Context: an optimization exercise on an open-source flow, tuned for small area and a short achievable clock period. The choices shown serve that exercise and are no tape-out recipe.
Only simulation tests tie the RTL to the original design; equivalence was not proved.
Not every run is shown, and edits may drop behaviour that the tests do not exercise.
Power figures rest on the tool's default switching activity, not on a simulated workload.

`flow/design.v`:
```
module akkanat (
    input  wire          clk_i,
    input  wire          rst_i,
    input  wire [31:0]   inst_i,
    input  wire [31:0]   data_mem_rdata_i,
    output wire [31:0]   pc_o,
    output wire [31:0]   data_mem_addr_o,
    output wire [31:0]   data_mem_wdata_o,
    output wire          data_mem_we_o,
    output wire [1023:0] regs_o,
    output wire [1:0]    cur_stage_o
);
    localparam S_F = 2'd0, S_D = 2'd1, S_E = 2'd2, S_W = 2'd3;
    reg  [1:0]  st;
    reg  [3:0]  cnt;       
    reg  [31:0] pc;
    reg  [31:0] ir;        
    reg  [31:0] ra;        
    reg  [31:0] rb;        
    reg  [31:0] xq;        
    reg  [31:0] res;       
    reg  [31:0] addr_q;
    reg  [31:0] wd_q;
    reg         we_q;
    reg         taken_q;
    reg         fnd_q;
    reg         gt_q;
    reg  [31:0] x3q;       
    reg  [31:0] rf [1:31];
    assign pc_o             = pc;
    assign cur_stage_o      = st;
    assign data_mem_addr_o  = addr_q;
    assign data_mem_wdata_o = wd_q;
    assign data_mem_we_o    = we_q;
    genvar g;
    assign regs_o[31:0] = 32'b0;
    generate
        for (g = 1; g < 32; g = g + 1) begin : dump
            assign regs_o[32*g +: 32] = rf[g];
        end
    endgenerate
    wire is_f = (st == S_F);
    wire is_d = (st == S_D);
    wire is_e = (st == S_E);
    wire is_w = (st == S_W);
    wire [4:0] idx1 = is_f ? inst_i[19:15] : ir[11:7];
    wire [4:0] idx2 = inst_i[24:20];
    wire [31:0] sel1, sel2;
    dec5 u_dec1 (.a(idx1), .y(sel1));
    dec5 u_dec2 (.a(idx2), .y(sel2));
    wire [1023:0] rflat;
    assign rflat[31:0] = 32'b0;
    generate
        for (g = 1; g < 32; g = g + 1) begin : flat
            assign rflat[32*g +: 32] = rf[g];
        end
    endgenerate
    wire [31:0] p1, p2;
    rdport u_p1 (.sel(sel1), .rf(rflat), .p(p1));
    rdport u_p2 (.sel(sel2), .rf(rflat), .p(p2));
    wire [4:0] iop = inst_i[6:2];
    wire [2:0] if3 = inst_i[14:12];
    wire i_c    = (iop[4:2] == 3'b111);               
    wire i_c2   = i_c & iop[1];
    wire i_c1   = i_c & ~iop[1];
    wire i_j    = iop[4] & iop[3] & ~iop[2];          
    wire i_jal  = i_j & iop[1];
    wire i_jalr = i_j & ~iop[1] & iop[0];
    wire i_br   = i_j & ~iop[1] & ~iop[0];
    wire i_lo   = ~iop[4];                            
    wire i_u    = i_lo & iop[0];                      
    wire i_lui  = i_u & iop[3];
    wire i_auipc= i_u & ~iop[3];
    wire i_mem  = i_lo & ~iop[0] & ~iop[2];           
    wire i_ld   = i_mem & ~iop[3];
    wire i_st   = i_mem & iop[3];
    wire i_alu  = i_lo & ~iop[0] & iop[2];            
    wire i_opr  = i_alu & iop[3];
    wire i_abs  = i_c1 & (if3 == 3'b000);
    wire i_srt  = i_c1 & (if3 == 3'b001);
    wire i_avg  = i_c1 & (if3 == 3'b100);
    wire i_ldm  = i_c1 & (if3 == 3'b110);
    wire i_mac  = i_c2 & if3[0];
    wire i_selc = i_c2 & ~if3[0];
    wire i_bra  = i_br | i_selc;
    wire i_useb = i_opr | i_bra | (i_c1 & ~i_avg);
    wire i_sub  = (i_opr & (if3 == 3'b000) & inst_i[30]) | (i_alu & (if3[2:1] == 2'b01))
                | i_bra | (i_c1 & ~i_avg);
    wire [31:0] imm_i_in = {{20{inst_i[31]}}, inst_i[31:20]};
    wire [31:0] imm_s_in = {{20{inst_i[31]}}, inst_i[31:25], inst_i[11:7]};
    reg d_jal, d_jalr, d_bra, d_br, d_st, d_ld, d_mem, d_abs, d_srt, d_ldm, d_mac;
    reg d_sub, d_wr, d_auipc;
    reg cin_q;            
    reg [31:0] opx;
    reg r_sum, r_sh, r_slt, r_sltu, r_log, r_imu, r_pc, r_absd, r_selp, r_avg, r_movu, r_srch;
    always @(posedge clk_i) begin
        d_jal  <= i_jal;
        d_jalr <= i_jalr;
        d_bra  <= i_bra;
        d_br   <= i_br;
        d_st   <= i_st;
        d_ld   <= i_ld;
        d_mem  <= i_mem;
        d_abs  <= i_abs;
        d_srt  <= i_srt;
        d_ldm  <= i_ldm;
        d_mac  <= i_mac;
        d_auipc<= i_auipc;
        d_sub  <= i_sub;
        cin_q  <= is_f ? (i_sub & ~i_abs) : d_sub;
        opx    <= (i_useb ? p2 : (i_st ? imm_s_in : imm_i_in)) ^ {32{i_sub}};
        d_wr   <= ~(i_st | i_br | i_c2 | i_srt) & (inst_i[11:7] != 5'd0);
        r_sum  <= (i_alu & (if3 == 3'b000));
        r_sh   <= (i_alu & (if3[1:0] == 2'b01));
        r_slt  <= (i_alu & (if3 == 3'b010));
        r_sltu <= (i_alu & (if3 == 3'b011));
        r_log  <= (i_alu & if3[2] & (if3 != 3'b101));
        r_imu  <= i_lui;
        r_pc   <= i_u & ~iop[3] | i_j | i_selc;
        r_absd <= i_abs;
        r_selp <= i_c1 & (if3 == 3'b010);
        r_avg  <= i_avg;
        r_movu <= i_c1 & (if3 == 3'b101);
        r_srch <= i_c1 & (if3 == 3'b111);
    end
    wire [2:0] f3 = ir[14:12];
    wire [4:0] rd = ir[11:7];
    wire [1:0] s2 = ir[26:25];
    wire [31:0] imm_i = {{20{ir[31]}}, ir[31:20]};
    wire [31:0] imm_s = {{20{ir[31]}}, ir[31:25], ir[11:7]};
    wire [31:0] imm_b = {{19{ir[31]}}, ir[31], ir[7], ir[30:25], ir[11:8], 1'b0};
    wire [31:0] imm_u = {ir[31:12], 12'b0};
    wire [31:0] imm_j = {{11{ir[31]}}, ir[31], ir[19:12], ir[20], ir[30:21], 1'b0};
    wire cin = cin_q;
    wire [31:0] sum;
    wire cout;                                        
    m_add33 u_add (.a(ra), .b(opx), .cin(cin), .s(sum), .co(cout));
    wire lt  = (ra[31] == opx[31]) ? ra[31] : sum[31];    
    wire [31:0] xr = ra ^ opx;
    wire eq  = &xr;                                   
    wire [31:0] sh_r, sh_l;
    m_shift u_sh (.a(ra), .sh(opx[4:0]), .left(~f3[2]), .arith(ir[30]), .o(sh_r), .ol(sh_l));
    wire [31:0] sh_out = f3[2] ? sh_r : sh_l;
    wire [19:0] win = is_d ? ra[19:0] : ra[31:12];
    reg fnd;
    integer i;
    always @(*) begin
        fnd = 1'b0;
        for (i = 0; i <= 12; i = i + 1)
            if (win[i +: 8] == rb[7:0]) fnd = 1'b1;
    end
    wire [31:0] pcimm = is_w ? (d_jal ? imm_j : 32'd4)
                             : (d_auipc ? imm_u : (d_bra ? imm_b : 32'd4));
    wire [31:0] pcadd = pc + pcimm;
    wire [31:0] logic_out = (f3[1:0] == 2'b00) ? xr : ((f3[1:0] == 2'b10) ? (ra | opx) : (ra & opx));
    wire [31:0] alu =
          ({32{r_sum}}  & sum)
        | ({32{r_sh}}   & sh_out)
        | ({32{r_slt}}  & {31'b0, lt})
        | ({32{r_sltu}} & {31'b0, ~cout})
        | ({32{r_log}}  & logic_out)
        | ({32{r_imu}}  & imm_u)
        | ({32{r_pc}}   & pcadd)
        | ({32{r_absd}} & (gt_q ? sum : res))
        | ({32{r_selp}} & {16'b0, ir[20] ? ra[31:16] : ra[15:0]})
        | ({32{r_avg}}  & {sum[31], sum[31:1]})
        | ({32{r_movu}} & {20'b0, ir[31:20]})
        | ({32{r_srch}} & {31'b0, fnd | fnd_q});
    reg taken;
    always @(*) begin
        if (d_br) taken = f3[2] ? ~lt : eq;
        else case (s2)
            2'b00: taken = eq;
            2'b01: taken = ~lt;
            2'b10: taken = lt;
            default: taken = 1'b0;
        endcase
    end
    wire [31:0] npc = d_jalr ? sum : ((d_bra & taken_q) ? res : pcadd);
    wire [31:0] mx = (res >= xq) ? res : xq;          
    wire [1:0] jj = cnt[3:2];
    reg  [31:0] mbase;
    reg  [1:0]  mk;
    always @(*) begin
        mbase = ra; mk = 2'd0;
        if (is_e) begin
            if (d_srt) begin mbase = addr_q; mk = 2'd1; end
            else if (cnt[1:0] == 2'b00) begin mbase = rb; mk = jj; end
            else mk = jj + 2'd1;
        end
    end
    wire [31:0] madd = mbase + {26'b0, mk, 2'b00};
    wire e_last = d_srt ? cnt[0] :
                  d_ldm ? cnt[1] :
                  d_mac ? ((cnt[1:0] == 2'b11) & (cnt[3:2] == s2)) : 1'b1;
    wire [165:0] cs_d;
    reg  [165:0] cs_q;
    wire [31:0]  mac_out;
    mac_s1 u_mac1 (.x(xq), .x3(x3q), .y(data_mem_rdata_i), .acc(wd_q), .cs(cs_d));
    mac_s2 u_mac2 (.cs(cs_q), .out(mac_out));
    wire c0 = (cnt[1:0] == 2'b00), c1 = (cnt[1:0] == 2'b01), c2 = (cnt[1:0] == 2'b10);
    wire rs_rd = ~is_d & (d_ld | (d_ldm & c0));
    wire rs_mx = ~is_d & d_ldm & ~c0;
    wire rs_al = ~is_d & ~d_ld & ~d_ldm;
    wire [31:0] res_n = ({32{is_d}} & ~sum) | ({32{rs_rd}} & data_mem_rdata_i)
                      | ({32{rs_mx}} & mx) | ({32{rs_al}} & alu);
    wire as_imm_in = is_f;
    wire as_p1   = (is_d & d_srt) | (is_e & d_ldm & cnt[0]);
    wire as_sum  = (is_d & d_mem) | (is_e & d_st);
    wire as_imms = is_e & d_mac & c1;
    wire as_hold = (is_e & d_mac & c2) | is_w;
    wire as_madd = ~(as_imm_in | as_p1 | as_sum | as_imms | as_hold);
    wire [31:0] addr_n = ({32{as_imm_in}} & imm_s_in) | ({32{as_p1}} & p1) | ({32{as_sum}} & sum)
                       | ({32{as_imms}} & imm_s) | ({32{as_hold}} & addr_q) | ({32{as_madd}} & madd);
    wire ws_srt  = (is_d | is_e) & d_srt;
    wire ws_ra   = ws_srt & (lt ^ is_e);              
    wire ws_rb   = (ws_srt & ~(lt ^ is_e)) | (is_e & d_st);
    wire ws_rd   = is_d & ~d_srt;                     
    wire ws_mac  = is_e & d_mac & c2;
    wire ws_hold = ~((is_d | is_e) & d_srt) & ~ws_rd & ~(is_e & d_st) & ~ws_mac;
    wire [31:0] wd_n = ({32{ws_ra}} & ra) | ({32{ws_rb}} & rb) | ({32{ws_rd}} & data_mem_rdata_i)
                     | ({32{ws_mac}} & mac_out) | ({32{ws_hold}} & wd_q);
    always @(posedge clk_i or posedge rst_i) begin
        if (rst_i) begin
            st   <= S_F;
            pc   <= 32'b0;
            we_q <= 1'b0;
        end else begin
            case (st)
                S_F: begin st <= S_D; we_q <= 1'b0; end
                S_D: begin st <= S_E; we_q <= d_srt; end
                S_E: begin
                    if (e_last) st <= S_W;
                    we_q <= d_st | (d_srt & ~cnt[0]) | (d_mac & (cnt[1:0] == 2'b10));
                end
                default: begin
                    st <= S_F;
                    we_q <= 1'b0;
                    pc <= npc;
                end
            endcase
        end
    end
    integer r;
    always @(posedge clk_i or posedge rst_i) begin
        if (rst_i) begin
            for (r = 1; r < 32; r = r + 1) rf[r] <= 32'b0;
        end else if (is_w & d_wr) begin
            rf[rd] <= d_ldm ? mx : res;
        end
    end
    always @(posedge clk_i) begin
        ir <= inst_i;
        rb <= p2;
        if (is_f) ra <= p1;
        cnt <= is_e ? cnt + 4'd1 : 4'd0;
        cs_q <= cs_d;
        xq <= data_mem_rdata_i;
        x3q <= data_mem_rdata_i + {data_mem_rdata_i[30:0], 1'b0};
        taken_q <= taken;
        fnd_q <= fnd;
        gt_q <= cout;
        res <= res_n;
        addr_q <= addr_n;
        wd_q <= wd_n;
    end
endmodule
module m_mux2i(input a, input b, input s, output y);
  assign y = ~(s ? b : a);
endmodule
module m_shift(input [31:0] a, input [4:0] sh, input left, input arith, output [31:0] o, output [31:0] ol);
  wire [31:0] t0, t1, t2, t3, t4, t5;    
  wire f = arith & a[31] & ~left;
  wire fn = ~f;
  genvar i;
  generate for (i = 0; i < 32; i = i + 1) begin : g
    m_mux2i r0 (.a(a[i]), .b(a[31-i]), .s(left), .y(t0[i]));                           
    m_mux2i r1 (.a(t0[i]), .b(i+1  < 32 ? t0[i+1]  : fn), .s(sh[0]), .y(t1[i]));     
    m_mux2i r2 (.a(t1[i]), .b(i+2  < 32 ? t1[i+2]  : f),  .s(sh[1]), .y(t2[i]));
    m_mux2i r3 (.a(t2[i]), .b(i+4  < 32 ? t2[i+4]  : fn), .s(sh[2]), .y(t3[i]));
    m_mux2i r4 (.a(t3[i]), .b(i+8  < 32 ? t3[i+8]  : f),  .s(sh[3]), .y(t4[i]));
    m_mux2i r5 (.a(t4[i]), .b(i+16 < 32 ? t4[i+16] : fn), .s(sh[4]), .y(t5[i]));
    assign o[i] = t5[i];
    assign ol[i] = t5[31-i];
  end endgenerate
endmodule
module mac_s1(input [31:0] x, input [31:0] x3, input [31:0] y, input [31:0] acc, output [165:0] cs);
  wire neg0, m1_0, m2_0, m3_0, m4_0;
  m_r8 r0 (.q({y[2],y[1],y[0],1'b0}), .neg(neg0), .m1(m1_0), .m2(m2_0), .m3(m3_0), .m4(m4_0));
  wire p1; m_ppb u2 (.m1(m1_0), .m2(m2_0), .m3(m3_0), .m4(m4_0), .neg(neg0), .x0(x[0]), .x1(1'b0), .x3(x3[0]), .x2(1'b0), .p(p1));
  wire p3; m_ppb u4 (.m1(m1_0), .m2(m2_0), .m3(m3_0), .m4(m4_0), .neg(neg0), .x0(x[1]), .x1(x[0]), .x3(x3[1]), .x2(1'b0), .p(p3));
  wire p5; m_ppb u6 (.m1(m1_0), .m2(m2_0), .m3(m3_0), .m4(m4_0), .neg(neg0), .x0(x[2]), .x1(x[1]), .x3(x3[2]), .x2(x[0]), .p(p5));
  wire p7; m_ppb u8 (.m1(m1_0), .m2(m2_0), .m3(m3_0), .m4(m4_0), .neg(neg0), .x0(x[3]), .x1(x[2]), .x3(x3[3]), .x2(x[1]), .p(p7));
  wire p9; m_ppb u10 (.m1(m1_0), .m2(m2_0), .m3(m3_0), .m4(m4_0), .neg(neg0), .x0(x[4]), .x1(x[3]), .x3(x3[4]), .x2(x[2]), .p(p9));
  wire p11; m_ppb u12 (.m1(m1_0), .m2(m2_0), .m3(m3_0), .m4(m4_0), .neg(neg0), .x0(x[5]), .x1(x[4]), .x3(x3[5]), .x2(x[3]), .p(p11));
  wire p13; m_ppb u14 (.m1(m1_0), .m2(m2_0), .m3(m3_0), .m4(m4_0), .neg(neg0), .x0(x[6]), .x1(x[5]), .x3(x3[6]), .x2(x[4]), .p(p13));
  wire p15; m_ppb u16 (.m1(m1_0), .m2(m2_0), .m3(m3_0), .m4(m4_0), .neg(neg0), .x0(x[7]), .x1(x[6]), .x3(x3[7]), .x2(x[5]), .p(p15));
  wire p17; m_ppb u18 (.m1(m1_0), .m2(m2_0), .m3(m3_0), .m4(m4_0), .neg(neg0), .x0(x[8]), .x1(x[7]), .x3(x3[8]), .x2(x[6]), .p(p17));
  wire p19; m_ppb u20 (.m1(m1_0), .m2(m2_0), .m3(m3_0), .m4(m4_0), .neg(neg0), .x0(x[9]), .x1(x[8]), .x3(x3[9]), .x2(x[7]), .p(p19));
  wire p21; m_ppb u22 (.m1(m1_0), .m2(m2_0), .m3(m3_0), .m4(m4_0), .neg(neg0), .x0(x[10]), .x1(x[9]), .x3(x3[10]), .x2(x[8]), .p(p21));
  wire p23; m_ppb u24 (.m1(m1_0), .m2(m2_0), .m3(m3_0), .m4(m4_0), .neg(neg0), .x0(x[11]), .x1(x[10]), .x3(x3[11]), .x2(x[9]), .p(p23));
  wire p25; m_ppb u26 (.m1(m1_0), .m2(m2_0), .m3(m3_0), .m4(m4_0), .neg(neg0), .x0(x[12]), .x1(x[11]), .x3(x3[12]), .x2(x[10]), .p(p25));
  wire p27; m_ppb u28 (.m1(m1_0), .m2(m2_0), .m3(m3_0), .m4(m4_0), .neg(neg0), .x0(x[13]), .x1(x[12]), .x3(x3[13]), .x2(x[11]), .p(p27));
  wire p29; m_ppb u30 (.m1(m1_0), .m2(m2_0), .m3(m3_0), .m4(m4_0), .neg(neg0), .x0(x[14]), .x1(x[13]), .x3(x3[14]), .x2(x[12]), .p(p29));
  wire p31; m_ppb u32 (.m1(m1_0), .m2(m2_0), .m3(m3_0), .m4(m4_0), .neg(neg0), .x0(x[15]), .x1(x[14]), .x3(x3[15]), .x2(x[13]), .p(p31));
  wire p33; m_ppb u34 (.m1(m1_0), .m2(m2_0), .m3(m3_0), .m4(m4_0), .neg(neg0), .x0(x[16]), .x1(x[15]), .x3(x3[16]), .x2(x[14]), .p(p33));
  wire p35; m_ppb u36 (.m1(m1_0), .m2(m2_0), .m3(m3_0), .m4(m4_0), .neg(neg0), .x0(x[17]), .x1(x[16]), .x3(x3[17]), .x2(x[15]), .p(p35));
  wire p37; m_ppb u38 (.m1(m1_0), .m2(m2_0), .m3(m3_0), .m4(m4_0), .neg(neg0), .x0(x[18]), .x1(x[17]), .x3(x3[18]), .x2(x[16]), .p(p37));
  wire p39; m_ppb u40 (.m1(m1_0), .m2(m2_0), .m3(m3_0), .m4(m4_0), .neg(neg0), .x0(x[19]), .x1(x[18]), .x3(x3[19]), .x2(x[17]), .p(p39));
  wire p41; m_ppb u42 (.m1(m1_0), .m2(m2_0), .m3(m3_0), .m4(m4_0), .neg(neg0), .x0(x[20]), .x1(x[19]), .x3(x3[20]), .x2(x[18]), .p(p41));
  wire p43; m_ppb u44 (.m1(m1_0), .m2(m2_0), .m3(m3_0), .m4(m4_0), .neg(neg0), .x0(x[21]), .x1(x[20]), .x3(x3[21]), .x2(x[19]), .p(p43));
  wire p45; m_ppb u46 (.m1(m1_0), .m2(m2_0), .m3(m3_0), .m4(m4_0), .neg(neg0), .x0(x[22]), .x1(x[21]), .x3(x3[22]), .x2(x[20]), .p(p45));
  wire p47; m_ppb u48 (.m1(m1_0), .m2(m2_0), .m3(m3_0), .m4(m4_0), .neg(neg0), .x0(x[23]), .x1(x[22]), .x3(x3[23]), .x2(x[21]), .p(p47));
  wire p49; m_ppb u50 (.m1(m1_0), .m2(m2_0), .m3(m3_0), .m4(m4_0), .neg(neg0), .x0(x[24]), .x1(x[23]), .x3(x3[24]), .x2(x[22]), .p(p49));
  wire p51; m_ppb u52 (.m1(m1_0), .m2(m2_0), .m3(m3_0), .m4(m4_0), .neg(neg0), .x0(x[25]), .x1(x[24]), .x3(x3[25]), .x2(x[23]), .p(p51));
  wire p53; m_ppb u54 (.m1(m1_0), .m2(m2_0), .m3(m3_0), .m4(m4_0), .neg(neg0), .x0(x[26]), .x1(x[25]), .x3(x3[26]), .x2(x[24]), .p(p53));
  wire p55; m_ppb u56 (.m1(m1_0), .m2(m2_0), .m3(m3_0), .m4(m4_0), .neg(neg0), .x0(x[27]), .x1(x[26]), .x3(x3[27]), .x2(x[25]), .p(p55));
  wire p57; m_ppb u58 (.m1(m1_0), .m2(m2_0), .m3(m3_0), .m4(m4_0), .neg(neg0), .x0(x[28]), .x1(x[27]), .x3(x3[28]), .x2(x[26]), .p(p57));
  wire p59; m_ppb u60 (.m1(m1_0), .m2(m2_0), .m3(m3_0), .m4(m4_0), .neg(neg0), .x0(x[29]), .x1(x[28]), .x3(x3[29]), .x2(x[27]), .p(p59));
  wire p61; m_ppb u62 (.m1(m1_0), .m2(m2_0), .m3(m3_0), .m4(m4_0), .neg(neg0), .x0(x[30]), .x1(x[29]), .x3(x3[30]), .x2(x[28]), .p(p61));
  wire p63; m_ppb u64 (.m1(m1_0), .m2(m2_0), .m3(m3_0), .m4(m4_0), .neg(neg0), .x0(x[31]), .x1(x[30]), .x3(x3[31]), .x2(x[29]), .p(p63));
  wire neg1, m1_1, m2_1, m3_1, m4_1;
  m_r8 r1 (.q({y[5],y[4],y[3],y[2]}), .neg(neg1), .m1(m1_1), .m2(m2_1), .m3(m3_1), .m4(m4_1));
  wire p65; m_ppb u66 (.m1(m1_1), .m2(m2_1), .m3(m3_1), .m4(m4_1), .neg(neg1), .x0(x[0]), .x1(1'b0), .x3(x3[0]), .x2(1'b0), .p(p65));
  wire p67; m_ppb u68 (.m1(m1_1), .m2(m2_1), .m3(m3_1), .m4(m4_1), .neg(neg1), .x0(x[1]), .x1(x[0]), .x3(x3[1]), .x2(1'b0), .p(p67));
  wire p69; m_ppb u70 (.m1(m1_1), .m2(m2_1), .m3(m3_1), .m4(m4_1), .neg(neg1), .x0(x[2]), .x1(x[1]), .x3(x3[2]), .x2(x[0]), .p(p69));
  wire p71; m_ppb u72 (.m1(m1_1), .m2(m2_1), .m3(m3_1), .m4(m4_1), .neg(neg1), .x0(x[3]), .x1(x[2]), .x3(x3[3]), .x2(x[1]), .p(p71));
  wire p73; m_ppb u74 (.m1(m1_1), .m2(m2_1), .m3(m3_1), .m4(m4_1), .neg(neg1), .x0(x[4]), .x1(x[3]), .x3(x3[4]), .x2(x[2]), .p(p73));
  wire p75; m_ppb u76 (.m1(m1_1), .m2(m2_1), .m3(m3_1), .m4(m4_1), .neg(neg1), .x0(x[5]), .x1(x[4]), .x3(x3[5]), .x2(x[3]), .p(p75));
  wire p77; m_ppb u78 (.m1(m1_1), .m2(m2_1), .m3(m3_1), .m4(m4_1), .neg(neg1), .x0(x[6]), .x1(x[5]), .x3(x3[6]), .x2(x[4]), .p(p77));
  wire p79; m_ppb u80 (.m1(m1_1), .m2(m2_1), .m3(m3_1), .m4(m4_1), .neg(neg1), .x0(x[7]), .x1(x[6]), .x3(x3[7]), .x2(x[5]), .p(p79));
  wire p81; m_ppb u82 (.m1(m1_1), .m2(m2_1), .m3(m3_1), .m4(m4_1), .neg(neg1), .x0(x[8]), .x1(x[7]), .x3(x3[8]), .x2(x[6]), .p(p81));
  wire p83; m_ppb u84 (.m1(m1_1), .m2(m2_1), .m3(m3_1), .m4(m4_1), .neg(neg1), .x0(x[9]), .x1(x[8]), .x3(x3[9]), .x2(x[7]), .p(p83));
  wire p85; m_ppb u86 (.m1(m1_1), .m2(m2_1), .m3(m3_1), .m4(m4_1), .neg(neg1), .x0(x[10]), .x1(x[9]), .x3(x3[10]), .x2(x[8]), .p(p85));
  wire p87; m_ppb u88 (.m1(m1_1), .m2(m2_1), .m3(m3_1), .m4(m4_1), .neg(neg1), .x0(x[11]), .x1(x[10]), .x3(x3[11]), .x2(x[9]), .p(p87));
  wire p89; m_ppb u90 (.m1(m1_1), .m2(m2_1), .m3(m3_1), .m4(m4_1), .neg(neg1), .x0(x[12]), .x1(x[11]), .x3(x3[12]), .x2(x[10]), .p(p89));
  wire p91; m_ppb u92 (.m1(m1_1), .m2(m2_1), .m3(m3_1), .m4(m4_1), .neg(neg1), .x0(x[13]), .x1(x[12]), .x3(x3[13]), .x2(x[11]), .p(p91));
  wire p93; m_ppb u94 (.m1(m1_1), .m2(m2_1), .m3(m3_1), .m4(m4_1), .neg(neg1), .x0(x[14]), .x1(x[13]), .x3(x3[14]), .x2(x[12]), .p(p93));
  wire p95; m_ppb u96 (.m1(m1_1), .m2(m2_1), .m3(m3_1), .m4(m4_1), .neg(neg1), .x0(x[15]), .x1(x[14]), .x3(x3[15]), .x2(x[13]), .p(p95));
  wire p97; m_ppb u98 (.m1(m1_1), .m2(m2_1), .m3(m3_1), .m4(m4_1), .neg(neg1), .x0(x[16]), .x1(x[15]), .x3(x3[16]), .x2(x[14]), .p(p97));
  wire p99; m_ppb u100 (.m1(m1_1), .m2(m2_1), .m3(m3_1), .m4(m4_1), .neg(neg1), .x0(x[17]), .x1(x[16]), .x3(x3[17]), .x2(x[15]), .p(p99));
  wire p101; m_ppb u102 (.m1(m1_1), .m2(m2_1), .m3(m3_1), .m4(m4_1), .neg(neg1), .x0(x[18]), .x1(x[17]), .x3(x3[18]), .x2(x[16]), .p(p101));
  wire p103; m_ppb u104 (.m1(m1_1), .m2(m2_1), .m3(m3_1), .m4(m4_1), .neg(neg1), .x0(x[19]), .x1(x[18]), .x3(x3[19]), .x2(x[17]), .p(p103));
  wire p105; m_ppb u106 (.m1(m1_1), .m2(m2_1), .m3(m3_1), .m4(m4_1), .neg(neg1), .x0(x[20]), .x1(x[19]), .x3(x3[20]), .x2(x[18]), .p(p105));
  wire p107; m_ppb u108 (.m1(m1_1), .m2(m2_1), .m3(m3_1), .m4(m4_1), .neg(neg1), .x0(x[21]), .x1(x[20]), .x3(x3[21]), .x2(x[19]), .p(p107));
  wire p109; m_ppb u110 (.m1(m1_1), .m2(m2_1), .m3(m3_1), .m4(m4_1), .neg(neg1), .x0(x[22]), .x1(x[21]), .x3(x3[22]), .x2(x[20]), .p(p109));
  wire p111; m_ppb u112 (.m1(m1_1), .m2(m2_1), .m3(m3_1), .m4(m4_1), .neg(neg1), .x0(x[23]), .x1(x[22]), .x3(x3[23]), .x2(x[21]), .p(p111));
  wire p113; m_ppb u114 (.m1(m1_1), .m2(m2_1), .m3(m3_1), .m4(m4_1), .neg(neg1), .x0(x[24]), .x1(x[23]), .x3(x3[24]), .x2(x[22]), .p(p113));
  wire p115; m_ppb u116 (.m1(m1_1), .m2(m2_1), .m3(m3_1), .m4(m4_1), .neg(neg1), .x0(x[25]), .x1(x[24]), .x3(x3[25]), .x2(x[23]), .p(p115));
  wire p117; m_ppb u118 (.m1(m1_1), .m2(m2_1), .m3(m3_1), .m4(m4_1), .neg(neg1), .x0(x[26]), .x1(x[25]), .x3(x3[26]), .x2(x[24]), .p(p117));
  wire p119; m_ppb u120 (.m1(m1_1), .m2(m2_1), .m3(m3_1), .m4(m4_1), .neg(neg1), .x0(x[27]), .x1(x[26]), .x3(x3[27]), .x2(x[25]), .p(p119));
  wire p121; m_ppb u122 (.m1(m1_1), .m2(m2_1), .m3(m3_1), .m4(m4_1), .neg(neg1), .x0(x[28]), .x1(x[27]), .x3(x3[28]), .x2(x[26]), .p(p121));
  wire neg2, m1_2, m2_2, m3_2, m4_2;
  m_r8 r2 (.q({y[8],y[7],y[6],y[5]}), .neg(neg2), .m1(m1_2), .m2(m2_2), .m3(m3_2), .m4(m4_2));
  wire p123; m_ppb u124 (.m1(m1_2), .m2(m2_2), .m3(m3_2), .m4(m4_2), .neg(neg2), .x0(x[0]), .x1(1'b0), .x3(x3[0]), .x2(1'b0), .p(p123));
  wire p125; m_ppb u126 (.m1(m1_2), .m2(m2_2), .m3(m3_2), .m4(m4_2), .neg(neg2), .x0(x[1]), .x1(x[0]), .x3(x3[1]), .x2(1'b0), .p(p125));
  wire p127; m_ppb u128 (.m1(m1_2), .m2(m2_2), .m3(m3_2), .m4(m4_2), .neg(neg2), .x0(x[2]), .x1(x[1]), .x3(x3[2]), .x2(x[0]), .p(p127));
  wire p129; m_ppb u130 (.m1(m1_2), .m2(m2_2), .m3(m3_2), .m4(m4_2), .neg(neg2), .x0(x[3]), .x1(x[2]), .x3(x3[3]), .x2(x[1]), .p(p129));
  wire p131; m_ppb u132 (.m1(m1_2), .m2(m2_2), .m3(m3_2), .m4(m4_2), .neg(neg2), .x0(x[4]), .x1(x[3]), .x3(x3[4]), .x2(x[2]), .p(p131));
  wire p133; m_ppb u134 (.m1(m1_2), .m2(m2_2), .m3(m3_2), .m4(m4_2), .neg(neg2), .x0(x[5]), .x1(x[4]), .x3(x3[5]), .x2(x[3]), .p(p133));
  wire p135; m_ppb u136 (.m1(m1_2), .m2(m2_2), .m3(m3_2), .m4(m4_2), .neg(neg2), .x0(x[6]), .x1(x[5]), .x3(x3[6]), .x2(x[4]), .p(p135));
  wire p137; m_ppb u138 (.m1(m1_2), .m2(m2_2), .m3(m3_2), .m4(m4_2), .neg(neg2), .x0(x[7]), .x1(x[6]), .x3(x3[7]), .x2(x[5]), .p(p137));
  wire p139; m_ppb u140 (.m1(m1_2), .m2(m2_2), .m3(m3_2), .m4(m4_2), .neg(neg2), .x0(x[8]), .x1(x[7]), .x3(x3[8]), .x2(x[6]), .p(p139));
  wire p141; m_ppb u142 (.m1(m1_2), .m2(m2_2), .m3(m3_2), .m4(m4_2), .neg(neg2), .x0(x[9]), .x1(x[8]), .x3(x3[9]), .x2(x[7]), .p(p141));
  wire p143; m_ppb u144 (.m1(m1_2), .m2(m2_2), .m3(m3_2), .m4(m4_2), .neg(neg2), .x0(x[10]), .x1(x[9]), .x3(x3[10]), .x2(x[8]), .p(p143));
  wire p145; m_ppb u146 (.m1(m1_2), .m2(m2_2), .m3(m3_2), .m4(m4_2), .neg(neg2), .x0(x[11]), .x1(x[10]), .x3(x3[11]), .x2(x[9]), .p(p145));
  wire p147; m_ppb u148 (.m1(m1_2), .m2(m2_2), .m3(m3_2), .m4(m4_2), .neg(neg2), .x0(x[12]), .x1(x[11]), .x3(x3[12]), .x2(x[10]), .p(p147));
  wire p149; m_ppb u150 (.m1(m1_2), .m2(m2_2), .m3(m3_2), .m4(m4_2), .neg(neg2), .x0(x[13]), .x1(x[12]), .x3(x3[13]), .x2(x[11]), .p(p149));
  wire p151; m_ppb u152 (.m1(m1_2), .m2(m2_2), .m3(m3_2), .m4(m4_2), .neg(neg2), .x0(x[14]), .x1(x[13]), .x3(x3[14]), .x2(x[12]), .p(p151));
  wire p153; m_ppb u154 (.m1(m1_2), .m2(m2_2), .m3(m3_2), .m4(m4_2), .neg(neg2), .x0(x[15]), .x1(x[14]), .x3(x3[15]), .x2(x[13]), .p(p153));
  wire p155; m_ppb u156 (.m1(m1_2), .m2(m2_2), .m3(m3_2), .m4(m4_2), .neg(neg2), .x0(x[16]), .x1(x[15]), .x3(x3[16]), .x2(x[14]), .p(p155));
  wire p157; m_ppb u158 (.m1(m1_2), .m2(m2_2), .m3(m3_2), .m4(m4_2), .neg(neg2), .x0(x[17]), .x1(x[16]), .x3(x3[17]), .x2(x[15]), .p(p157));
  wire p159; m_ppb u160 (.m1(m1_2), .m2(m2_2), .m3(m3_2), .m4(m4_2), .neg(neg2), .x0(x[18]), .x1(x[17]), .x3(x3[18]), .x2(x[16]), .p(p159));
  wire p161; m_ppb u162 (.m1(m1_2), .m2(m2_2), .m3(m3_2), .m4(m4_2), .neg(neg2), .x0(x[19]), .x1(x[18]), .x3(x3[19]), .x2(x[17]), .p(p161));
  wire p163; m_ppb u164 (.m1(m1_2), .m2(m2_2), .m3(m3_2), .m4(m4_2), .neg(neg2), .x0(x[20]), .x1(x[19]), .x3(x3[20]), .x2(x[18]), .p(p163));
  wire p165; m_ppb u166 (.m1(m1_2), .m2(m2_2), .m3(m3_2), .m4(m4_2), .neg(neg2), .x0(x[21]), .x1(x[20]), .x3(x3[21]), .x2(x[19]), .p(p165));
  wire p167; m_ppb u168 (.m1(m1_2), .m2(m2_2), .m3(m3_2), .m4(m4_2), .neg(neg2), .x0(x[22]), .x1(x[21]), .x3(x3[22]), .x2(x[20]), .p(p167));
  wire p169; m_ppb u170 (.m1(m1_2), .m2(m2_2), .m3(m3_2), .m4(m4_2), .neg(neg2), .x0(x[23]), .x1(x[22]), .x3(x3[23]), .x2(x[21]), .p(p169));
  wire p171; m_ppb u172 (.m1(m1_2), .m2(m2_2), .m3(m3_2), .m4(m4_2), .neg(neg2), .x0(x[24]), .x1(x[23]), .x3(x3[24]), .x2(x[22]), .p(p171));
  wire p173; m_ppb u174 (.m1(m1_2), .m2(m2_2), .m3(m3_2), .m4(m4_2), .neg(neg2), .x0(x[25]), .x1(x[24]), .x3(x3[25]), .x2(x[23]), .p(p173));
  wire neg3, m1_3, m2_3, m3_3, m4_3;
  m_r8 r3 (.q({y[11],y[10],y[9],y[8]}), .neg(neg3), .m1(m1_3), .m2(m2_3), .m3(m3_3), .m4(m4_3));
  wire p175; m_ppb u176 (.m1(m1_3), .m2(m2_3), .m3(m3_3), .m4(m4_3), .neg(neg3), .x0(x[0]), .x1(1'b0), .x3(x3[0]), .x2(1'b0), .p(p175));
  wire p177; m_ppb u178 (.m1(m1_3), .m2(m2_3), .m3(m3_3), .m4(m4_3), .neg(neg3), .x0(x[1]), .x1(x[0]), .x3(x3[1]), .x2(1'b0), .p(p177));
  wire p179; m_ppb u180 (.m1(m1_3), .m2(m2_3), .m3(m3_3), .m4(m4_3), .neg(neg3), .x0(x[2]), .x1(x[1]), .x3(x3[2]), .x2(x[0]), .p(p179));
  wire p181; m_ppb u182 (.m1(m1_3), .m2(m2_3), .m3(m3_3), .m4(m4_3), .neg(neg3), .x0(x[3]), .x1(x[2]), .x3(x3[3]), .x2(x[1]), .p(p181));
  wire p183; m_ppb u184 (.m1(m1_3), .m2(m2_3), .m3(m3_3), .m4(m4_3), .neg(neg3), .x0(x[4]), .x1(x[3]), .x3(x3[4]), .x2(x[2]), .p(p183));
  wire p185; m_ppb u186 (.m1(m1_3), .m2(m2_3), .m3(m3_3), .m4(m4_3), .neg(neg3), .x0(x[5]), .x1(x[4]), .x3(x3[5]), .x2(x[3]), .p(p185));
  wire p187; m_ppb u188 (.m1(m1_3), .m2(m2_3), .m3(m3_3), .m4(m4_3), .neg(neg3), .x0(x[6]), .x1(x[5]), .x3(x3[6]), .x2(x[4]), .p(p187));
  wire p189; m_ppb u190 (.m1(m1_3), .m2(m2_3), .m3(m3_3), .m4(m4_3), .neg(neg3), .x0(x[7]), .x1(x[6]), .x3(x3[7]), .x2(x[5]), .p(p189));
  wire p191; m_ppb u192 (.m1(m1_3), .m2(m2_3), .m3(m3_3), .m4(m4_3), .neg(neg3), .x0(x[8]), .x1(x[7]), .x3(x3[8]), .x2(x[6]), .p(p191));
  wire p193; m_ppb u194 (.m1(m1_3), .m2(m2_3), .m3(m3_3), .m4(m4_3), .neg(neg3), .x0(x[9]), .x1(x[8]), .x3(x3[9]), .x2(x[7]), .p(p193));
  wire p195; m_ppb u196 (.m1(m1_3), .m2(m2_3), .m3(m3_3), .m4(m4_3), .neg(neg3), .x0(x[10]), .x1(x[9]), .x3(x3[10]), .x2(x[8]), .p(p195));
  wire p197; m_ppb u198 (.m1(m1_3), .m2(m2_3), .m3(m3_3), .m4(m4_3), .neg(neg3), .x0(x[11]), .x1(x[10]), .x3(x3[11]), .x2(x[9]), .p(p197));
  wire p199; m_ppb u200 (.m1(m1_3), .m2(m2_3), .m3(m3_3), .m4(m4_3), .neg(neg3), .x0(x[12]), .x1(x[11]), .x3(x3[12]), .x2(x[10]), .p(p199));
  wire p201; m_ppb u202 (.m1(m1_3), .m2(m2_3), .m3(m3_3), .m4(m4_3), .neg(neg3), .x0(x[13]), .x1(x[12]), .x3(x3[13]), .x2(x[11]), .p(p201));
  wire p203; m_ppb u204 (.m1(m1_3), .m2(m2_3), .m3(m3_3), .m4(m4_3), .neg(neg3), .x0(x[14]), .x1(x[13]), .x3(x3[14]), .x2(x[12]), .p(p203));
  wire p205; m_ppb u206 (.m1(m1_3), .m2(m2_3), .m3(m3_3), .m4(m4_3), .neg(neg3), .x0(x[15]), .x1(x[14]), .x3(x3[15]), .x2(x[13]), .p(p205));
  wire p207; m_ppb u208 (.m1(m1_3), .m2(m2_3), .m3(m3_3), .m4(m4_3), .neg(neg3), .x0(x[16]), .x1(x[15]), .x3(x3[16]), .x2(x[14]), .p(p207));
  wire p209; m_ppb u210 (.m1(m1_3), .m2(m2_3), .m3(m3_3), .m4(m4_3), .neg(neg3), .x0(x[17]), .x1(x[16]), .x3(x3[17]), .x2(x[15]), .p(p209));
  wire p211; m_ppb u212 (.m1(m1_3), .m2(m2_3), .m3(m3_3), .m4(m4_3), .neg(neg3), .x0(x[18]), .x1(x[17]), .x3(x3[18]), .x2(x[16]), .p(p211));
  wire p213; m_ppb u214 (.m1(m1_3), .m2(m2_3), .m3(m3_3), .m4(m4_3), .neg(neg3), .x0(x[19]), .x1(x[18]), .x3(x3[19]), .x2(x[17]), .p(p213));
  wire p215; m_ppb u216 (.m1(m1_3), .m2(m2_3), .m3(m3_3), .m4(m4_3), .neg(neg3), .x0(x[20]), .x1(x[19]), .x3(x3[20]), .x2(x[18]), .p(p215));
  wire p217; m_ppb u218 (.m1(m1_3), .m2(m2_3), .m3(m3_3), .m4(m4_3), .neg(neg3), .x0(x[21]), .x1(x[20]), .x3(x3[21]), .x2(x[19]), .p(p217));
  wire p219; m_ppb u220 (.m1(m1_3), .m2(m2_3), .m3(m3_3), .m4(m4_3), .neg(neg3), .x0(x[22]), .x1(x[21]), .x3(x3[22]), .x2(x[20]), .p(p219));
  wire neg4, m1_4, m2_4, m3_4, m4_4;
  m_r8 r4 (.q({y[14],y[13],y[12],y[11]}), .neg(neg4), .m1(m1_4), .m2(m2_4), .m3(m3_4), .m4(m4_4));
  wire p221; m_ppb u222 (.m1(m1_4), .m2(m2_4), .m3(m3_4), .m4(m4_4), .neg(neg4), .x0(x[0]), .x1(1'b0), .x3(x3[0]), .x2(1'b0), .p(p221));
  wire p223; m_ppb u224 (.m1(m1_4), .m2(m2_4), .m3(m3_4), .m4(m4_4), .neg(neg4), .x0(x[1]), .x1(x[0]), .x3(x3[1]), .x2(1'b0), .p(p223));
  wire p225; m_ppb u226 (.m1(m1_4), .m2(m2_4), .m3(m3_4), .m4(m4_4), .neg(neg4), .x0(x[2]), .x1(x[1]), .x3(x3[2]), .x2(x[0]), .p(p225));
  wire p227; m_ppb u228 (.m1(m1_4), .m2(m2_4), .m3(m3_4), .m4(m4_4), .neg(neg4), .x0(x[3]), .x1(x[2]), .x3(x3[3]), .x2(x[1]), .p(p227));
  wire p229; m_ppb u230 (.m1(m1_4), .m2(m2_4), .m3(m3_4), .m4(m4_4), .neg(neg4), .x0(x[4]), .x1(x[3]), .x3(x3[4]), .x2(x[2]), .p(p229));
  wire p231; m_ppb u232 (.m1(m1_4), .m2(m2_4), .m3(m3_4), .m4(m4_4), .neg(neg4), .x0(x[5]), .x1(x[4]), .x3(x3[5]), .x2(x[3]), .p(p231));
  wire p233; m_ppb u234 (.m1(m1_4), .m2(m2_4), .m3(m3_4), .m4(m4_4), .neg(neg4), .x0(x[6]), .x1(x[5]), .x3(x3[6]), .x2(x[4]), .p(p233));
  wire p235; m_ppb u236 (.m1(m1_4), .m2(m2_4), .m3(m3_4), .m4(m4_4), .neg(neg4), .x0(x[7]), .x1(x[6]), .x3(x3[7]), .x2(x[5]), .p(p235));
  wire p237; m_ppb u238 (.m1(m1_4), .m2(m2_4), .m3(m3_4), .m4(m4_4), .neg(neg4), .x0(x[8]), .x1(x[7]), .x3(x3[8]), .x2(x[6]), .p(p237));
  wire p239; m_ppb u240 (.m1(m1_4), .m2(m2_4), .m3(m3_4), .m4(m4_4), .neg(neg4), .x0(x[9]), .x1(x[8]), .x3(x3[9]), .x2(x[7]), .p(p239));
  wire p241; m_ppb u242 (.m1(m1_4), .m2(m2_4), .m3(m3_4), .m4(m4_4), .neg(neg4), .x0(x[10]), .x1(x[9]), .x3(x3[10]), .x2(x[8]), .p(p241));
  wire p243; m_ppb u244 (.m1(m1_4), .m2(m2_4), .m3(m3_4), .m4(m4_4), .neg(neg4), .x0(x[11]), .x1(x[10]), .x3(x3[11]), .x2(x[9]), .p(p243));
  wire p245; m_ppb u246 (.m1(m1_4), .m2(m2_4), .m3(m3_4), .m4(m4_4), .neg(neg4), .x0(x[12]), .x1(x[11]), .x3(x3[12]), .x2(x[10]), .p(p245));
  wire p247; m_ppb u248 (.m1(m1_4), .m2(m2_4), .m3(m3_4), .m4(m4_4), .neg(neg4), .x0(x[13]), .x1(x[12]), .x3(x3[13]), .x2(x[11]), .p(p247));
  wire p249; m_ppb u250 (.m1(m1_4), .m2(m2_4), .m3(m3_4), .m4(m4_4), .neg(neg4), .x0(x[14]), .x1(x[13]), .x3(x3[14]), .x2(x[12]), .p(p249));
  wire p251; m_ppb u252 (.m1(m1_4), .m2(m2_4), .m3(m3_4), .m4(m4_4), .neg(neg4), .x0(x[15]), .x1(x[14]), .x3(x3[15]), .x2(x[13]), .p(p251));
  wire p253; m_ppb u254 (.m1(m1_4), .m2(m2_4), .m3(m3_4), .m4(m4_4), .neg(neg4), .x0(x[16]), .x1(x[15]), .x3(x3[16]), .x2(x[14]), .p(p253));
  wire p255; m_ppb u256 (.m1(m1_4), .m2(m2_4), .m3(m3_4), .m4(m4_4), .neg(neg4), .x0(x[17]), .x1(x[16]), .x3(x3[17]), .x2(x[15]), .p(p255));
  wire p257; m_ppb u258 (.m1(m1_4), .m2(m2_4), .m3(m3_4), .m4(m4_4), .neg(neg4), .x0(x[18]), .x1(x[17]), .x3(x3[18]), .x2(x[16]), .p(p257));
  wire p259; m_ppb u260 (.m1(m1_4), .m2(m2_4), .m3(m3_4), .m4(m4_4), .neg(neg4), .x0(x[19]), .x1(x[18]), .x3(x3[19]), .x2(x[17]), .p(p259));
  wire neg5, m1_5, m2_5, m3_5, m4_5;
  m_r8 r5 (.q({y[17],y[16],y[15],y[14]}), .neg(neg5), .m1(m1_5), .m2(m2_5), .m3(m3_5), .m4(m4_5));
  wire p261; m_ppb u262 (.m1(m1_5), .m2(m2_5), .m3(m3_5), .m4(m4_5), .neg(neg5), .x0(x[0]), .x1(1'b0), .x3(x3[0]), .x2(1'b0), .p(p261));
  wire p263; m_ppb u264 (.m1(m1_5), .m2(m2_5), .m3(m3_5), .m4(m4_5), .neg(neg5), .x0(x[1]), .x1(x[0]), .x3(x3[1]), .x2(1'b0), .p(p263));
  wire p265; m_ppb u266 (.m1(m1_5), .m2(m2_5), .m3(m3_5), .m4(m4_5), .neg(neg5), .x0(x[2]), .x1(x[1]), .x3(x3[2]), .x2(x[0]), .p(p265));
  wire p267; m_ppb u268 (.m1(m1_5), .m2(m2_5), .m3(m3_5), .m4(m4_5), .neg(neg5), .x0(x[3]), .x1(x[2]), .x3(x3[3]), .x2(x[1]), .p(p267));
  wire p269; m_ppb u270 (.m1(m1_5), .m2(m2_5), .m3(m3_5), .m4(m4_5), .neg(neg5), .x0(x[4]), .x1(x[3]), .x3(x3[4]), .x2(x[2]), .p(p269));
  wire p271; m_ppb u272 (.m1(m1_5), .m2(m2_5), .m3(m3_5), .m4(m4_5), .neg(neg5), .x0(x[5]), .x1(x[4]), .x3(x3[5]), .x2(x[3]), .p(p271));
  wire p273; m_ppb u274 (.m1(m1_5), .m2(m2_5), .m3(m3_5), .m4(m4_5), .neg(neg5), .x0(x[6]), .x1(x[5]), .x3(x3[6]), .x2(x[4]), .p(p273));
  wire p275; m_ppb u276 (.m1(m1_5), .m2(m2_5), .m3(m3_5), .m4(m4_5), .neg(neg5), .x0(x[7]), .x1(x[6]), .x3(x3[7]), .x2(x[5]), .p(p275));
  wire p277; m_ppb u278 (.m1(m1_5), .m2(m2_5), .m3(m3_5), .m4(m4_5), .neg(neg5), .x0(x[8]), .x1(x[7]), .x3(x3[8]), .x2(x[6]), .p(p277));
  wire p279; m_ppb u280 (.m1(m1_5), .m2(m2_5), .m3(m3_5), .m4(m4_5), .neg(neg5), .x0(x[9]), .x1(x[8]), .x3(x3[9]), .x2(x[7]), .p(p279));
  wire p281; m_ppb u282 (.m1(m1_5), .m2(m2_5), .m3(m3_5), .m4(m4_5), .neg(neg5), .x0(x[10]), .x1(x[9]), .x3(x3[10]), .x2(x[8]), .p(p281));
  wire p283; m_ppb u284 (.m1(m1_5), .m2(m2_5), .m3(m3_5), .m4(m4_5), .neg(neg5), .x0(x[11]), .x1(x[10]), .x3(x3[11]), .x2(x[9]), .p(p283));
  wire p285; m_ppb u286 (.m1(m1_5), .m2(m2_5), .m3(m3_5), .m4(m4_5), .neg(neg5), .x0(x[12]), .x1(x[11]), .x3(x3[12]), .x2(x[10]), .p(p285));
  wire p287; m_ppb u288 (.m1(m1_5), .m2(m2_5), .m3(m3_5), .m4(m4_5), .neg(neg5), .x0(x[13]), .x1(x[12]), .x3(x3[13]), .x2(x[11]), .p(p287));
  wire p289; m_ppb u290 (.m1(m1_5), .m2(m2_5), .m3(m3_5), .m4(m4_5), .neg(neg5), .x0(x[14]), .x1(x[13]), .x3(x3[14]), .x2(x[12]), .p(p289));
  wire p291; m_ppb u292 (.m1(m1_5), .m2(m2_5), .m3(m3_5), .m4(m4_5), .neg(neg5), .x0(x[15]), .x1(x[14]), .x3(x3[15]), .x2(x[13]), .p(p291));
  wire p293; m_ppb u294 (.m1(m1_5), .m2(m2_5), .m3(m3_5), .m4(m4_5), .neg(neg5), .x0(x[16]), .x1(x[15]), .x3(x3[16]), .x2(x[14]), .p(p293));
  wire neg6, m1_6, m2_6, m3_6, m4_6;
  m_r8 r6 (.q({y[20],y[19],y[18],y[17]}), .neg(neg6), .m1(m1_6), .m2(m2_6), .m3(m3_6), .m4(m4_6));
  wire p295; m_ppb u296 (.m1(m1_6), .m2(m2_6), .m3(m3_6), .m4(m4_6), .neg(neg6), .x0(x[0]), .x1(1'b0), .x3(x3[0]), .x2(1'b0), .p(p295));
  wire p297; m_ppb u298 (.m1(m1_6), .m2(m2_6), .m3(m3_6), .m4(m4_6), .neg(neg6), .x0(x[1]), .x1(x[0]), .x3(x3[1]), .x2(1'b0), .p(p297));
  wire p299; m_ppb u300 (.m1(m1_6), .m2(m2_6), .m3(m3_6), .m4(m4_6), .neg(neg6), .x0(x[2]), .x1(x[1]), .x3(x3[2]), .x2(x[0]), .p(p299));
  wire p301; m_ppb u302 (.m1(m1_6), .m2(m2_6), .m3(m3_6), .m4(m4_6), .neg(neg6), .x0(x[3]), .x1(x[2]), .x3(x3[3]), .x2(x[1]), .p(p301));
  wire p303; m_ppb u304 (.m1(m1_6), .m2(m2_6), .m3(m3_6), .m4(m4_6), .neg(neg6), .x0(x[4]), .x1(x[3]), .x3(x3[4]), .x2(x[2]), .p(p303));
  wire p305; m_ppb u306 (.m1(m1_6), .m2(m2_6), .m3(m3_6), .m4(m4_6), .neg(neg6), .x0(x[5]), .x1(x[4]), .x3(x3[5]), .x2(x[3]), .p(p305));
  wire p307; m_ppb u308 (.m1(m1_6), .m2(m2_6), .m3(m3_6), .m4(m4_6), .neg(neg6), .x0(x[6]), .x1(x[5]), .x3(x3[6]), .x2(x[4]), .p(p307));
  wire p309; m_ppb u310 (.m1(m1_6), .m2(m2_6), .m3(m3_6), .m4(m4_6), .neg(neg6), .x0(x[7]), .x1(x[6]), .x3(x3[7]), .x2(x[5]), .p(p309));
  wire p311; m_ppb u312 (.m1(m1_6), .m2(m2_6), .m3(m3_6), .m4(m4_6), .neg(neg6), .x0(x[8]), .x1(x[7]), .x3(x3[8]), .x2(x[6]), .p(p311));
  wire p313; m_ppb u314 (.m1(m1_6), .m2(m2_6), .m3(m3_6), .m4(m4_6), .neg(neg6), .x0(x[9]), .x1(x[8]), .x3(x3[9]), .x2(x[7]), .p(p313));
  wire p315; m_ppb u316 (.m1(m1_6), .m2(m2_6), .m3(m3_6), .m4(m4_6), .neg(neg6), .x0(x[10]), .x1(x[9]), .x3(x3[10]), .x2(x[8]), .p(p315));
  wire p317; m_ppb u318 (.m1(m1_6), .m2(m2_6), .m3(m3_6), .m4(m4_6), .neg(neg6), .x0(x[11]), .x1(x[10]), .x3(x3[11]), .x2(x[9]), .p(p317));
  wire p319; m_ppb u320 (.m1(m1_6), .m2(m2_6), .m3(m3_6), .m4(m4_6), .neg(neg6), .x0(x[12]), .x1(x[11]), .x3(x3[12]), .x2(x[10]), .p(p319));
  wire p321; m_ppb u322 (.m1(m1_6), .m2(m2_6), .m3(m3_6), .m4(m4_6), .neg(neg6), .x0(x[13]), .x1(x[12]), .x3(x3[13]), .x2(x[11]), .p(p321));
  wire neg7, m1_7, m2_7, m3_7, m4_7;
  m_r8 r7 (.q({y[23],y[22],y[21],y[20]}), .neg(neg7), .m1(m1_7), .m2(m2_7), .m3(m3_7), .m4(m4_7));
  wire p323; m_ppb u324 (.m1(m1_7), .m2(m2_7), .m3(m3_7), .m4(m4_7), .neg(neg7), .x0(x[0]), .x1(1'b0), .x3(x3[0]), .x2(1'b0), .p(p323));
  wire p325; m_ppb u326 (.m1(m1_7), .m2(m2_7), .m3(m3_7), .m4(m4_7), .neg(neg7), .x0(x[1]), .x1(x[0]), .x3(x3[1]), .x2(1'b0), .p(p325));
  wire p327; m_ppb u328 (.m1(m1_7), .m2(m2_7), .m3(m3_7), .m4(m4_7), .neg(neg7), .x0(x[2]), .x1(x[1]), .x3(x3[2]), .x2(x[0]), .p(p327));
  wire p329; m_ppb u330 (.m1(m1_7), .m2(m2_7), .m3(m3_7), .m4(m4_7), .neg(neg7), .x0(x[3]), .x1(x[2]), .x3(x3[3]), .x2(x[1]), .p(p329));
  wire p331; m_ppb u332 (.m1(m1_7), .m2(m2_7), .m3(m3_7), .m4(m4_7), .neg(neg7), .x0(x[4]), .x1(x[3]), .x3(x3[4]), .x2(x[2]), .p(p331));
  wire p333; m_ppb u334 (.m1(m1_7), .m2(m2_7), .m3(m3_7), .m4(m4_7), .neg(neg7), .x0(x[5]), .x1(x[4]), .x3(x3[5]), .x2(x[3]), .p(p333));
  wire p335; m_ppb u336 (.m1(m1_7), .m2(m2_7), .m3(m3_7), .m4(m4_7), .neg(neg7), .x0(x[6]), .x1(x[5]), .x3(x3[6]), .x2(x[4]), .p(p335));
  wire p337; m_ppb u338 (.m1(m1_7), .m2(m2_7), .m3(m3_7), .m4(m4_7), .neg(neg7), .x0(x[7]), .x1(x[6]), .x3(x3[7]), .x2(x[5]), .p(p337));
  wire p339; m_ppb u340 (.m1(m1_7), .m2(m2_7), .m3(m3_7), .m4(m4_7), .neg(neg7), .x0(x[8]), .x1(x[7]), .x3(x3[8]), .x2(x[6]), .p(p339));
  wire p341; m_ppb u342 (.m1(m1_7), .m2(m2_7), .m3(m3_7), .m4(m4_7), .neg(neg7), .x0(x[9]), .x1(x[8]), .x3(x3[9]), .x2(x[7]), .p(p341));
  wire p343; m_ppb u344 (.m1(m1_7), .m2(m2_7), .m3(m3_7), .m4(m4_7), .neg(neg7), .x0(x[10]), .x1(x[9]), .x3(x3[10]), .x2(x[8]), .p(p343));
  wire neg8, m1_8, m2_8, m3_8, m4_8;
  m_r8 r8 (.q({y[26],y[25],y[24],y[23]}), .neg(neg8), .m1(m1_8), .m2(m2_8), .m3(m3_8), .m4(m4_8));
  wire p345; m_ppb u346 (.m1(m1_8), .m2(m2_8), .m3(m3_8), .m4(m4_8), .neg(neg8), .x0(x[0]), .x1(1'b0), .x3(x3[0]), .x2(1'b0), .p(p345));
  wire p347; m_ppb u348 (.m1(m1_8), .m2(m2_8), .m3(m3_8), .m4(m4_8), .neg(neg8), .x0(x[1]), .x1(x[0]), .x3(x3[1]), .x2(1'b0), .p(p347));
  wire p349; m_ppb u350 (.m1(m1_8), .m2(m2_8), .m3(m3_8), .m4(m4_8), .neg(neg8), .x0(x[2]), .x1(x[1]), .x3(x3[2]), .x2(x[0]), .p(p349));
  wire p351; m_ppb u352 (.m1(m1_8), .m2(m2_8), .m3(m3_8), .m4(m4_8), .neg(neg8), .x0(x[3]), .x1(x[2]), .x3(x3[3]), .x2(x[1]), .p(p351));
  wire p353; m_ppb u354 (.m1(m1_8), .m2(m2_8), .m3(m3_8), .m4(m4_8), .neg(neg8), .x0(x[4]), .x1(x[3]), .x3(x3[4]), .x2(x[2]), .p(p353));
  wire p355; m_ppb u356 (.m1(m1_8), .m2(m2_8), .m3(m3_8), .m4(m4_8), .neg(neg8), .x0(x[5]), .x1(x[4]), .x3(x3[5]), .x2(x[3]), .p(p355));
  wire p357; m_ppb u358 (.m1(m1_8), .m2(m2_8), .m3(m3_8), .m4(m4_8), .neg(neg8), .x0(x[6]), .x1(x[5]), .x3(x3[6]), .x2(x[4]), .p(p357));
  wire p359; m_ppb u360 (.m1(m1_8), .m2(m2_8), .m3(m3_8), .m4(m4_8), .neg(neg8), .x0(x[7]), .x1(x[6]), .x3(x3[7]), .x2(x[5]), .p(p359));
  wire neg9, m1_9, m2_9, m3_9, m4_9;
  m_r8 r9 (.q({y[29],y[28],y[27],y[26]}), .neg(neg9), .m1(m1_9), .m2(m2_9), .m3(m3_9), .m4(m4_9));
  wire p361; m_ppb u362 (.m1(m1_9), .m2(m2_9), .m3(m3_9), .m4(m4_9), .neg(neg9), .x0(x[0]), .x1(1'b0), .x3(x3[0]), .x2(1'b0), .p(p361));
  wire p363; m_ppb u364 (.m1(m1_9), .m2(m2_9), .m3(m3_9), .m4(m4_9), .neg(neg9), .x0(x[1]), .x1(x[0]), .x3(x3[1]), .x2(1'b0), .p(p363));
  wire p365; m_ppb u366 (.m1(m1_9), .m2(m2_9), .m3(m3_9), .m4(m4_9), .neg(neg9), .x0(x[2]), .x1(x[1]), .x3(x3[2]), .x2(x[0]), .p(p365));
  wire p367; m_ppb u368 (.m1(m1_9), .m2(m2_9), .m3(m3_9), .m4(m4_9), .neg(neg9), .x0(x[3]), .x1(x[2]), .x3(x3[3]), .x2(x[1]), .p(p367));
  wire p369; m_ppb u370 (.m1(m1_9), .m2(m2_9), .m3(m3_9), .m4(m4_9), .neg(neg9), .x0(x[4]), .x1(x[3]), .x3(x3[4]), .x2(x[2]), .p(p369));
  wire neg10, m1_10, m2_10, m3_10, m4_10;
  m_r8 r10 (.q({y[31],y[31],y[30],y[29]}), .neg(neg10), .m1(m1_10), .m2(m2_10), .m3(m3_10), .m4(m4_10));
  wire p371; m_ppb u372 (.m1(m1_10), .m2(m2_10), .m3(m3_10), .m4(m4_10), .neg(neg10), .x0(x[0]), .x1(1'b0), .x3(x3[0]), .x2(1'b0), .p(p371));
  wire p373; m_ppb u374 (.m1(m1_10), .m2(m2_10), .m3(m3_10), .m4(m4_10), .neg(neg10), .x0(x[1]), .x1(x[0]), .x3(x3[1]), .x2(1'b0), .p(p373));
  wire s375, c376; m_ha u377 (.a(p43), .b(p101), .s(s375), .co(c376));
  wire s378, c379; m_ha u380 (.a(p45), .b(p103), .s(s378), .co(c379));
  wire s381, c382; m_ha u383 (.a(p47), .b(p105), .s(s381), .co(c382));
  wire s384, c385; m_fa u386 (.a(p49), .b(p107), .c(p159), .s(s384), .co(c385));
  wire s387, c388; m_ha u389 (.a(p205), .b(p245), .s(s387), .co(c388));
  wire s390, c391; m_fa u392 (.a(p51), .b(p109), .c(p161), .s(s390), .co(c391));
  wire s393, c394; m_ha u395 (.a(p207), .b(p247), .s(s393), .co(c394));
  wire s396, c397; m_fa u398 (.a(p53), .b(p111), .c(p163), .s(s396), .co(c397));
  wire s399, c400; m_ha u401 (.a(p209), .b(p249), .s(s399), .co(c400));
  wire s402, c403; m_fa u404 (.a(p55), .b(p113), .c(p165), .s(s402), .co(c403));
  wire s405, c406; m_fa u407 (.a(p211), .b(p251), .c(p285), .s(s405), .co(c406));
  wire s408, c409; m_ha u410 (.a(p313), .b(p335), .s(s408), .co(c409));
  wire s411, c412; m_fa u413 (.a(p57), .b(p115), .c(p167), .s(s411), .co(c412));
  wire s414, c415; m_fa u416 (.a(p213), .b(p253), .c(p287), .s(s414), .co(c415));
  wire s417, c418; m_ha u419 (.a(p315), .b(p337), .s(s417), .co(c418));
  wire s420, c421; m_fa u422 (.a(p59), .b(p117), .c(p169), .s(s420), .co(c421));
  wire s423, c424; m_fa u425 (.a(p215), .b(p255), .c(p289), .s(s423), .co(c424));
  wire s426, c427; m_ha u428 (.a(p317), .b(p339), .s(s426), .co(c427));
  wire s429, c430; m_fa u431 (.a(p61), .b(p119), .c(p171), .s(s429), .co(c430));
  wire s432, c433; m_fa u434 (.a(p217), .b(p257), .c(p291), .s(s432), .co(c433));
  wire s435, c436; m_fa u437 (.a(p319), .b(p341), .c(p357), .s(s435), .co(c436));
  wire s438, c439; m_ha u440 (.a(p367), .b(p371), .s(s438), .co(c439));
  wire s441 = p63 ^ p121 ^ p173;
  wire s443 = p219 ^ p259 ^ p293;
  wire s445 = p321 ^ p343 ^ p359;
  wire s447 = p369 ^ p373;
  wire s449, c450; m_ha u451 (.a(p25), .b(p83), .s(s449), .co(c450));
  wire s452, c453; m_ha u454 (.a(p27), .b(p85), .s(s452), .co(c453));
  wire s455, c456; m_ha u457 (.a(p29), .b(p87), .s(s455), .co(c456));
  wire s458, c459; m_fa u460 (.a(p31), .b(p89), .c(p141), .s(s458), .co(c459));
  wire s461, c462; m_ha u463 (.a(p187), .b(p227), .s(s461), .co(c462));
  wire s464, c465; m_fa u466 (.a(p33), .b(p91), .c(p143), .s(s464), .co(c465));
  wire s467, c468; m_ha u469 (.a(p189), .b(p229), .s(s467), .co(c468));
  wire s470, c471; m_fa u472 (.a(p35), .b(p93), .c(p145), .s(s470), .co(c471));
  wire s473, c474; m_ha u475 (.a(p191), .b(p231), .s(s473), .co(c474));
  wire s476, c477; m_fa u478 (.a(p37), .b(p95), .c(p147), .s(s476), .co(c477));
  wire s479, c480; m_fa u481 (.a(p193), .b(p233), .c(p267), .s(s479), .co(c480));
  wire s482, c483; m_ha u484 (.a(p295), .b(neg6), .s(s482), .co(c483));
  wire s485, c486; m_fa u487 (.a(p39), .b(p97), .c(p149), .s(s485), .co(c486));
  wire s488, c489; m_fa u490 (.a(p195), .b(p235), .c(p269), .s(s488), .co(c489));
  wire s491, c492; m_ha u493 (.a(p297), .b(acc[19]), .s(s491), .co(c492));
  wire s494, c495; m_fa u496 (.a(p41), .b(p99), .c(p151), .s(s494), .co(c495));
  wire s497, c498; m_fa u499 (.a(p197), .b(p237), .c(p271), .s(s497), .co(c498));
  wire s500, c501; m_ha u502 (.a(p299), .b(acc[20]), .s(s500), .co(c501));
  wire s503, c504; m_fa u505 (.a(p153), .b(p199), .c(p239), .s(s503), .co(c504));
  wire s506, c507; m_fa u508 (.a(p273), .b(p301), .c(p323), .s(s506), .co(c507));
  wire s509, c510; m_fa u511 (.a(neg7), .b(acc[21]), .c(s375), .s(s509), .co(c510));
  wire s512, c513; m_fa u514 (.a(p155), .b(p201), .c(p241), .s(s512), .co(c513));
  wire s515, c516; m_fa u517 (.a(p275), .b(p303), .c(p325), .s(s515), .co(c516));
  wire s518, c519; m_fa u520 (.a(acc[22]), .b(s378), .c(c376), .s(s518), .co(c519));
  wire s521, c522; m_fa u523 (.a(p157), .b(p203), .c(p243), .s(s521), .co(c522));
  wire s524, c525; m_fa u526 (.a(p277), .b(p305), .c(p327), .s(s524), .co(c525));
  wire s527, c528; m_fa u529 (.a(acc[23]), .b(s381), .c(c379), .s(s527), .co(c528));
  wire s530, c531; m_fa u532 (.a(p279), .b(p307), .c(p329), .s(s530), .co(c531));
  wire s533, c534; m_fa u535 (.a(p345), .b(neg8), .c(acc[24]), .s(s533), .co(c534));
  wire s536, c537; m_fa u538 (.a(s384), .b(s387), .c(c382), .s(s536), .co(c537));
  wire s539, c540; m_fa u541 (.a(p281), .b(p309), .c(p331), .s(s539), .co(c540));
  wire s542, c543; m_fa u544 (.a(p347), .b(acc[25]), .c(s390), .s(s542), .co(c543));
  wire s545, c546; m_fa u547 (.a(s393), .b(c385), .c(c388), .s(s545), .co(c546));
  wire s548, c549; m_fa u550 (.a(p283), .b(p311), .c(p333), .s(s548), .co(c549));
  wire s551, c552; m_fa u553 (.a(p349), .b(acc[26]), .c(s396), .s(s551), .co(c552));
  wire s554, c555; m_fa u556 (.a(s399), .b(c391), .c(c394), .s(s554), .co(c555));
  wire s557, c558; m_fa u559 (.a(p351), .b(p361), .c(neg9), .s(s557), .co(c558));
  wire s560, c561; m_fa u562 (.a(acc[27]), .b(s402), .c(s405), .s(s560), .co(c561));
  wire s563, c564; m_fa u565 (.a(s408), .b(c397), .c(c400), .s(s563), .co(c564));
  wire s566, c567; m_fa u568 (.a(p353), .b(p363), .c(acc[28]), .s(s566), .co(c567));
  wire s569, c570; m_fa u571 (.a(s411), .b(s414), .c(s417), .s(s569), .co(c570));
  wire s572, c573; m_fa u574 (.a(c403), .b(c406), .c(c409), .s(s572), .co(c573));
  wire s575, c576; m_fa u577 (.a(p355), .b(p365), .c(acc[29]), .s(s575), .co(c576));
  wire s578, c579; m_fa u580 (.a(s420), .b(s423), .c(s426), .s(s578), .co(c579));
  wire s581, c582; m_fa u583 (.a(c412), .b(c415), .c(c418), .s(s581), .co(c582));
  wire s584, c585; m_fa u586 (.a(neg10), .b(acc[30]), .c(s429), .s(s584), .co(c585));
  wire s587, c588; m_fa u589 (.a(s432), .b(s435), .c(s438), .s(s587), .co(c588));
  wire s590, c591; m_fa u592 (.a(c421), .b(c424), .c(c427), .s(s590), .co(c591));
  wire s593 = acc[31] ^ s441 ^ s443;
  wire s595 = s445 ^ s447 ^ c430;
  wire s597 = c433 ^ c436 ^ c439;
  assign cs = {c591, c588, c585, s597, s595, s593, c582, c579, c576, s590, s587, s584, c573, c570, c567, s581, s578, s575, c564, c561, c558, s572, s569, s566, c555, c552, c549, s563, s560, s557, c546, c543, c540, s554, s551, s548, c537, c534, c531, s545, s542, s539, c528, c525, c522, s536, s533, s530, c519, c516, c513, s527, s524, s521, c510, c507, c504, s518, s515, s512, c501, c498, c495, s509, s506, s503, c492, c489, c486, s500, s497, s494, c483, c480, c477, s491, s488, s485, c474, c471, s482, s479, s476, acc[18], c468, c465, s473, s470, acc[17], p265, c462, c459, s467, s464, acc[16], p263, c456, s461, s458, acc[15], neg5, p261, c453, s455, acc[14], p225, p185, p139, c450, s452, acc[13], p223, p183, p137, s449, acc[12], neg4, p221, p181, p135, acc[11], p179, p133, p81, p23, acc[10], p177, p131, p79, p21, acc[9], neg3, p175, p129, p77, p19, acc[8], p127, p75, p17, acc[7], p125, p73, p15, acc[6], neg2, p123, p71, p13, acc[5], p69, p11, acc[4], p67, p9, acc[3], neg1, p65, p7, acc[2], p5, acc[1], p3, acc[0], neg0, p1};
endmodule
module mac_s2(input [165:0] cs, output [31:0] out);
  wire s599, c600; m_ha u601 (.a(cs[17]), .b(cs[18]), .s(s599), .co(c600));
  wire s602, c603; m_ha u604 (.a(cs[22]), .b(cs[23]), .s(s602), .co(c603));
  wire s605, c606; m_ha u607 (.a(cs[26]), .b(cs[27]), .s(s605), .co(c606));
  wire s608, c609; m_fa u610 (.a(cs[30]), .b(cs[31]), .c(cs[32]), .s(s608), .co(c609));
  wire s611, c612; m_ha u613 (.a(cs[33]), .b(cs[34]), .s(s611), .co(c612));
  wire s614, c615; m_fa u616 (.a(cs[36]), .b(cs[37]), .c(cs[38]), .s(s614), .co(c615));
  wire s617, c618; m_ha u619 (.a(cs[39]), .b(cs[40]), .s(s617), .co(c618));
  wire s620, c621; m_fa u622 (.a(cs[41]), .b(cs[42]), .c(cs[43]), .s(s620), .co(c621));
  wire s623, c624; m_ha u625 (.a(cs[44]), .b(cs[45]), .s(s623), .co(c624));
  wire s626, c627; m_fa u628 (.a(cs[46]), .b(cs[47]), .c(cs[48]), .s(s626), .co(c627));
  wire s629, c630; m_fa u631 (.a(cs[49]), .b(cs[50]), .c(cs[51]), .s(s629), .co(c630));
  wire s632, c633; m_fa u634 (.a(cs[52]), .b(cs[53]), .c(cs[54]), .s(s632), .co(c633));
  wire s635, c636; m_fa u637 (.a(cs[55]), .b(cs[56]), .c(cs[57]), .s(s635), .co(c636));
  wire s638, c639; m_fa u640 (.a(cs[58]), .b(cs[59]), .c(cs[60]), .s(s638), .co(c639));
  wire s641, c642; m_fa u643 (.a(cs[61]), .b(cs[62]), .c(cs[63]), .s(s641), .co(c642));
  wire s644, c645; m_fa u646 (.a(cs[64]), .b(cs[65]), .c(cs[66]), .s(s644), .co(c645));
  wire s647, c648; m_fa u649 (.a(cs[67]), .b(cs[68]), .c(cs[69]), .s(s647), .co(c648));
  wire s650, c651; m_fa u652 (.a(cs[70]), .b(cs[71]), .c(cs[72]), .s(s650), .co(c651));
  wire s653, c654; m_fa u655 (.a(cs[73]), .b(cs[74]), .c(cs[75]), .s(s653), .co(c654));
  wire s656, c657; m_fa u658 (.a(cs[76]), .b(cs[77]), .c(cs[78]), .s(s656), .co(c657));
  wire s659, c660; m_fa u661 (.a(cs[79]), .b(cs[80]), .c(cs[81]), .s(s659), .co(c660));
  wire s662, c663; m_fa u664 (.a(cs[82]), .b(cs[83]), .c(cs[84]), .s(s662), .co(c663));
  wire s665, c666; m_fa u667 (.a(cs[85]), .b(cs[86]), .c(cs[87]), .s(s665), .co(c666));
  wire s668, c669; m_fa u670 (.a(cs[88]), .b(cs[89]), .c(cs[90]), .s(s668), .co(c669));
  wire s671, c672; m_fa u673 (.a(cs[91]), .b(cs[92]), .c(cs[93]), .s(s671), .co(c672));
  wire s674, c675; m_fa u676 (.a(cs[94]), .b(cs[95]), .c(cs[96]), .s(s674), .co(c675));
  wire s677, c678; m_fa u679 (.a(cs[97]), .b(cs[98]), .c(cs[99]), .s(s677), .co(c678));
  wire s680, c681; m_fa u682 (.a(cs[100]), .b(cs[101]), .c(cs[102]), .s(s680), .co(c681));
  wire s683, c684; m_fa u685 (.a(cs[103]), .b(cs[104]), .c(cs[105]), .s(s683), .co(c684));
  wire s686, c687; m_fa u688 (.a(cs[106]), .b(cs[107]), .c(cs[108]), .s(s686), .co(c687));
  wire s689, c690; m_fa u691 (.a(cs[109]), .b(cs[110]), .c(cs[111]), .s(s689), .co(c690));
  wire s692, c693; m_fa u694 (.a(cs[112]), .b(cs[113]), .c(cs[114]), .s(s692), .co(c693));
  wire s695, c696; m_fa u697 (.a(cs[115]), .b(cs[116]), .c(cs[117]), .s(s695), .co(c696));
  wire s698, c699; m_fa u700 (.a(cs[118]), .b(cs[119]), .c(cs[120]), .s(s698), .co(c699));
  wire s701, c702; m_fa u703 (.a(cs[121]), .b(cs[122]), .c(cs[123]), .s(s701), .co(c702));
  wire s704, c705; m_fa u706 (.a(cs[124]), .b(cs[125]), .c(cs[126]), .s(s704), .co(c705));
  wire s707, c708; m_fa u709 (.a(cs[127]), .b(cs[128]), .c(cs[129]), .s(s707), .co(c708));
  wire s710, c711; m_fa u712 (.a(cs[130]), .b(cs[131]), .c(cs[132]), .s(s710), .co(c711));
  wire s713, c714; m_fa u715 (.a(cs[133]), .b(cs[134]), .c(cs[135]), .s(s713), .co(c714));
  wire s716, c717; m_fa u718 (.a(cs[136]), .b(cs[137]), .c(cs[138]), .s(s716), .co(c717));
  wire s719, c720; m_fa u721 (.a(cs[139]), .b(cs[140]), .c(cs[141]), .s(s719), .co(c720));
  wire s722, c723; m_fa u724 (.a(cs[142]), .b(cs[143]), .c(cs[144]), .s(s722), .co(c723));
  wire s725, c726; m_fa u727 (.a(cs[145]), .b(cs[146]), .c(cs[147]), .s(s725), .co(c726));
  wire s728, c729; m_fa u730 (.a(cs[148]), .b(cs[149]), .c(cs[150]), .s(s728), .co(c729));
  wire s731, c732; m_fa u733 (.a(cs[151]), .b(cs[152]), .c(cs[153]), .s(s731), .co(c732));
  wire s734, c735; m_fa u736 (.a(cs[154]), .b(cs[155]), .c(cs[156]), .s(s734), .co(c735));
  wire s737, c738; m_fa u739 (.a(cs[157]), .b(cs[158]), .c(cs[159]), .s(s737), .co(c738));
  wire s740 = cs[160] ^ cs[161] ^ cs[162];
  wire s742 = cs[163] ^ cs[164] ^ cs[165];
  wire s744, c745; m_ha u746 (.a(cs[7]), .b(cs[8]), .s(s744), .co(c745));
  wire s747, c748; m_ha u749 (.a(cs[11]), .b(cs[12]), .s(s747), .co(c748));
  wire s750, c751; m_ha u752 (.a(cs[14]), .b(cs[15]), .s(s750), .co(c751));
  wire s753, c754; m_fa u755 (.a(cs[19]), .b(cs[20]), .c(cs[21]), .s(s753), .co(c754));
  wire s756, c757; m_fa u758 (.a(cs[24]), .b(cs[25]), .c(s602), .s(s756), .co(c757));
  wire s759, c760; m_fa u761 (.a(cs[28]), .b(cs[29]), .c(s605), .s(s759), .co(c760));
  wire s762, c763; m_fa u764 (.a(cs[35]), .b(s608), .c(s611), .s(s762), .co(c763));
  wire s765, c766; m_fa u767 (.a(s614), .b(s617), .c(c609), .s(s765), .co(c766));
  wire s768, c769; m_fa u770 (.a(s620), .b(s623), .c(c615), .s(s768), .co(c769));
  wire s771, c772; m_fa u773 (.a(s626), .b(s629), .c(c621), .s(s771), .co(c772));
  wire s774, c775; m_fa u776 (.a(s632), .b(s635), .c(c627), .s(s774), .co(c775));
  wire s777, c778; m_fa u779 (.a(s638), .b(s641), .c(c633), .s(s777), .co(c778));
  wire s780, c781; m_fa u782 (.a(s644), .b(s647), .c(c639), .s(s780), .co(c781));
  wire s783, c784; m_fa u785 (.a(s650), .b(s653), .c(c645), .s(s783), .co(c784));
  wire s786, c787; m_fa u788 (.a(s656), .b(s659), .c(c651), .s(s786), .co(c787));
  wire s789, c790; m_fa u791 (.a(s662), .b(s665), .c(c657), .s(s789), .co(c790));
  wire s792, c793; m_fa u794 (.a(s668), .b(s671), .c(c663), .s(s792), .co(c793));
  wire s795, c796; m_fa u797 (.a(s674), .b(s677), .c(c669), .s(s795), .co(c796));
  wire s798, c799; m_fa u800 (.a(s680), .b(s683), .c(c675), .s(s798), .co(c799));
  wire s801, c802; m_fa u803 (.a(s686), .b(s689), .c(c681), .s(s801), .co(c802));
  wire s804, c805; m_fa u806 (.a(s692), .b(s695), .c(c687), .s(s804), .co(c805));
  wire s807, c808; m_fa u809 (.a(s698), .b(s701), .c(c693), .s(s807), .co(c808));
  wire s810, c811; m_fa u812 (.a(s704), .b(s707), .c(c699), .s(s810), .co(c811));
  wire s813, c814; m_fa u815 (.a(s710), .b(s713), .c(c705), .s(s813), .co(c814));
  wire s816, c817; m_fa u818 (.a(s716), .b(s719), .c(c711), .s(s816), .co(c817));
  wire s819, c820; m_fa u821 (.a(s722), .b(s725), .c(c717), .s(s819), .co(c820));
  wire s822, c823; m_fa u824 (.a(s728), .b(s731), .c(c723), .s(s822), .co(c823));
  wire s825, c826; m_fa u827 (.a(s734), .b(s737), .c(c729), .s(s825), .co(c826));
  wire s828 = s740 ^ s742 ^ c735;
  wire s830, c831; m_ha u832 (.a(cs[0]), .b(cs[1]), .s(s830), .co(c831));
  wire s833, c834; m_ha u835 (.a(cs[3]), .b(cs[4]), .s(s833), .co(c834));
  wire s836, c837; m_ha u838 (.a(cs[5]), .b(cs[6]), .s(s836), .co(c837));
  wire s839, c840; m_fa u841 (.a(cs[9]), .b(cs[10]), .c(s744), .s(s839), .co(c840));
  wire s842, c843; m_fa u844 (.a(cs[13]), .b(s747), .c(c745), .s(s842), .co(c843));
  wire s845, c846; m_fa u847 (.a(cs[16]), .b(s750), .c(c748), .s(s845), .co(c846));
  wire s848, c849; m_fa u850 (.a(s599), .b(s753), .c(c751), .s(s848), .co(c849));
  wire s851, c852; m_fa u853 (.a(c600), .b(s756), .c(c754), .s(s851), .co(c852));
  wire s854, c855; m_fa u856 (.a(c603), .b(s759), .c(c757), .s(s854), .co(c855));
  wire s857, c858; m_fa u859 (.a(c606), .b(s762), .c(c760), .s(s857), .co(c858));
  wire s860, c861; m_fa u862 (.a(c612), .b(s765), .c(c763), .s(s860), .co(c861));
  wire s863, c864; m_fa u865 (.a(c618), .b(s768), .c(c766), .s(s863), .co(c864));
  wire s866, c867; m_fa u868 (.a(c624), .b(s771), .c(c769), .s(s866), .co(c867));
  wire s869, c870; m_fa u871 (.a(c630), .b(s774), .c(c772), .s(s869), .co(c870));
  wire s872, c873; m_fa u874 (.a(c636), .b(s777), .c(c775), .s(s872), .co(c873));
  wire s875, c876; m_fa u877 (.a(c642), .b(s780), .c(c778), .s(s875), .co(c876));
  wire s878, c879; m_fa u880 (.a(c648), .b(s783), .c(c781), .s(s878), .co(c879));
  wire s881, c882; m_fa u883 (.a(c654), .b(s786), .c(c784), .s(s881), .co(c882));
  wire s884, c885; m_fa u886 (.a(c660), .b(s789), .c(c787), .s(s884), .co(c885));
  wire s887, c888; m_fa u889 (.a(c666), .b(s792), .c(c790), .s(s887), .co(c888));
  wire s890, c891; m_fa u892 (.a(c672), .b(s795), .c(c793), .s(s890), .co(c891));
  wire s893, c894; m_fa u895 (.a(c678), .b(s798), .c(c796), .s(s893), .co(c894));
  wire s896, c897; m_fa u898 (.a(c684), .b(s801), .c(c799), .s(s896), .co(c897));
  wire s899, c900; m_fa u901 (.a(c690), .b(s804), .c(c802), .s(s899), .co(c900));
  wire s902, c903; m_fa u904 (.a(c696), .b(s807), .c(c805), .s(s902), .co(c903));
  wire s905, c906; m_fa u907 (.a(c702), .b(s810), .c(c808), .s(s905), .co(c906));
  wire s908, c909; m_fa u910 (.a(c708), .b(s813), .c(c811), .s(s908), .co(c909));
  wire s911, c912; m_fa u913 (.a(c714), .b(s816), .c(c814), .s(s911), .co(c912));
  wire s914, c915; m_fa u916 (.a(c720), .b(s819), .c(c817), .s(s914), .co(c915));
  wire s917, c918; m_fa u919 (.a(c726), .b(s822), .c(c820), .s(s917), .co(c918));
  wire s920, c921; m_fa u922 (.a(c732), .b(s825), .c(c823), .s(s920), .co(c921));
  wire s923 = c738 ^ s828 ^ c826;
  wire [31:0] ra = {s923, s920, s917, s914, s911, s908, s905, s902, s899, s896, s893, s890, s887, s884, s881, s878, s875, s872, s869, s866, s863, s860, s857, s854, s851, s848, s845, s842, s839, s836, s833, cs[2]};
  wire [31:0] rb = {c921, c918, c915, c912, c909, c906, c903, c900, c897, c894, c891, c888, c885, c882, c879, c876, c873, c870, c867, c864, c861, c858, c855, c852, c849, c846, c843, c840, c837, c834, c831, s830};
  m_add32 u_add (.a(ra), .b(rb), .s(out));
endmodule
module m_fa(input a, input b, input c, output s, output co);
  assign s = a ^ b ^ c;
  assign co = (a & b) | (a & c) | (b & c);
endmodule
module m_ha(input a, input b, output s, output co);
  assign s = a ^ b;
  assign co = a & b;
endmodule
module m_r8(input [3:0] q, output neg, output m1, output m2, output m3, output m4);
  assign neg = q[3] & ~(q[2] & q[1] & q[0]);
  assign m1 = (q == 4'b0001) | (q == 4'b0010) | (q == 4'b1101) | (q == 4'b1110);
  assign m2 = (q == 4'b0011) | (q == 4'b0100) | (q == 4'b1011) | (q == 4'b1100);
  assign m3 = (q == 4'b0101) | (q == 4'b0110) | (q == 4'b1001) | (q == 4'b1010);
  assign m4 = (q == 4'b0111) | (q == 4'b1000);
endmodule
module m_ppb(input m1, input m2, input m3, input m4, input neg, input x0, input x1, input x3, input x2, output p);
  wire t;
  m_ao4 u_s (.s0(m1), .d0(x0), .s1(m2), .d1(x1), .s2(m3), .d2(x3), .s3(m4), .d3(x2), .y(t));
  m_xor2 u_x (.a(t), .b(neg), .y(p));
endmodule
module m_xor2(input a, input b, output y);
  assign y = a ^ b;
endmodule
module m_add33(input [31:0] a, input [31:0] b, input cin, output [31:0] s, output co);
  wire [32:0] g0, p0;
  assign g0 = {a & b, cin};
  assign p0 = {a ^ b, 1'b0};
  wire [32:0] g1, p1, g2, p2, g3, p3, g4, p4, g5, p5;
  genvar i;
  generate for (i = 0; i < 33; i = i + 1) begin : l
    if (i >= 1)  begin assign g1[i] = g0[i] | (p0[i] & g0[i-1]);  assign p1[i] = p0[i] & p0[i-1];  end
    else         begin assign g1[i] = g0[i]; assign p1[i] = p0[i]; end
    if (i >= 2)  begin assign g2[i] = g1[i] | (p1[i] & g1[i-2]);  assign p2[i] = p1[i] & p1[i-2];  end
    else         begin assign g2[i] = g1[i]; assign p2[i] = p1[i]; end
    if (i >= 4)  begin assign g3[i] = g2[i] | (p2[i] & g2[i-4]);  assign p3[i] = p2[i] & p2[i-4];  end
    else         begin assign g3[i] = g2[i]; assign p3[i] = p2[i]; end
    if (i >= 8)  begin assign g4[i] = g3[i] | (p3[i] & g3[i-8]);  assign p4[i] = p3[i] & p3[i-8];  end
    else         begin assign g4[i] = g3[i]; assign p4[i] = p3[i]; end
    if (i >= 16) begin assign g5[i] = g4[i] | (p4[i] & g4[i-16]); assign p5[i] = p4[i] & p4[i-16]; end
    else         begin assign g5[i] = g4[i]; assign p5[i] = p4[i]; end
  end endgenerate
  assign s = p0[32:1] ^ g5[31:0];
  assign co = g5[32] | (p5[32] & g0[0]);
endmodule
module m_add32(input [31:0] a, input [31:0] b, output [31:0] s);
  assign s = a + b;
endmodule
module dec5(input [4:0] a, output [31:0] y);
  genvar i;
  generate for (i = 0; i < 32; i = i + 1) begin : o
    assign y[i] = (a == i);
  end endgenerate
endmodule
module m_ao4(input s0, input d0, input s1, input d1, input s2, input d2, input s3, input d3, output y);
  assign y = (s0 & d0) | (s1 & d1) | (s2 & d2) | (s3 & d3);
endmodule
module m_nand2(input a, input b, output y);
  assign y = ~(a & b);
endmodule
module m_nor2(input a, input b, output y);
  assign y = ~(a | b);
endmodule
module m_inv(input a, output y);
  assign y = ~a;
endmodule
module rdport(input [31:0] sel, input [1023:0] rf, output [31:0] p);
  genvar b, j;
  generate for (b = 0; b < 32; b = b + 1) begin : bt
    wire [10:0] t;    
    wire [5:0]  u;    
    wire [2:0]  v;    
    for (j = 0; j < 10; j = j + 1) begin : q
      m_aoi222 a (.a1(sel[3*j+1]), .a2(rf[32*(3*j+1)+b]), .b1(sel[3*j+2]), .b2(rf[32*(3*j+2)+b]),
                  .c1(sel[3*j+3]), .c2(rf[32*(3*j+3)+b]), .y(t[j]));
    end
    m_nand2 a10 (.a(sel[31]), .b(rf[32*31+b]), .y(t[10]));
    for (j = 0; j < 5; j = j + 1) begin : l1
      m_nand2 n (.a(t[2*j]), .b(t[2*j+1]), .y(u[j]));
    end
    m_inv l1x (.a(t[10]), .y(u[5]));
    for (j = 0; j < 3; j = j + 1) begin : l2
      m_nor2 n (.a(u[2*j]), .b(u[2*j+1]), .y(v[j]));
    end
    m_nand3 l3 (.a(v[0]), .b(v[1]), .c(v[2]), .y(p[b]));
  end endgenerate
endmodule
module m_aoi222(input a1, input a2, input b1, input b2, input c1, input c2, output y);
  assign y = ~((a1 & a2) | (b1 & b2) | (c1 & c2));
endmodule
module m_nand3(input a, input b, input c, output y);
  assign y = ~(a & b & c);
endmodule
```
`flow/flow/run.sh`:
```
#!/bin/bash
# The standard layout (standard.sh: ORFS with the standard flow's config and synthesis), with
# three repair settings changed; the clock period and constraints are untouched:
#  - setup repair aims for a slack margin of MARGIN ns (flow/margin.txt), so that the
#    resizer also works on paths well inside the clock period;
#  - the resizer may swap cells of different footprints (MATCH_CELL_FOOTPRINT=0);
#  - port buffers are buf_1 cells.
# Every tool's output goes to ORFS's own logs under orfs/logs; make's output to standard.log.
set -uo pipefail
MARGIN=$(cat flow/margin.txt 2>/dev/null || echo 8)
bash standard.sh SETUP_SLACK_MARGIN=$MARGIN MATCH_CELL_FOOTPRINT=0 \
  "BUFFER_PORTS_ARGS=-buffer_cell sky130_fd_sc_hd__buf_1" finish > standard.log 2>&1
```
`flow/flow/margin.txt`:
```
8.15
```
`flow/standard.sh`:
```
#!/bin/bash
# synth_recipe.tcl (not shown) runs the flow's synth.tcl, then flattens the netlist and writes it again
# the make line also repeats each setting of config.mk as NAME=value (left out here)
make -C /OpenROAD-flow-scripts/flow DESIGN_CONFIG=/design/flow/config.mk WORK_HOME=/design/flow/orfs CLKGATE_MAP_FILE= SYNTH_SCRIPT=/design/flow/synth_recipe.tcl "${@:-finish}"
```
`flow/config.mk`:
```
export PLATFORM = sky130hd
export DESIGN_NAME = akkanat
export DESIGN_NICKNAME = akkanat
export VERILOG_FILES = /design/flow/design.v
export SDC_FILE = /design/flow/constraint.sdc
export NUM_CORES = 8
export LEC_CHECK = 0
export CAP_MARGIN = 20
export CORE_MARGIN = 2
export CORE_UTILIZATION = 50
export CTS_BUF_LIST = sky130_fd_sc_hd__clkbuf_8 sky130_fd_sc_hd__clkbuf_16
export CTS_CLUSTER_DIAMETER = 60
export CTS_CLUSTER_SIZE = 30
export PLACE_DENSITY = 0.6
export SLEW_MARGIN = 20
export SYNTH_HIERARCHICAL = 1
```
`flow/constraint.sdc`:
```
create_clock -name core_clock -period 12.5 [get_ports {clk_i}]
set_input_delay 2.5000 -clock core_clock [delete_from_list [all_inputs] [get_ports {clk_i}]]
set_output_delay 2.5000 -clock core_clock [all_outputs]
set_load 0.01 [all_outputs]
```
Figure 1. Nets reached from selected ports (run 1).
(1.5 px per micron)
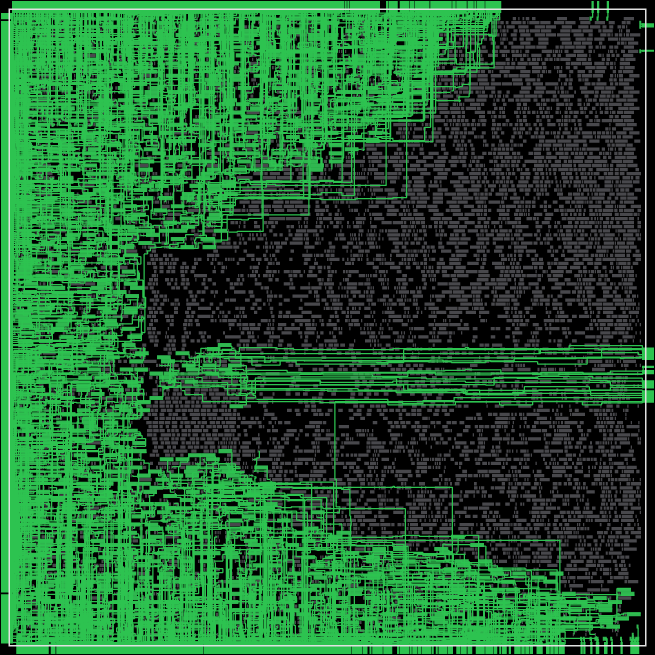
Key: green = regs_o [bits 1024, direction output, edge 358 bottom, 337 top, 307 left, 22 right, end cells 1024, buffers 992, wire 110 mm]

Figure 2. Sizing map (run 1).
(1.5 px per micron)
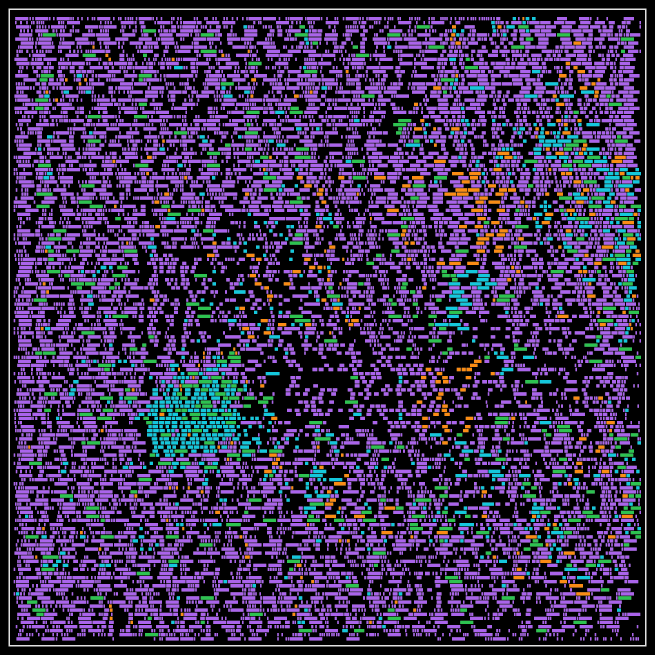
Key: green = drive 6 and up [cells 379, most used clkbuf_16]; cyan = drive 3 to 4 [cells 738, most used buf_4]; orange = drive 2 [cells 352, most used nor2_2]; purple = drive 1 or less [cells 9533, most used nor2_1]

Figure 3. Routing congestion (run 1).
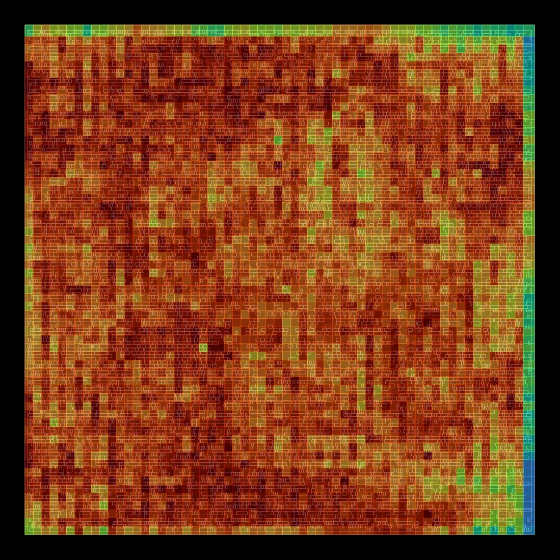
Most Crowded Layer GR: met2
GRT met2 Usage: 0.755
global routing usage on met1: 0.663

Figure 4. Signal metal coverage by tile (run 1).
(1 px per micron) 21 x 21 tiles, from dark purple (low) to yellow (high), scaled to the fullest tile. Values are wire area over tile area, all layers added.
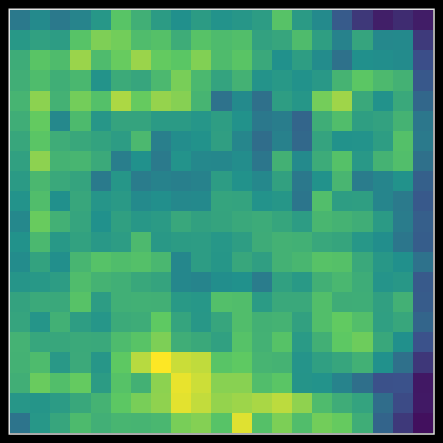
The mean over all tiles is 0.58. The densest ninth of the die: bottom middle. 77% of the tiles are over half the peak. The fullest tile reaches 1.0.

==> flow_summary.json, run 1 <==
{
  "routed-via-count": 97100,
  "syn-cell-area_sq_mm": 0.0879,
  "finish.instance_area_sq_mm": 0.106,
  "clock_buffers": 153,
  "post-route-period-util": 0.376,
  "final-hold-violation-count": 0,
  "max-cap-violations": 0,
  "number_of_nets_in_the_layout": 11400,
  "report.final.slew_viol_count": 0,
  "timing.max_slew.rel_slack": 0.0650,
  "seq_cell_count": 1506,
  "post_cts_buffers": 127,
  "route.detailed.vias_per_inst": 7.27,
  "r2r-start": "cs_q[30]",
  "core-area_sq_mm": 0.174,
  "grt_pass1_vias": 87400,
  "dpl_worst_slack_ns": 5.80,
  "area_share_clock_buf_inv": 0.0471,
  "reg_top3": "rf: 992 flops, cs_q: 166 flops",
  "clock_pin_slew_worst_setup_and_hold_paths_ns": 0.08,
  "inv_count": 252,
  "detailed_place_hpwl_microns": 376000,
  "top_area_cell_class": "multi-input gates",
  "total_cts_buffers": 140,
  "worst_path_max_stage_delay_ns": 0.67,
  "floorplan.initialDensity": 0.505,
  "worst_path_max_delay_cell": "sky130_fd_sc_hd__a222oi_1",
  "power_report.internal_total_mw": 17.1,
  "cts-root-to-sink-buffers": 3,
  "fillerInstances": 15300,
  "cts_root_buf": "sky130_fd_sc_hd__clkbuf_16",
  "design.die.area_sq_mm": 0.179,
  "cts_tree": "done",
  "clk_latency_ns": 0.89,
  "largest_register": "rf",
  "skew_ns": 0.0591,
  "io_pins": 1189,
  "numPortBuffers": 1154,
  "die_height_microns": 423,
  "top_layer": "met5",
  "power_density_mw_per_mm2": 347,
  "endpoint": "addr_q[30]",
  "worst_vdd_rail_ir_drop_uv": 512,
  "grt_pass1_wl_microns": 708000,
  "utilization": 0.609,
  "cp_num_cells": 14,
  "drc": 0,
  "wirelength_met1_microns": 174000,
  "drt_first_iter_violations": 22800,
  "hold_path_depth": 2,
  "share_clk_of_total_power": 0.130,
  "critPathTopFamily": "simple AND/OR/NAND/NOR gates",
  "largest_register_ff_count": 992,
  "dpl_cell_area_sq_mm": 0.0955,
  "detailedRoute.firstPassIterationCount": 17,
  "multiInputGateArea_sq_mm": 0.0515,
  "multi_input_cells": 7274,
  "reg2regPathDepth": 13,
  "setup_slack_ns": 7.80,
  "outcome": "no timing/DRC/antenna violations",
  "overflow": 0,
  "worst_ep_arrival_time_ns": 5.40,
  "worst_setup_path_start_kind": "input port",
  "timing.reg2reg.setup_slack_ns": 7.87,
  "cts.repair.resized": 390,
  "final-setup-viol-count": 0,
  "synthesis.yosys.warnings": 8,
  "worst_path_fanout_max": 13,
  "power.sequential.fraction": 0.238,
  "area_growth_pct": 20.6,
  "number_of_instances_in_the_synthesized_netlist": 9676,
  "power.combinational.fraction": 0.632,
  "fmax_ghz": 0.213,
  "antenna_cells": 27,
  "post_layout_nonfiller_instances": 13400,
  "gp_routability_congestion": 1.10
}
run 1: how the worst min path moves through the flow:
stage | slack [ns] | to | start
3_3_place_gp | 0.43 | cin_q | d_sub
3_5_place_dp | 0.44 | cin_q | d_sub
2_1_floorplan | 0.42 | cin_q | d_sub
6_report | 0.47 | cin_q | d_sub
4_1_cts | 0.46 | cin_q | d_sub
5_1_grt | 0.48 | cin_q | d_sub
run 1: placed cells by master, fill, tap and decap left out, drive strengths merged, types with 172 or more instances in the layout:
cell type	n
nand2	1098
mux2i	326
xnor2	194
a22oi	430
dfrtp	1027
nor2	1315
a21oi	1078
dfxtp	447
a222oi	735
nand3	172
clkbuf	210
ha	260
inv	299
xor2	309
o21ai	368
buf	1649
run 1: power groups by stage:
stage / sequential [mW] / combinational (mW) / clock, mW
after global placement: 8.68 / 18.7 / 0
after floorplan: 8.50 / 11.1 / 0
after global routing: 8.81 / 23.8 / 4.95
after detailed placement: 8.78 / 18.9 / 0
final: 8.76 / 23.3 / 4.79
after CTS: 8.59 / 20.8 / 4.76
Figure 5. Cell classes on the final placement (run 1).
(1.5 px per micron) Fill, decap, tap and diode cells in grey.
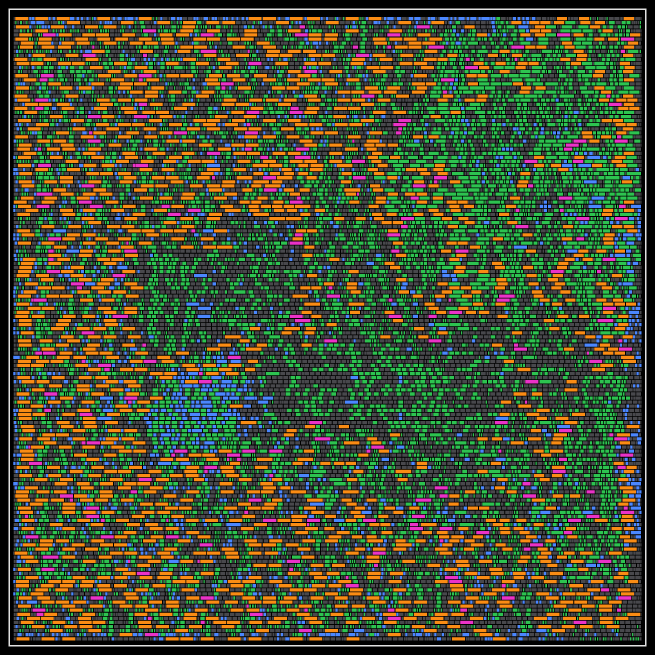

==> run 2, diff against run 1 <==
==> flow/flow/run.sh (replaced) <==
#!/bin/bash
# The standard layout (standard.sh: ORFS with the standard flow's config and synthesis), with
# these layout settings changed; the clock period and constraints are untouched:
#  - setup repair aims for a slack margin of MARGIN ns (flow/margin.txt), so that the
#    resizer also works on paths well inside the clock period;
#  - the resizer may swap cells of different footprints (MATCH_CELL_FOOTPRINT=0);
#  - port buffers are buf_1 cells;
#  - clock tree synthesis gets its arguments explicitly (the same as config.mk's CTS
#    settings give it) plus -dont_use_dummy_load, so it adds no dummy load cells.
# Every tool's output goes to ORFS's own logs under orfs/logs; make's output to standard.log.
set -uo pipefail
MARGIN=$(cat flow/margin.txt 2>/dev/null || echo 8)
bash standard.sh SETUP_SLACK_MARGIN=$MARGIN MATCH_CELL_FOOTPRINT=0 \
  "BUFFER_PORTS_ARGS=-buffer_cell sky130_fd_sc_hd__buf_1" \
  "CTS_ARGS=-sink_clustering_enable -repair_clock_nets -sink_clustering_size 30 -sink_clustering_max_diameter 60 -buf_list {sky130_fd_sc_hd__clkbuf_8 sky130_fd_sc_hd__clkbuf_16} -dont_use_dummy_load" \
  finish > standard.log 2>&1
==> flow/flow/margin.txt (replaced) <==
8
Figure 6. Cell classes on the final placement (run 2).
(1.5 px per micron) Fill, decap, tap and diode cells in grey.
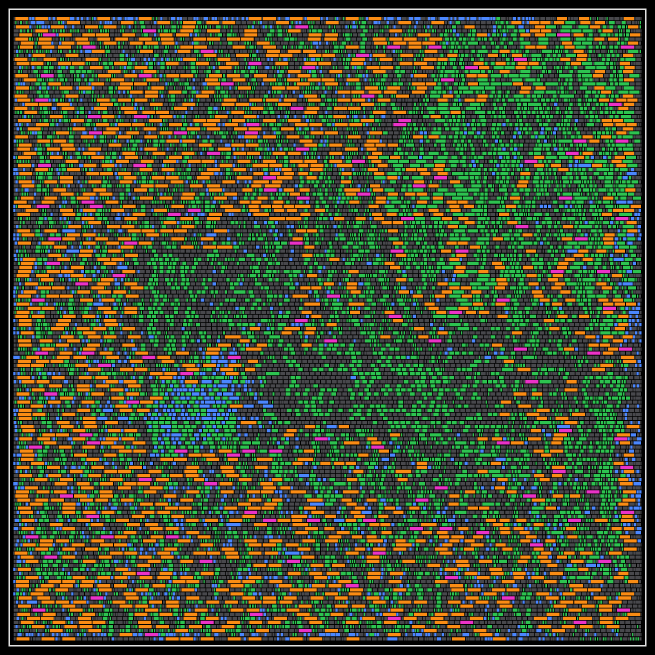
Key: magenta = cells driving clock nets [cells 140, share of their area 3.5%]; green = all other logic [cells 7521, share of their area 52%]; blue = other buffers and delay cells [cells 1637, share of their area 8.8%]; orange = flip-flops [cells 1506, share of their area 36%]

Figure 7. Signal metal coverage by tile (run 2).
(1 px per micron) 21 x 21 tiles, from dark purple (low) to yellow (high), scaled to the fullest tile. Values are wire area over tile area, all layers added.
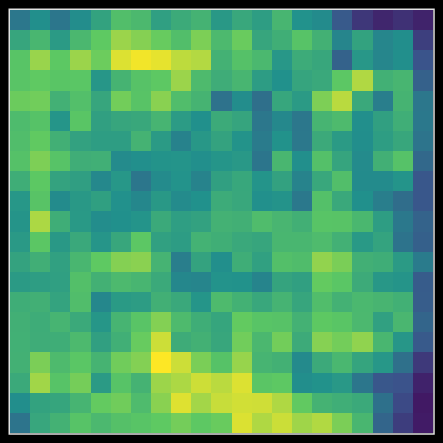
The fullest tile reaches 0.92. 79% of the tiles are over half the peak. The mean over all tiles is 0.56.

Figure 8. Routing congestion (run 2).
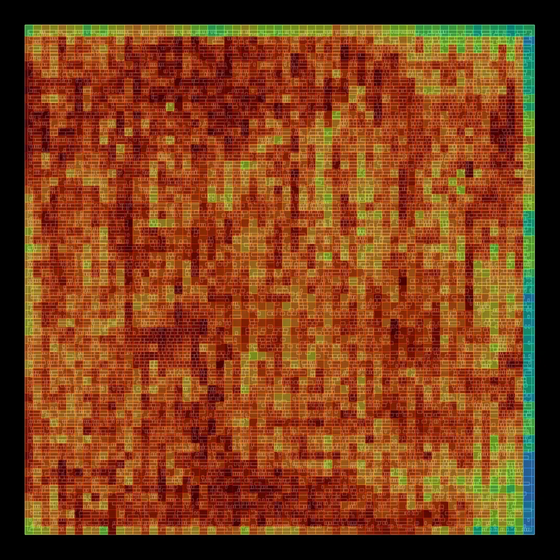
GRT met2 Usage: 0.749
met3 track utilization from global routing: 0.279
overall track demand over capacity in global routing: 0.555

==> flow_summary.json, run 2 <==
{
  "outcome": "no timing/DRC/antenna violations",
  "timing.hold.ws_ns": 0.459,
  "critPathTopFamily": "simple AND/OR/NAND/NOR gates",
  "worst_vdd_rail_ir_drop_uv": 415,
  "power_density_mw_per_mm2": 339,
  "layout_common_cells": "1156 x sky130_fd_sc_hd__nor2_1, 1131 x sky130_fd_sc_hd__buf_1, 1088 x sky130_fd_sc_hd__nand2_1, 1065 x sky130_fd_sc_hd__a21oi_1, 1025 x sky130_fd_sc_hd__dfrtp_1",
  "route.detailed.vias_per_inst": 7.27,
  "post-route-period-util": 0.375,
  "area_growth_pct": 16.6,
  "io_pins": 1189,
  "overflow": 0,
  "total_cts_buffers": 140,
  "seq_cell_count": 1506,
  "design.die.area_sq_mm": 0.179,
  "worst_hold_startpoint": "wd_q[0]",
  "drive_above_1_share": 0.106,
  "area_share_clock_buf_inv": 0.0342,
  "endpoint": "opx[31]",
  "antenna_found_initial": 35,
  "netSwitchingPower_mw": 18.6,
  "worst-setup-path-type": "in -> reg",
  "multiInputGateArea_sq_mm": 0.0507,
  "die_width_microns": 423,
  "endpoint_kind": "flop",
  "clk_latency_ns": 0.88,
  "routed-via-count": 95700,
  "hold_critical_path_endpoint": "cs_q[2]",
  "gp_routability_congestion": 1.10,
  "pg_seq_mw": 8.77,
  "nWellTaps": 2325,
  "fillerInstances": 15800,
  "grt_max_degree": 154,
  "mostFrequentLayoutCell": "sky130_fd_sc_hd__nor2_1",
  "post_cts_buffers": 92,
  "power_report.internal_total_mw": 16.1,
  "multi_input_cells": 7270,
  "worst_path_max_delay_cell": "sky130_fd_sc_hd__nor2_1",
  "postRouteAntennaNets": 0,
  "largest_register": "rf",
  "numPortBuffers": 1154,
  "multi_input_area_share": 0.494,
  "power_top_consumer": "combinational cells",
  "largest_register_ff_count": 992,
  "reg2reg_to": "wd_q[18]",
  "timing.reg2reg.setup_slack_ns": 7.87,
  "cts_tree": "done",
  "p_sw_frac": 0.537,
  "grt_pass1_wl_microns": 701000,
  "clock-sinks": 1506,
  "rsz0062_at_grt": "true",
  "crit_buf_inv": 2,
  "power_leakage_nw": 45.1,
  "core-area_sq_mm": 0.174,
  "reg2regPathDepth": 13,
  "reg_top3": "rf: 992 flops, cs_q: 166 flops",
  "utilization": 0.588,
  "worstHoldPathType": "reg -> reg",
  "inv_count": 251,
  "report.final.slew_viol_count": 0,
  "worst_path_max_stage_delay_ns": 0.51,
  "final-nonclk-buf-share": 0.0859,
  "hold_path_depth": 0,
  "clock_pin_slew_worst_setup_and_hold_paths_ns": 0.06,
  "fmax_ghz": 0.213,
  "nNonClkBuffers": 1637,
  "number_of_instances_in_the_synthesized_netlist": 9676,
  "synthesis.yosys.warnings": 8,
  "post_drt_wl_per_cell_microns": 39.6,
  "r2r-start": "cs_q[30]",
  "timing.max_slew.rel_slack": 0.108,
  "grt_pass1_vias": 86600,
  "cts_root_buf": "sky130_fd_sc_hd__clkbuf_16",
  "final-setup-viol-count": 0,
  "cts-root-to-sink-buffers": 3,
  "die_height_microns": 423,
  "worst_path_fanout_max": 32,
  "share_clk_of_total_power": 0.112,
  "worst_setup_path_startpoint": "inst_i[22]",
  "cp_num_cells": 10,
  "detailedRoute.firstPassIterationCount": 17,
  "number_of_nets_in_the_layout": 11300,
  "power_clock_mw": 3.88,
  "drc": 0,
  "antenna_cells": 28,
  "comb_pwr_mw": 22.1,
  "area.sequential_sq_mm": 0.0356,
  "cts.repair.resized": 237,
  "synth_area_per_cell_sq_um": 9.08,
  "skew_ns": 0.103,
  "power.combinational.fraction": 0.635,
  "power.sequential.fraction": 0.253,
  "total_detailed_routing_wirelength_microns": 522000,
  "tightestPinTransition_ns": 1.33,
  "drt_first_iter_violations": 21500,
  "max-cap-violations": 0,
  "post_layout_nonfiller_instances": 13200,
  "number_of_cells_in_the_design_after_placement": 12800,
  "final-hold-violation-count": 0,
  "clock_buffers": 140,
  "ctsHoldBuffers": 0,
  "worst_ep_arrival_time_ns": 5.37,
  "detailed_place_hpwl_microns": 376000,
  "critPathRequiredTime_ns": 13.19,
  "syn-cell-area_sq_mm": 0.0879,
  "timing.final.crit_period_ns": 4.68,
  "row_count": 153,
  "floorplan.initialDensity": 0.505,
  "crit_path_cell_trace": "clkbuf_4, or2_4, nor2_4, buf_4, a222oi_1, nand2_1, nor2_1, nand3_1, a21oi_1, xnor2_1",
  "top_area_cell_class": "multi-input gates",
  "worst_setup_path_start_kind": "input port",
  "register_share_of_the_cell_area": 0.348,
  "cts_htree_levels": 4
}
==> run 2: changes by cell type in the layout (fill, tap and decap cells not counted), moves of 12 or more <==
| cell | change |
|---|---|
| sky130_fd_sc_hd__inv_6 | -29 |
| sky130_fd_sc_hd__nor2_1 | +28 |
| sky130_fd_sc_hd__buf_1 | +27 |
| sky130_fd_sc_hd__buf_6 | -27 |
| sky130_fd_sc_hd__clkbuf_2 | -23 |
| sky130_fd_sc_hd__nor2_4 | -23 |
| sky130_fd_sc_hd__clkbuf_16 | -18 |
| sky130_fd_sc_hd__clkinv_8 | -16 |
| sky130_fd_sc_hd__xor2_1 | +13 |
| sky130_fd_sc_hd__buf_4 | -12 |
==> run 2: through the flow <==
step	worst slack, ns	power [mW]	instance area [sq um]	setup TNS [ns]
after detailed placement	5.80	27.6	95500	0
after global routing	7.85	35.5	102000	0
after floorplan	-4.16	19.6	88500	-4268.11
after CTS	7.78	32.2	101000	0
after global placement	5.81	27.4	95500	0
final	7.82	34.7	103000	0
==> run 2: per-layer routing <==
metal / global-route usage / part of all wire
met4: 0.441 / 0.11
met3: 0.279 / 0.17
met5: 0.0220 / 0.0012
met2: 0.749 / 0.39
met1: 0.658 / 0.33
Figure 9. Sizing map (run 2).
(1.5 px per micron)
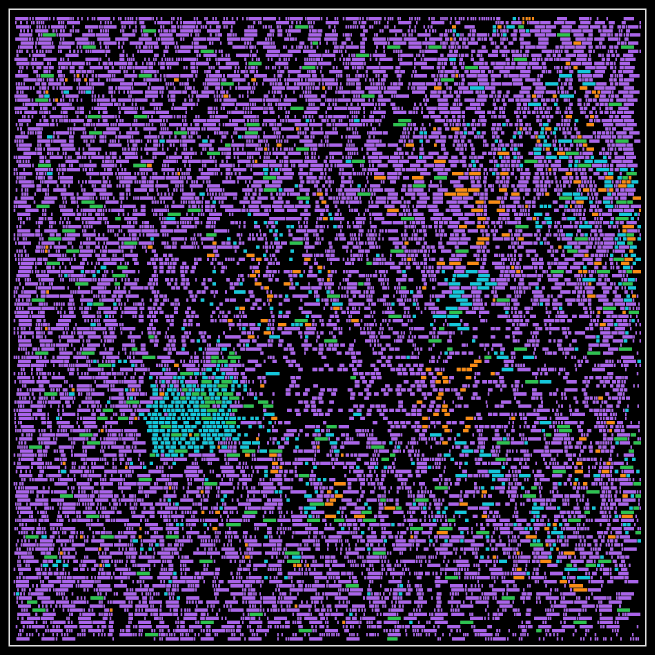

==> run 3, diff against run 2 <==
==> flow/flow/margin.txt (replaced) <==
7.8
Figure 10. Sizing map (run 3).
(1.5 px per micron)
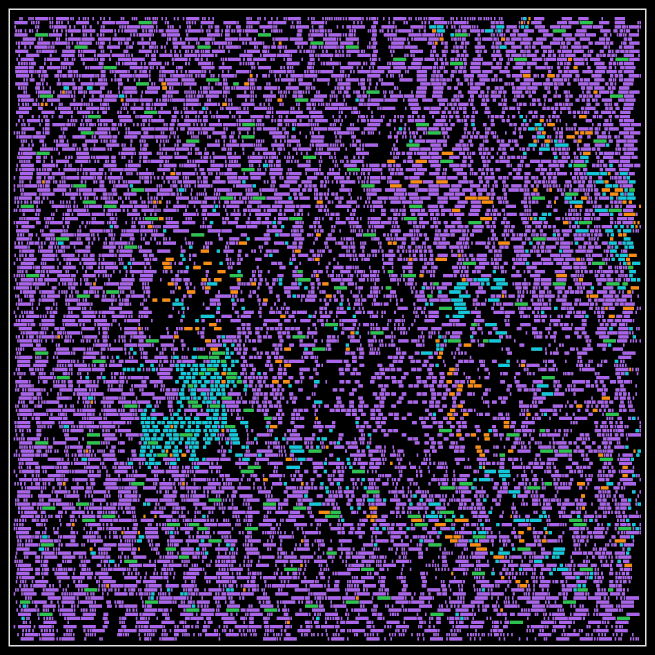
Key: orange = drive 2 [cells 244, most used nor2_2]; green = drive 6 and up [cells 185, most used clkbuf_16]; cyan = drive 3 to 4 [cells 588, most used buf_4]; purple = drive 1 or less [cells 9709, most used nor2_1]

Figure 11. Cell classes on the final placement (run 3).
(1.5 px per micron) Fill, decap, tap and diode cells in grey.
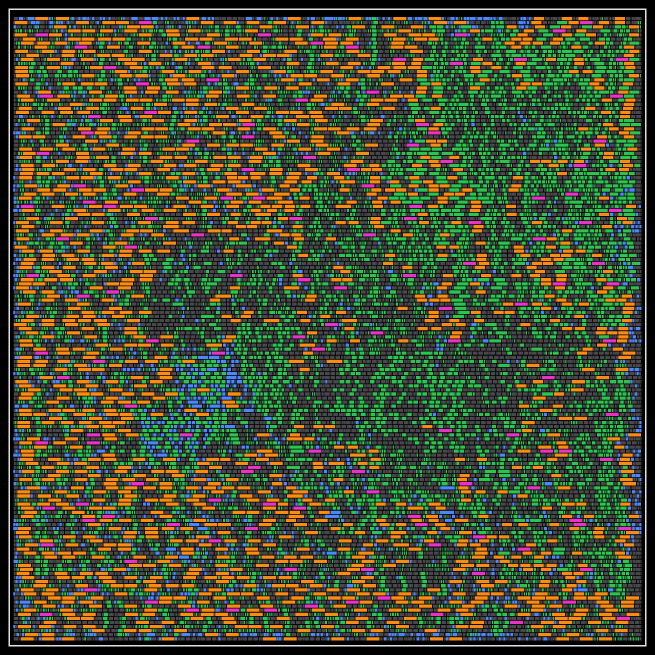
Key: orange = flip-flops [cells 1506, share of their area 36%]; green = all other logic [cells 7514, share of their area 52%]; magenta = cells driving clock nets [cells 140, share of their area 3.6%]; blue = other buffers and delay cells [cells 1566, share of their area 8.0%]

==> flow_summary.json, run 3 <==
{
  "total_detailed_routing_wirelength_microns": 518000,
  "power_leakage_nw": 44.5,
  "routed-wl-met2_microns": 200000,
  "design.die.area_sq_mm": 0.179,
  "number_of_cells_in_the_design_after_placement": 12800,
  "max-cap-violations": 0,
  "cts_htree_levels": 4,
  "overflow": 0,
  "worst_setup_path_start_kind": "input port",
  "timing.final.crit_period_ns": 5.04,
  "worstHoldPathType": "reg -> reg",
  "gp_routability_congestion": 1.11,
  "synthesis.yosys.warnings": 8,
  "drive_above_1_share": 0.0948,
  "tightestPinTransition_ns": 1.22,
  "numPortBuffers": 1154,
  "post_layout_nonfiller_instances": 13100,
  "rsz0062_at_grt": "true",
  "antenna_found_initial": 25,
  "area_growth_pct": 15.0,
  "worst-setup-path-type": "in -> reg",
  "die_height_microns": 423,
  "row_count": 153,
  "mostFrequentLayoutCell": "sky130_fd_sc_hd__nor2_1",
  "largest_register_ff_count": 992,
  "number_of_nets_in_the_layout": 11200,
  "fillerInstances": 15800,
  "clk_latency_ns": 0.88,
  "power_density_mw_per_mm2": 335,
  "worst_vdd_rail_ir_drop_uv": 499,
  "setup_slack_ns": 7.46,
  "design_power_total_mw": 33.9,
  "detailedRoute.firstPassIterationCount": 16,
  "layout_common_cells": "1169 x sky130_fd_sc_hd__nor2_1, 1136 x sky130_fd_sc_hd__buf_1, 1094 x sky130_fd_sc_hd__nand2_1, 1067 x sky130_fd_sc_hd__a21oi_1, 1026 x sky130_fd_sc_hd__dfrtp_1",
  "timing.max_slew.rel_slack": 0.184,
  "worst_path_fanout_max": 14,
  "track_usage": 0.556,
  "reg_top3": "rf: 992 flops, cs_q: 166 flops",
  "endpoint_kind": "flop",
  "drt_first_iter_violations": 22200,
  "die_width_microns": 423,
  "timing.hold.ws_ns": 0.457,
  "floorplan.initialDensity": 0.505,
  "dpl_cell_area_sq_mm": 0.0955,
  "largest_register": "rf",
  "detailed_place_hpwl_microns": 378000,
  "grt_pass1_wl_microns": 703000,
  "clock-sinks": 1506,
  "critPathRequiredTime_ns": 13.14,
  "cts-root-to-sink-buffers": 3,
  "core-area_sq_mm": 0.174,
  "total_cts_buffers": 140,
  "syn-cell-area_sq_mm": 0.0879,
  "cts_root_buf": "sky130_fd_sc_hd__clkbuf_16",
  "fmax_ghz": 0.199,
  "post-route-period-util": 0.403,
  "crit_buf_inv": 2,
  "final-hold-violation-count": 0,
  "grt_max_degree": 148,
  "outcome": "no timing/DRC/antenna violations",
  "final.setup.tns_ns": 0,
  "finish.instance_area_sq_mm": 0.101,
  "wirelength_met1_microns": 175000,
  "route.detailed.vias_per_inst": 7.25,
  "top_layer": "met5",
  "skew_ns": 0.123,
  "multiInputGateArea_sq_mm": 0.0502,
  "io_pins": 1189,
  "postRouteAntennaNets": 0,
  "number_of_instances_in_the_synthesized_netlist": 9676,
  "report.final.slew_viol_count": 0,
  "worst_ep_arrival_time_ns": 5.68,
  "dpl_worst_slack_ns": 6.10,
  "synth_area_per_cell_sq_um": 9.08,
  "ctsHoldBuffers": 0,
  "drc": 0,
  "clock_pin_slew_worst_setup_and_hold_paths_ns": 0.07
}
Figure 12. Routing congestion (run 3).
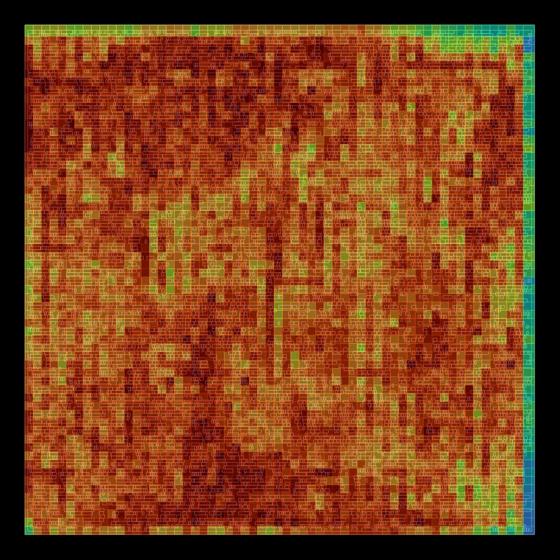
global routing usage on met1: 0.672
met3 track utilization from global routing: 0.275
Post-Route Utilization: 0.580
post-DR wirelength/cell: 39.6 microns

run 3: layout make-up:
type | count | area share
diodes | 25 | 0.000619
well taps | 2325 | 0.0288
multi-input cells | 7263 | 0.496
repair buffers | 1566 | 0.0777
inverters | 251 | 0.00943
clock buffers | 140 | 0.0346
flip-flops and latches | 1506 | 0.352
run 3: path summary, 6_finish.rpt:
path                            start   endpoint  slack [ns]  cells after the start
hold / removal                  d_sub      cin_q        0.46                      2
max in group asynchronous       rst_i     pc[21]        8.15                      5
hold reg to reg                 d_sub      cin_q        0.46                      2
setup / recovery           inst_i[21]    opx[29]        7.46                     10
min in group asynchronous       rst_i  rf[14][0]        1.83                      3
setup reg to reg                st[1]     res[0]        7.73                     12
run 3: repair_timing:
item / 4_1_cts / 5_1_grt
resized for setup: 112 / 134
pin swaps: 36 / 35
gates cloned: 4 / 1
endpoints found under the setup margin: 905 / 138
setup buffers: 74 / 38
run 3: tightest hold or removal path: stages (launching register included):
cell and delay, ns:
sky130_fd_sc_hd__dfxtp_1 0.30, sky130_fd_sc_hd__inv_1 0.04, sky130_fd_sc_hd__o21ai_0 0.06
run 3: where the power goes:
part,internal [mW],switching (mW)
Sequential,6.53,2.40
Clock,1.96,1.91
Combinational,6.93,14.1
Figure 13. Signal metal coverage by tile (run 3).
(1 px per micron) 21 x 21 tiles, from dark purple (low) to yellow (high), scaled to the fullest tile. Values are wire area over tile area, all layers added.
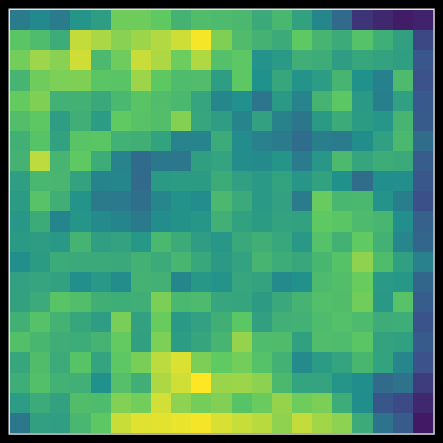

==> run 4, diff against run 3 <==
--- a/flow/design.v
+++ b/flow/design.v
@@ -88,10 +88,12 @@
                 | i_bra | (i_c1 & ~i_avg);
     wire [31:0] imm_i_in = {{20{inst_i[31]}}, inst_i[31:20]};
     wire [31:0] imm_s_in = {{20{inst_i[31]}}, inst_i[31:25], inst_i[11:7]};
+    wire [31:0] i_immx = (i_st ? imm_s_in : imm_i_in) ^ {32{i_sub}};
     reg d_jal, d_jalr, d_bra, d_br, d_st, d_ld, d_mem, d_abs, d_srt, d_ldm, d_mac;
     reg d_sub, d_wr, d_auipc;
     reg cin_q;            
     reg [31:0] opx;
+    wire [31:0] opx_n;
     reg r_sum, r_sh, r_slt, r_sltu, r_log, r_imu, r_pc, r_absd, r_selp, r_avg, r_movu, r_srch;
     always @(posedge clk_i) begin
         d_jal  <= i_jal;
@@ -108,7 +110,7 @@
         d_auipc<= i_auipc;
         d_sub  <= i_sub;
         cin_q  <= is_f ? (i_sub & ~i_abs) : d_sub;
-        opx    <= (i_useb ? p2 : (i_st ? imm_s_in : imm_i_in)) ^ {32{i_sub}};
+        opx    <= opx_n;
         d_wr   <= ~(i_st | i_br | i_c2 | i_srt) & (inst_i[11:7] != 5'd0);
         r_sum  <= (i_alu & (if3 == 3'b000));
         r_sh   <= (i_alu & (if3[1:0] == 2'b01));
@@ -210,8 +212,16 @@
     wire as_imms = is_e & d_mac & c1;
     wire as_hold = (is_e & d_mac & c2) | is_w;
     wire as_madd = ~(as_imm_in | as_p1 | as_sum | as_imms | as_hold);
-    wire [31:0] addr_n = ({32{as_imm_in}} & imm_s_in) | ({32{as_p1}} & p1) | ({32{as_sum}} & sum)
+    wire [31:0] addr_o = ({32{as_imm_in}} & imm_s_in) | ({32{as_sum}} & sum)
                        | ({32{as_imms}} & imm_s) | ({32{as_hold}} & addr_q) | ({32{as_madd}} & madd);
+    wire [31:0] addr_n;
+    genvar gb;
+    generate
+        for (gb = 0; gb < 32; gb = gb + 1) begin : an
+            m_a21o u_a (.a1(as_p1), .a2(p1[gb]), .b1(addr_o[gb]), .x(addr_n[gb]));
+            m_opsel u_o (.p(p2[gb]), .useb(i_useb), .sub(i_sub), .immx(i_immx[gb]), .y(opx_n[gb]));
+        end
+    endgenerate
     wire ws_srt  = (is_d | is_e) & d_srt;
     wire ws_ra   = ws_srt & (lt ^ is_e);              
     wire ws_rb   = (ws_srt & ~(lt ^ is_e)) | (is_e & d_st);
@@ -780,3 +790,9 @@
 module m_nand3(input a, input b, input c, output y);
   assign y = ~(a & b & c);
 endmodule
+module m_a21o(input a1, input a2, input b1, output x);
+  assign x = (a1 & a2) | b1;
+endmodule
+module m_opsel(input p, input useb, input sub, input immx, output y);
+  assign y = useb ? (p ^ sub) : immx;
+endmodule
==> flow/flow/margin.txt (replaced) <==
8
Figure 14. Signal metal coverage by tile (run 4).
(1 px per micron) 21 x 21 tiles, from dark purple (low) to yellow (high), scaled to the fullest tile. Values are wire area over tile area, all layers added.
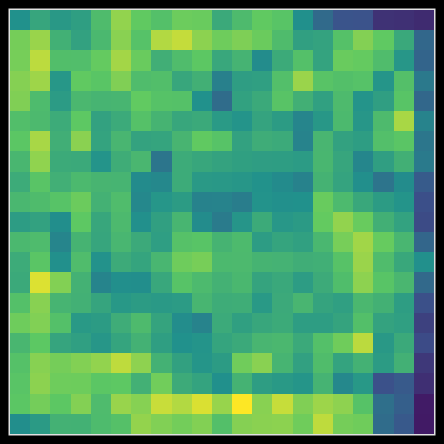
The mean over all tiles is 0.56. 84% of the tiles are over half the peak. The fullest tile reaches 0.89.

Figure 15. Routing congestion (run 4).
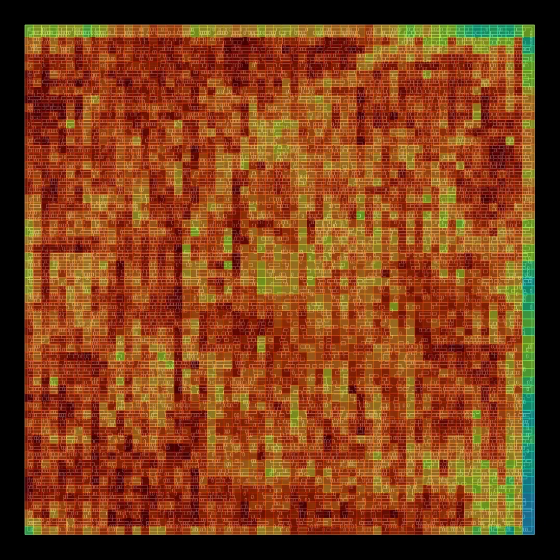
overall track demand over capacity in global routing: 0.556
global routing usage on met1: 0.670

==> flow_summary.json, run 4 <==
{
  "cts_tree": "done",
  "reg_top3": "rf: 992 flops, cs_q: 166 flops",
  "power_density_mw_per_mm2": 344,
  "worstHoldPathType": "reg -> reg",
  "grt_pass1_vias": 86400,
  "met3_length_microns": 89400,
  "detailed_place_hpwl_microns": 379000,
  "cp_num_cells": 13,
  "cpMostUsedCell": "sky130_fd_sc_hd__buf_6",
  "overflow": 0,
  "total_cts_buffers": 140,
  "route.detailed.vias_per_inst": 7.25,
  "routed-via-count": 95700,
  "routed-wl-met2_microns": 201000,
  "antenna_found_initial": 25,
  "drc": 0,
  "tightestPinTransition_ns": 1.29,
  "ctsHoldBuffers": 0,
  "worst_ep_arrival_time_ns": 5.36,
  "layout_common_cells": "1155 x sky130_fd_sc_hd__nor2_1, 1132 x sky130_fd_sc_hd__buf_1, 1125 x sky130_fd_sc_hd__nand2_1, 1052 x sky130_fd_sc_hd__a21oi_1, 1026 x sky130_fd_sc_hd__dfrtp_1",
  "row_count": 154,
  "worst_path_fanout_max": 32,
  "mostFrequentLayoutCell": "sky130_fd_sc_hd__nor2_1",
  "crit_path_cell_trace": "buf_1, buf_6, nand3b_1, buf_4, buf_12, nor2_4, buf_6, a222oi_1, nand2_1, nor2_1, nand3_1, xnor2_1, a21oi_1",
  "r2r-start": "cs_q[76]",
  "utilization": 0.585,
  "number_of_instances_in_the_synthesized_netlist": 9732,
  "total_detailed_routing_wirelength_microns": 522000,
  "crit_buf_inv": 5,
  "timing.final.crit_period_ns": 4.68,
  "cts_htree_levels": 4,
  "grt_max_degree": 173,
  "gp_routability_congestion": 1.10,
  "cts_root_buf": "sky130_fd_sc_hd__clkbuf_16",
  "detailedRoute.firstPassIterationCount": 17,
  "area_growth_pct": 16.5,
  "top_layer": "met5",
  "reg2regPathDepth": 12,
  "post_cts_buffers": 56,
  "largest_register": "rf",
  "grt_pass1_wl_microns": 703000,
  "die_width_microns": 424,
  "endpoint": "opx[21]",
  "post_drt_wl_per_cell_microns": 39.6,
  "cts-root-to-sink-buffers": 3,
  "critPathRequiredTime_ns": 13.18,
  "drive_above_1_share": 0.108,
  "rsz0062_at_grt": "true",
  "drt_first_iter_violations": 22500,
  "hold_path_depth": 0,
  "io_pins": 1189,
  "design_power_total_mw": 35.3,
  "endpoint_kind": "flop",
  "worst_path_max_stage_delay_ns": 0.41,
  "worst_hold_startpoint": "wd_q[3]",
  "numPortBuffers": 1154,
  "floorplan.initialDensity": 0.502,
  "timing.max_slew.rel_slack": 0.141,
  "fmax_ghz": 0.214,
  "worst_path_max_delay_cell": "sky130_fd_sc_hd__a222oi_1",
  "report.final.slew_viol_count": 0,
  "clock_pin_slew_worst_setup_and_hold_paths_ns": 0.08,
  "dpl_worst_slack_ns": 5.99,
  "skew_ns": 0.104,
  "synth_area_per_cell_sq_um": 9.06,
  "design.die.area_sq_mm": 0.180,
  "final-setup-viol-count": 0,
  "max-cap-violations": 0,
  "clock-sinks": 1506,
  "syn-cell-area_sq_mm": 0.0882,
  "timing.reg2reg.setup_slack_ns": 7.88,
  "setup_slack_ns": 7.82,
  "critPathTopFamily": "simple AND/OR/NAND/NOR gates",
  "reg2reg_to": "wd_q[28]",
  "clk_latency_ns": 0.87,
  "fillerInstances": 15900,
  "die_height_microns": 424,
  "grt_busiest_layer": "met2",
  "grtUsageMet2": 0.749,
  "hold_critical_path_endpoint": "cs_q[10]",
  "wirelength_met1_microns": 175000,
  "synthesis.yosys.warnings": 8,
  "worst_setup_path_start_kind": "input port",
  "worst_setup_path_startpoint": "inst_i[23]",
  "power_leakage_nw": 45.4,
  "met3_track_utilization_from_global_routing": 0.272,
  "final-hold-violation-count": 0,
  "worst-setup-path-type": "in -> reg",
  "postRouteAntennaNets": 0,
  "outcome": "no timing/DRC/antenna violations",
  "cts.repair.resized": 264,
  "worst_vdd_rail_ir_drop_uv": 474,
  "number_of_nets_in_the_layout": 11300,
  "core-area_sq_mm": 0.176,
  "post-route-period-util": 0.374,
  "largest_register_ff_count": 992
}
Figure 16. Nets reached from selected ports (run 4).
(1.5 px per micron)
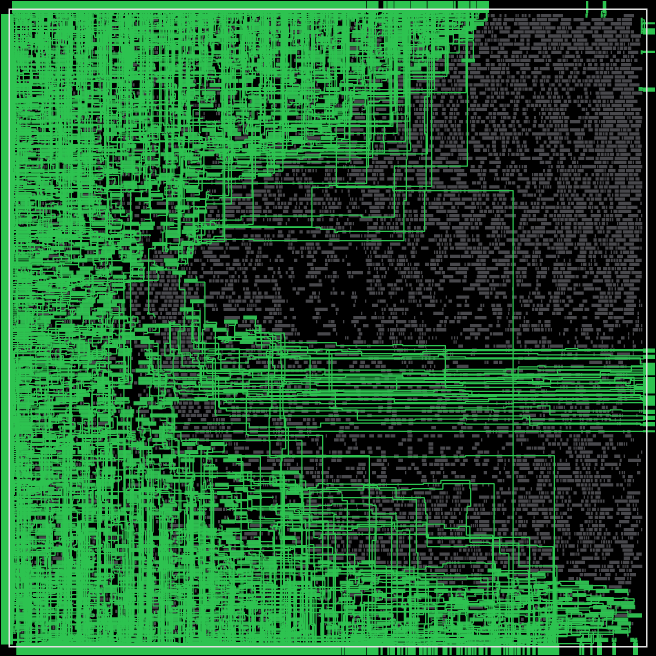
Key: green = regs_o [bits 1024, direction output, edge 344 bottom, 334 top, 309 left, 37 right, end cells 1024, buffers 992, wire 116 mm]

## run 4: cell count changes in the layout (fill, tap and decap cells not counted), sizes merged, moves of 18 or more
cell     delta
a21o       +31
a221oi     +27
buf        +21
mux2i      -25
nand2      +45
nand3      +21
nand3b     +18
nor2       +19
o2111ai    -22
xnor2      +23
## run 4: area by class of cell
| type | count | area, sq um | share of cell area |
|---|---|---|---|
| Sequential cell | 1506 | 35600 | 0.347 |
| Antenna cell | 21 | 52.6 | 0.000511 |
| Tap cell | 2340 | 2930 | 0.0285 |
| Timing Repair Buffer | 1594 | 8460 | 0.0824 |
| Multi-Input combinational cell | 7338 | 51200 | 0.499 |
| Clock buffer | 140 | 3500 | 0.0341 |
| Inverter | 248 | 935 | 0.00910 |
## run 4: report_power, final
group          switching (mW)  internal, mW
logic                    14.9          7.73
clock network            1.91          1.96
registers                2.28          6.52
## run 4: per-stage QoR
stage	hold slack [ns]	instance area, sq um	TNS [ns]	cells
after global routing	0.396	103000	0	13200
after floorplan	0.415	88800	-4268.11	9800
after detailed placement	0.377	95900	0	12900
final	0.390	103000	0	13200
after CTS	0.386	101000	0	13100
after global placement	0.373	95800	0	12900

## static timing again, ports no longer ideal
In the flow no input, the clock included, has a driving cell. The finished layouts below were timed again as built, in two steps.
Step 1, drivers: a clkbuf_16 drives clk_i and a buf_2 each remaining input, both assumed.
Step 2 adds t to the input delays and takes it off the output delays; t is the mean of the earliest and latest rising clock arrival at the registers after step 1. Input paths then give back, and output paths get back, about the clock's delay inside the block.
Three values: no drivers, after step 1, after step 2; two values: the first two.
run	shift t [ns]	slack for setup (ns)	clock arrival spread, ns	worst data-port slew with drivers (ns)	pins driven straight from the clock port
run 1	0.965	7.801 / 7.836 / 6.871	0.063 / 0.062	0.18	1
run 2	0.927	7.816 / 7.751 / 6.824	0.112 / 0.112	0.16	1
run 3	0.908	7.463 / 7.428 / 6.519	0.141 / 0.141	0.17	1
run 4	0.934	7.822 / 7.812 / 6.877	0.105 / 0.105	0.14	1
After both steps setup and hold are still met in every run listed. For run 2, which loses most, drivers alone change the setup slack by -0.065 ns; drivers and shift together by -0.992 ns.
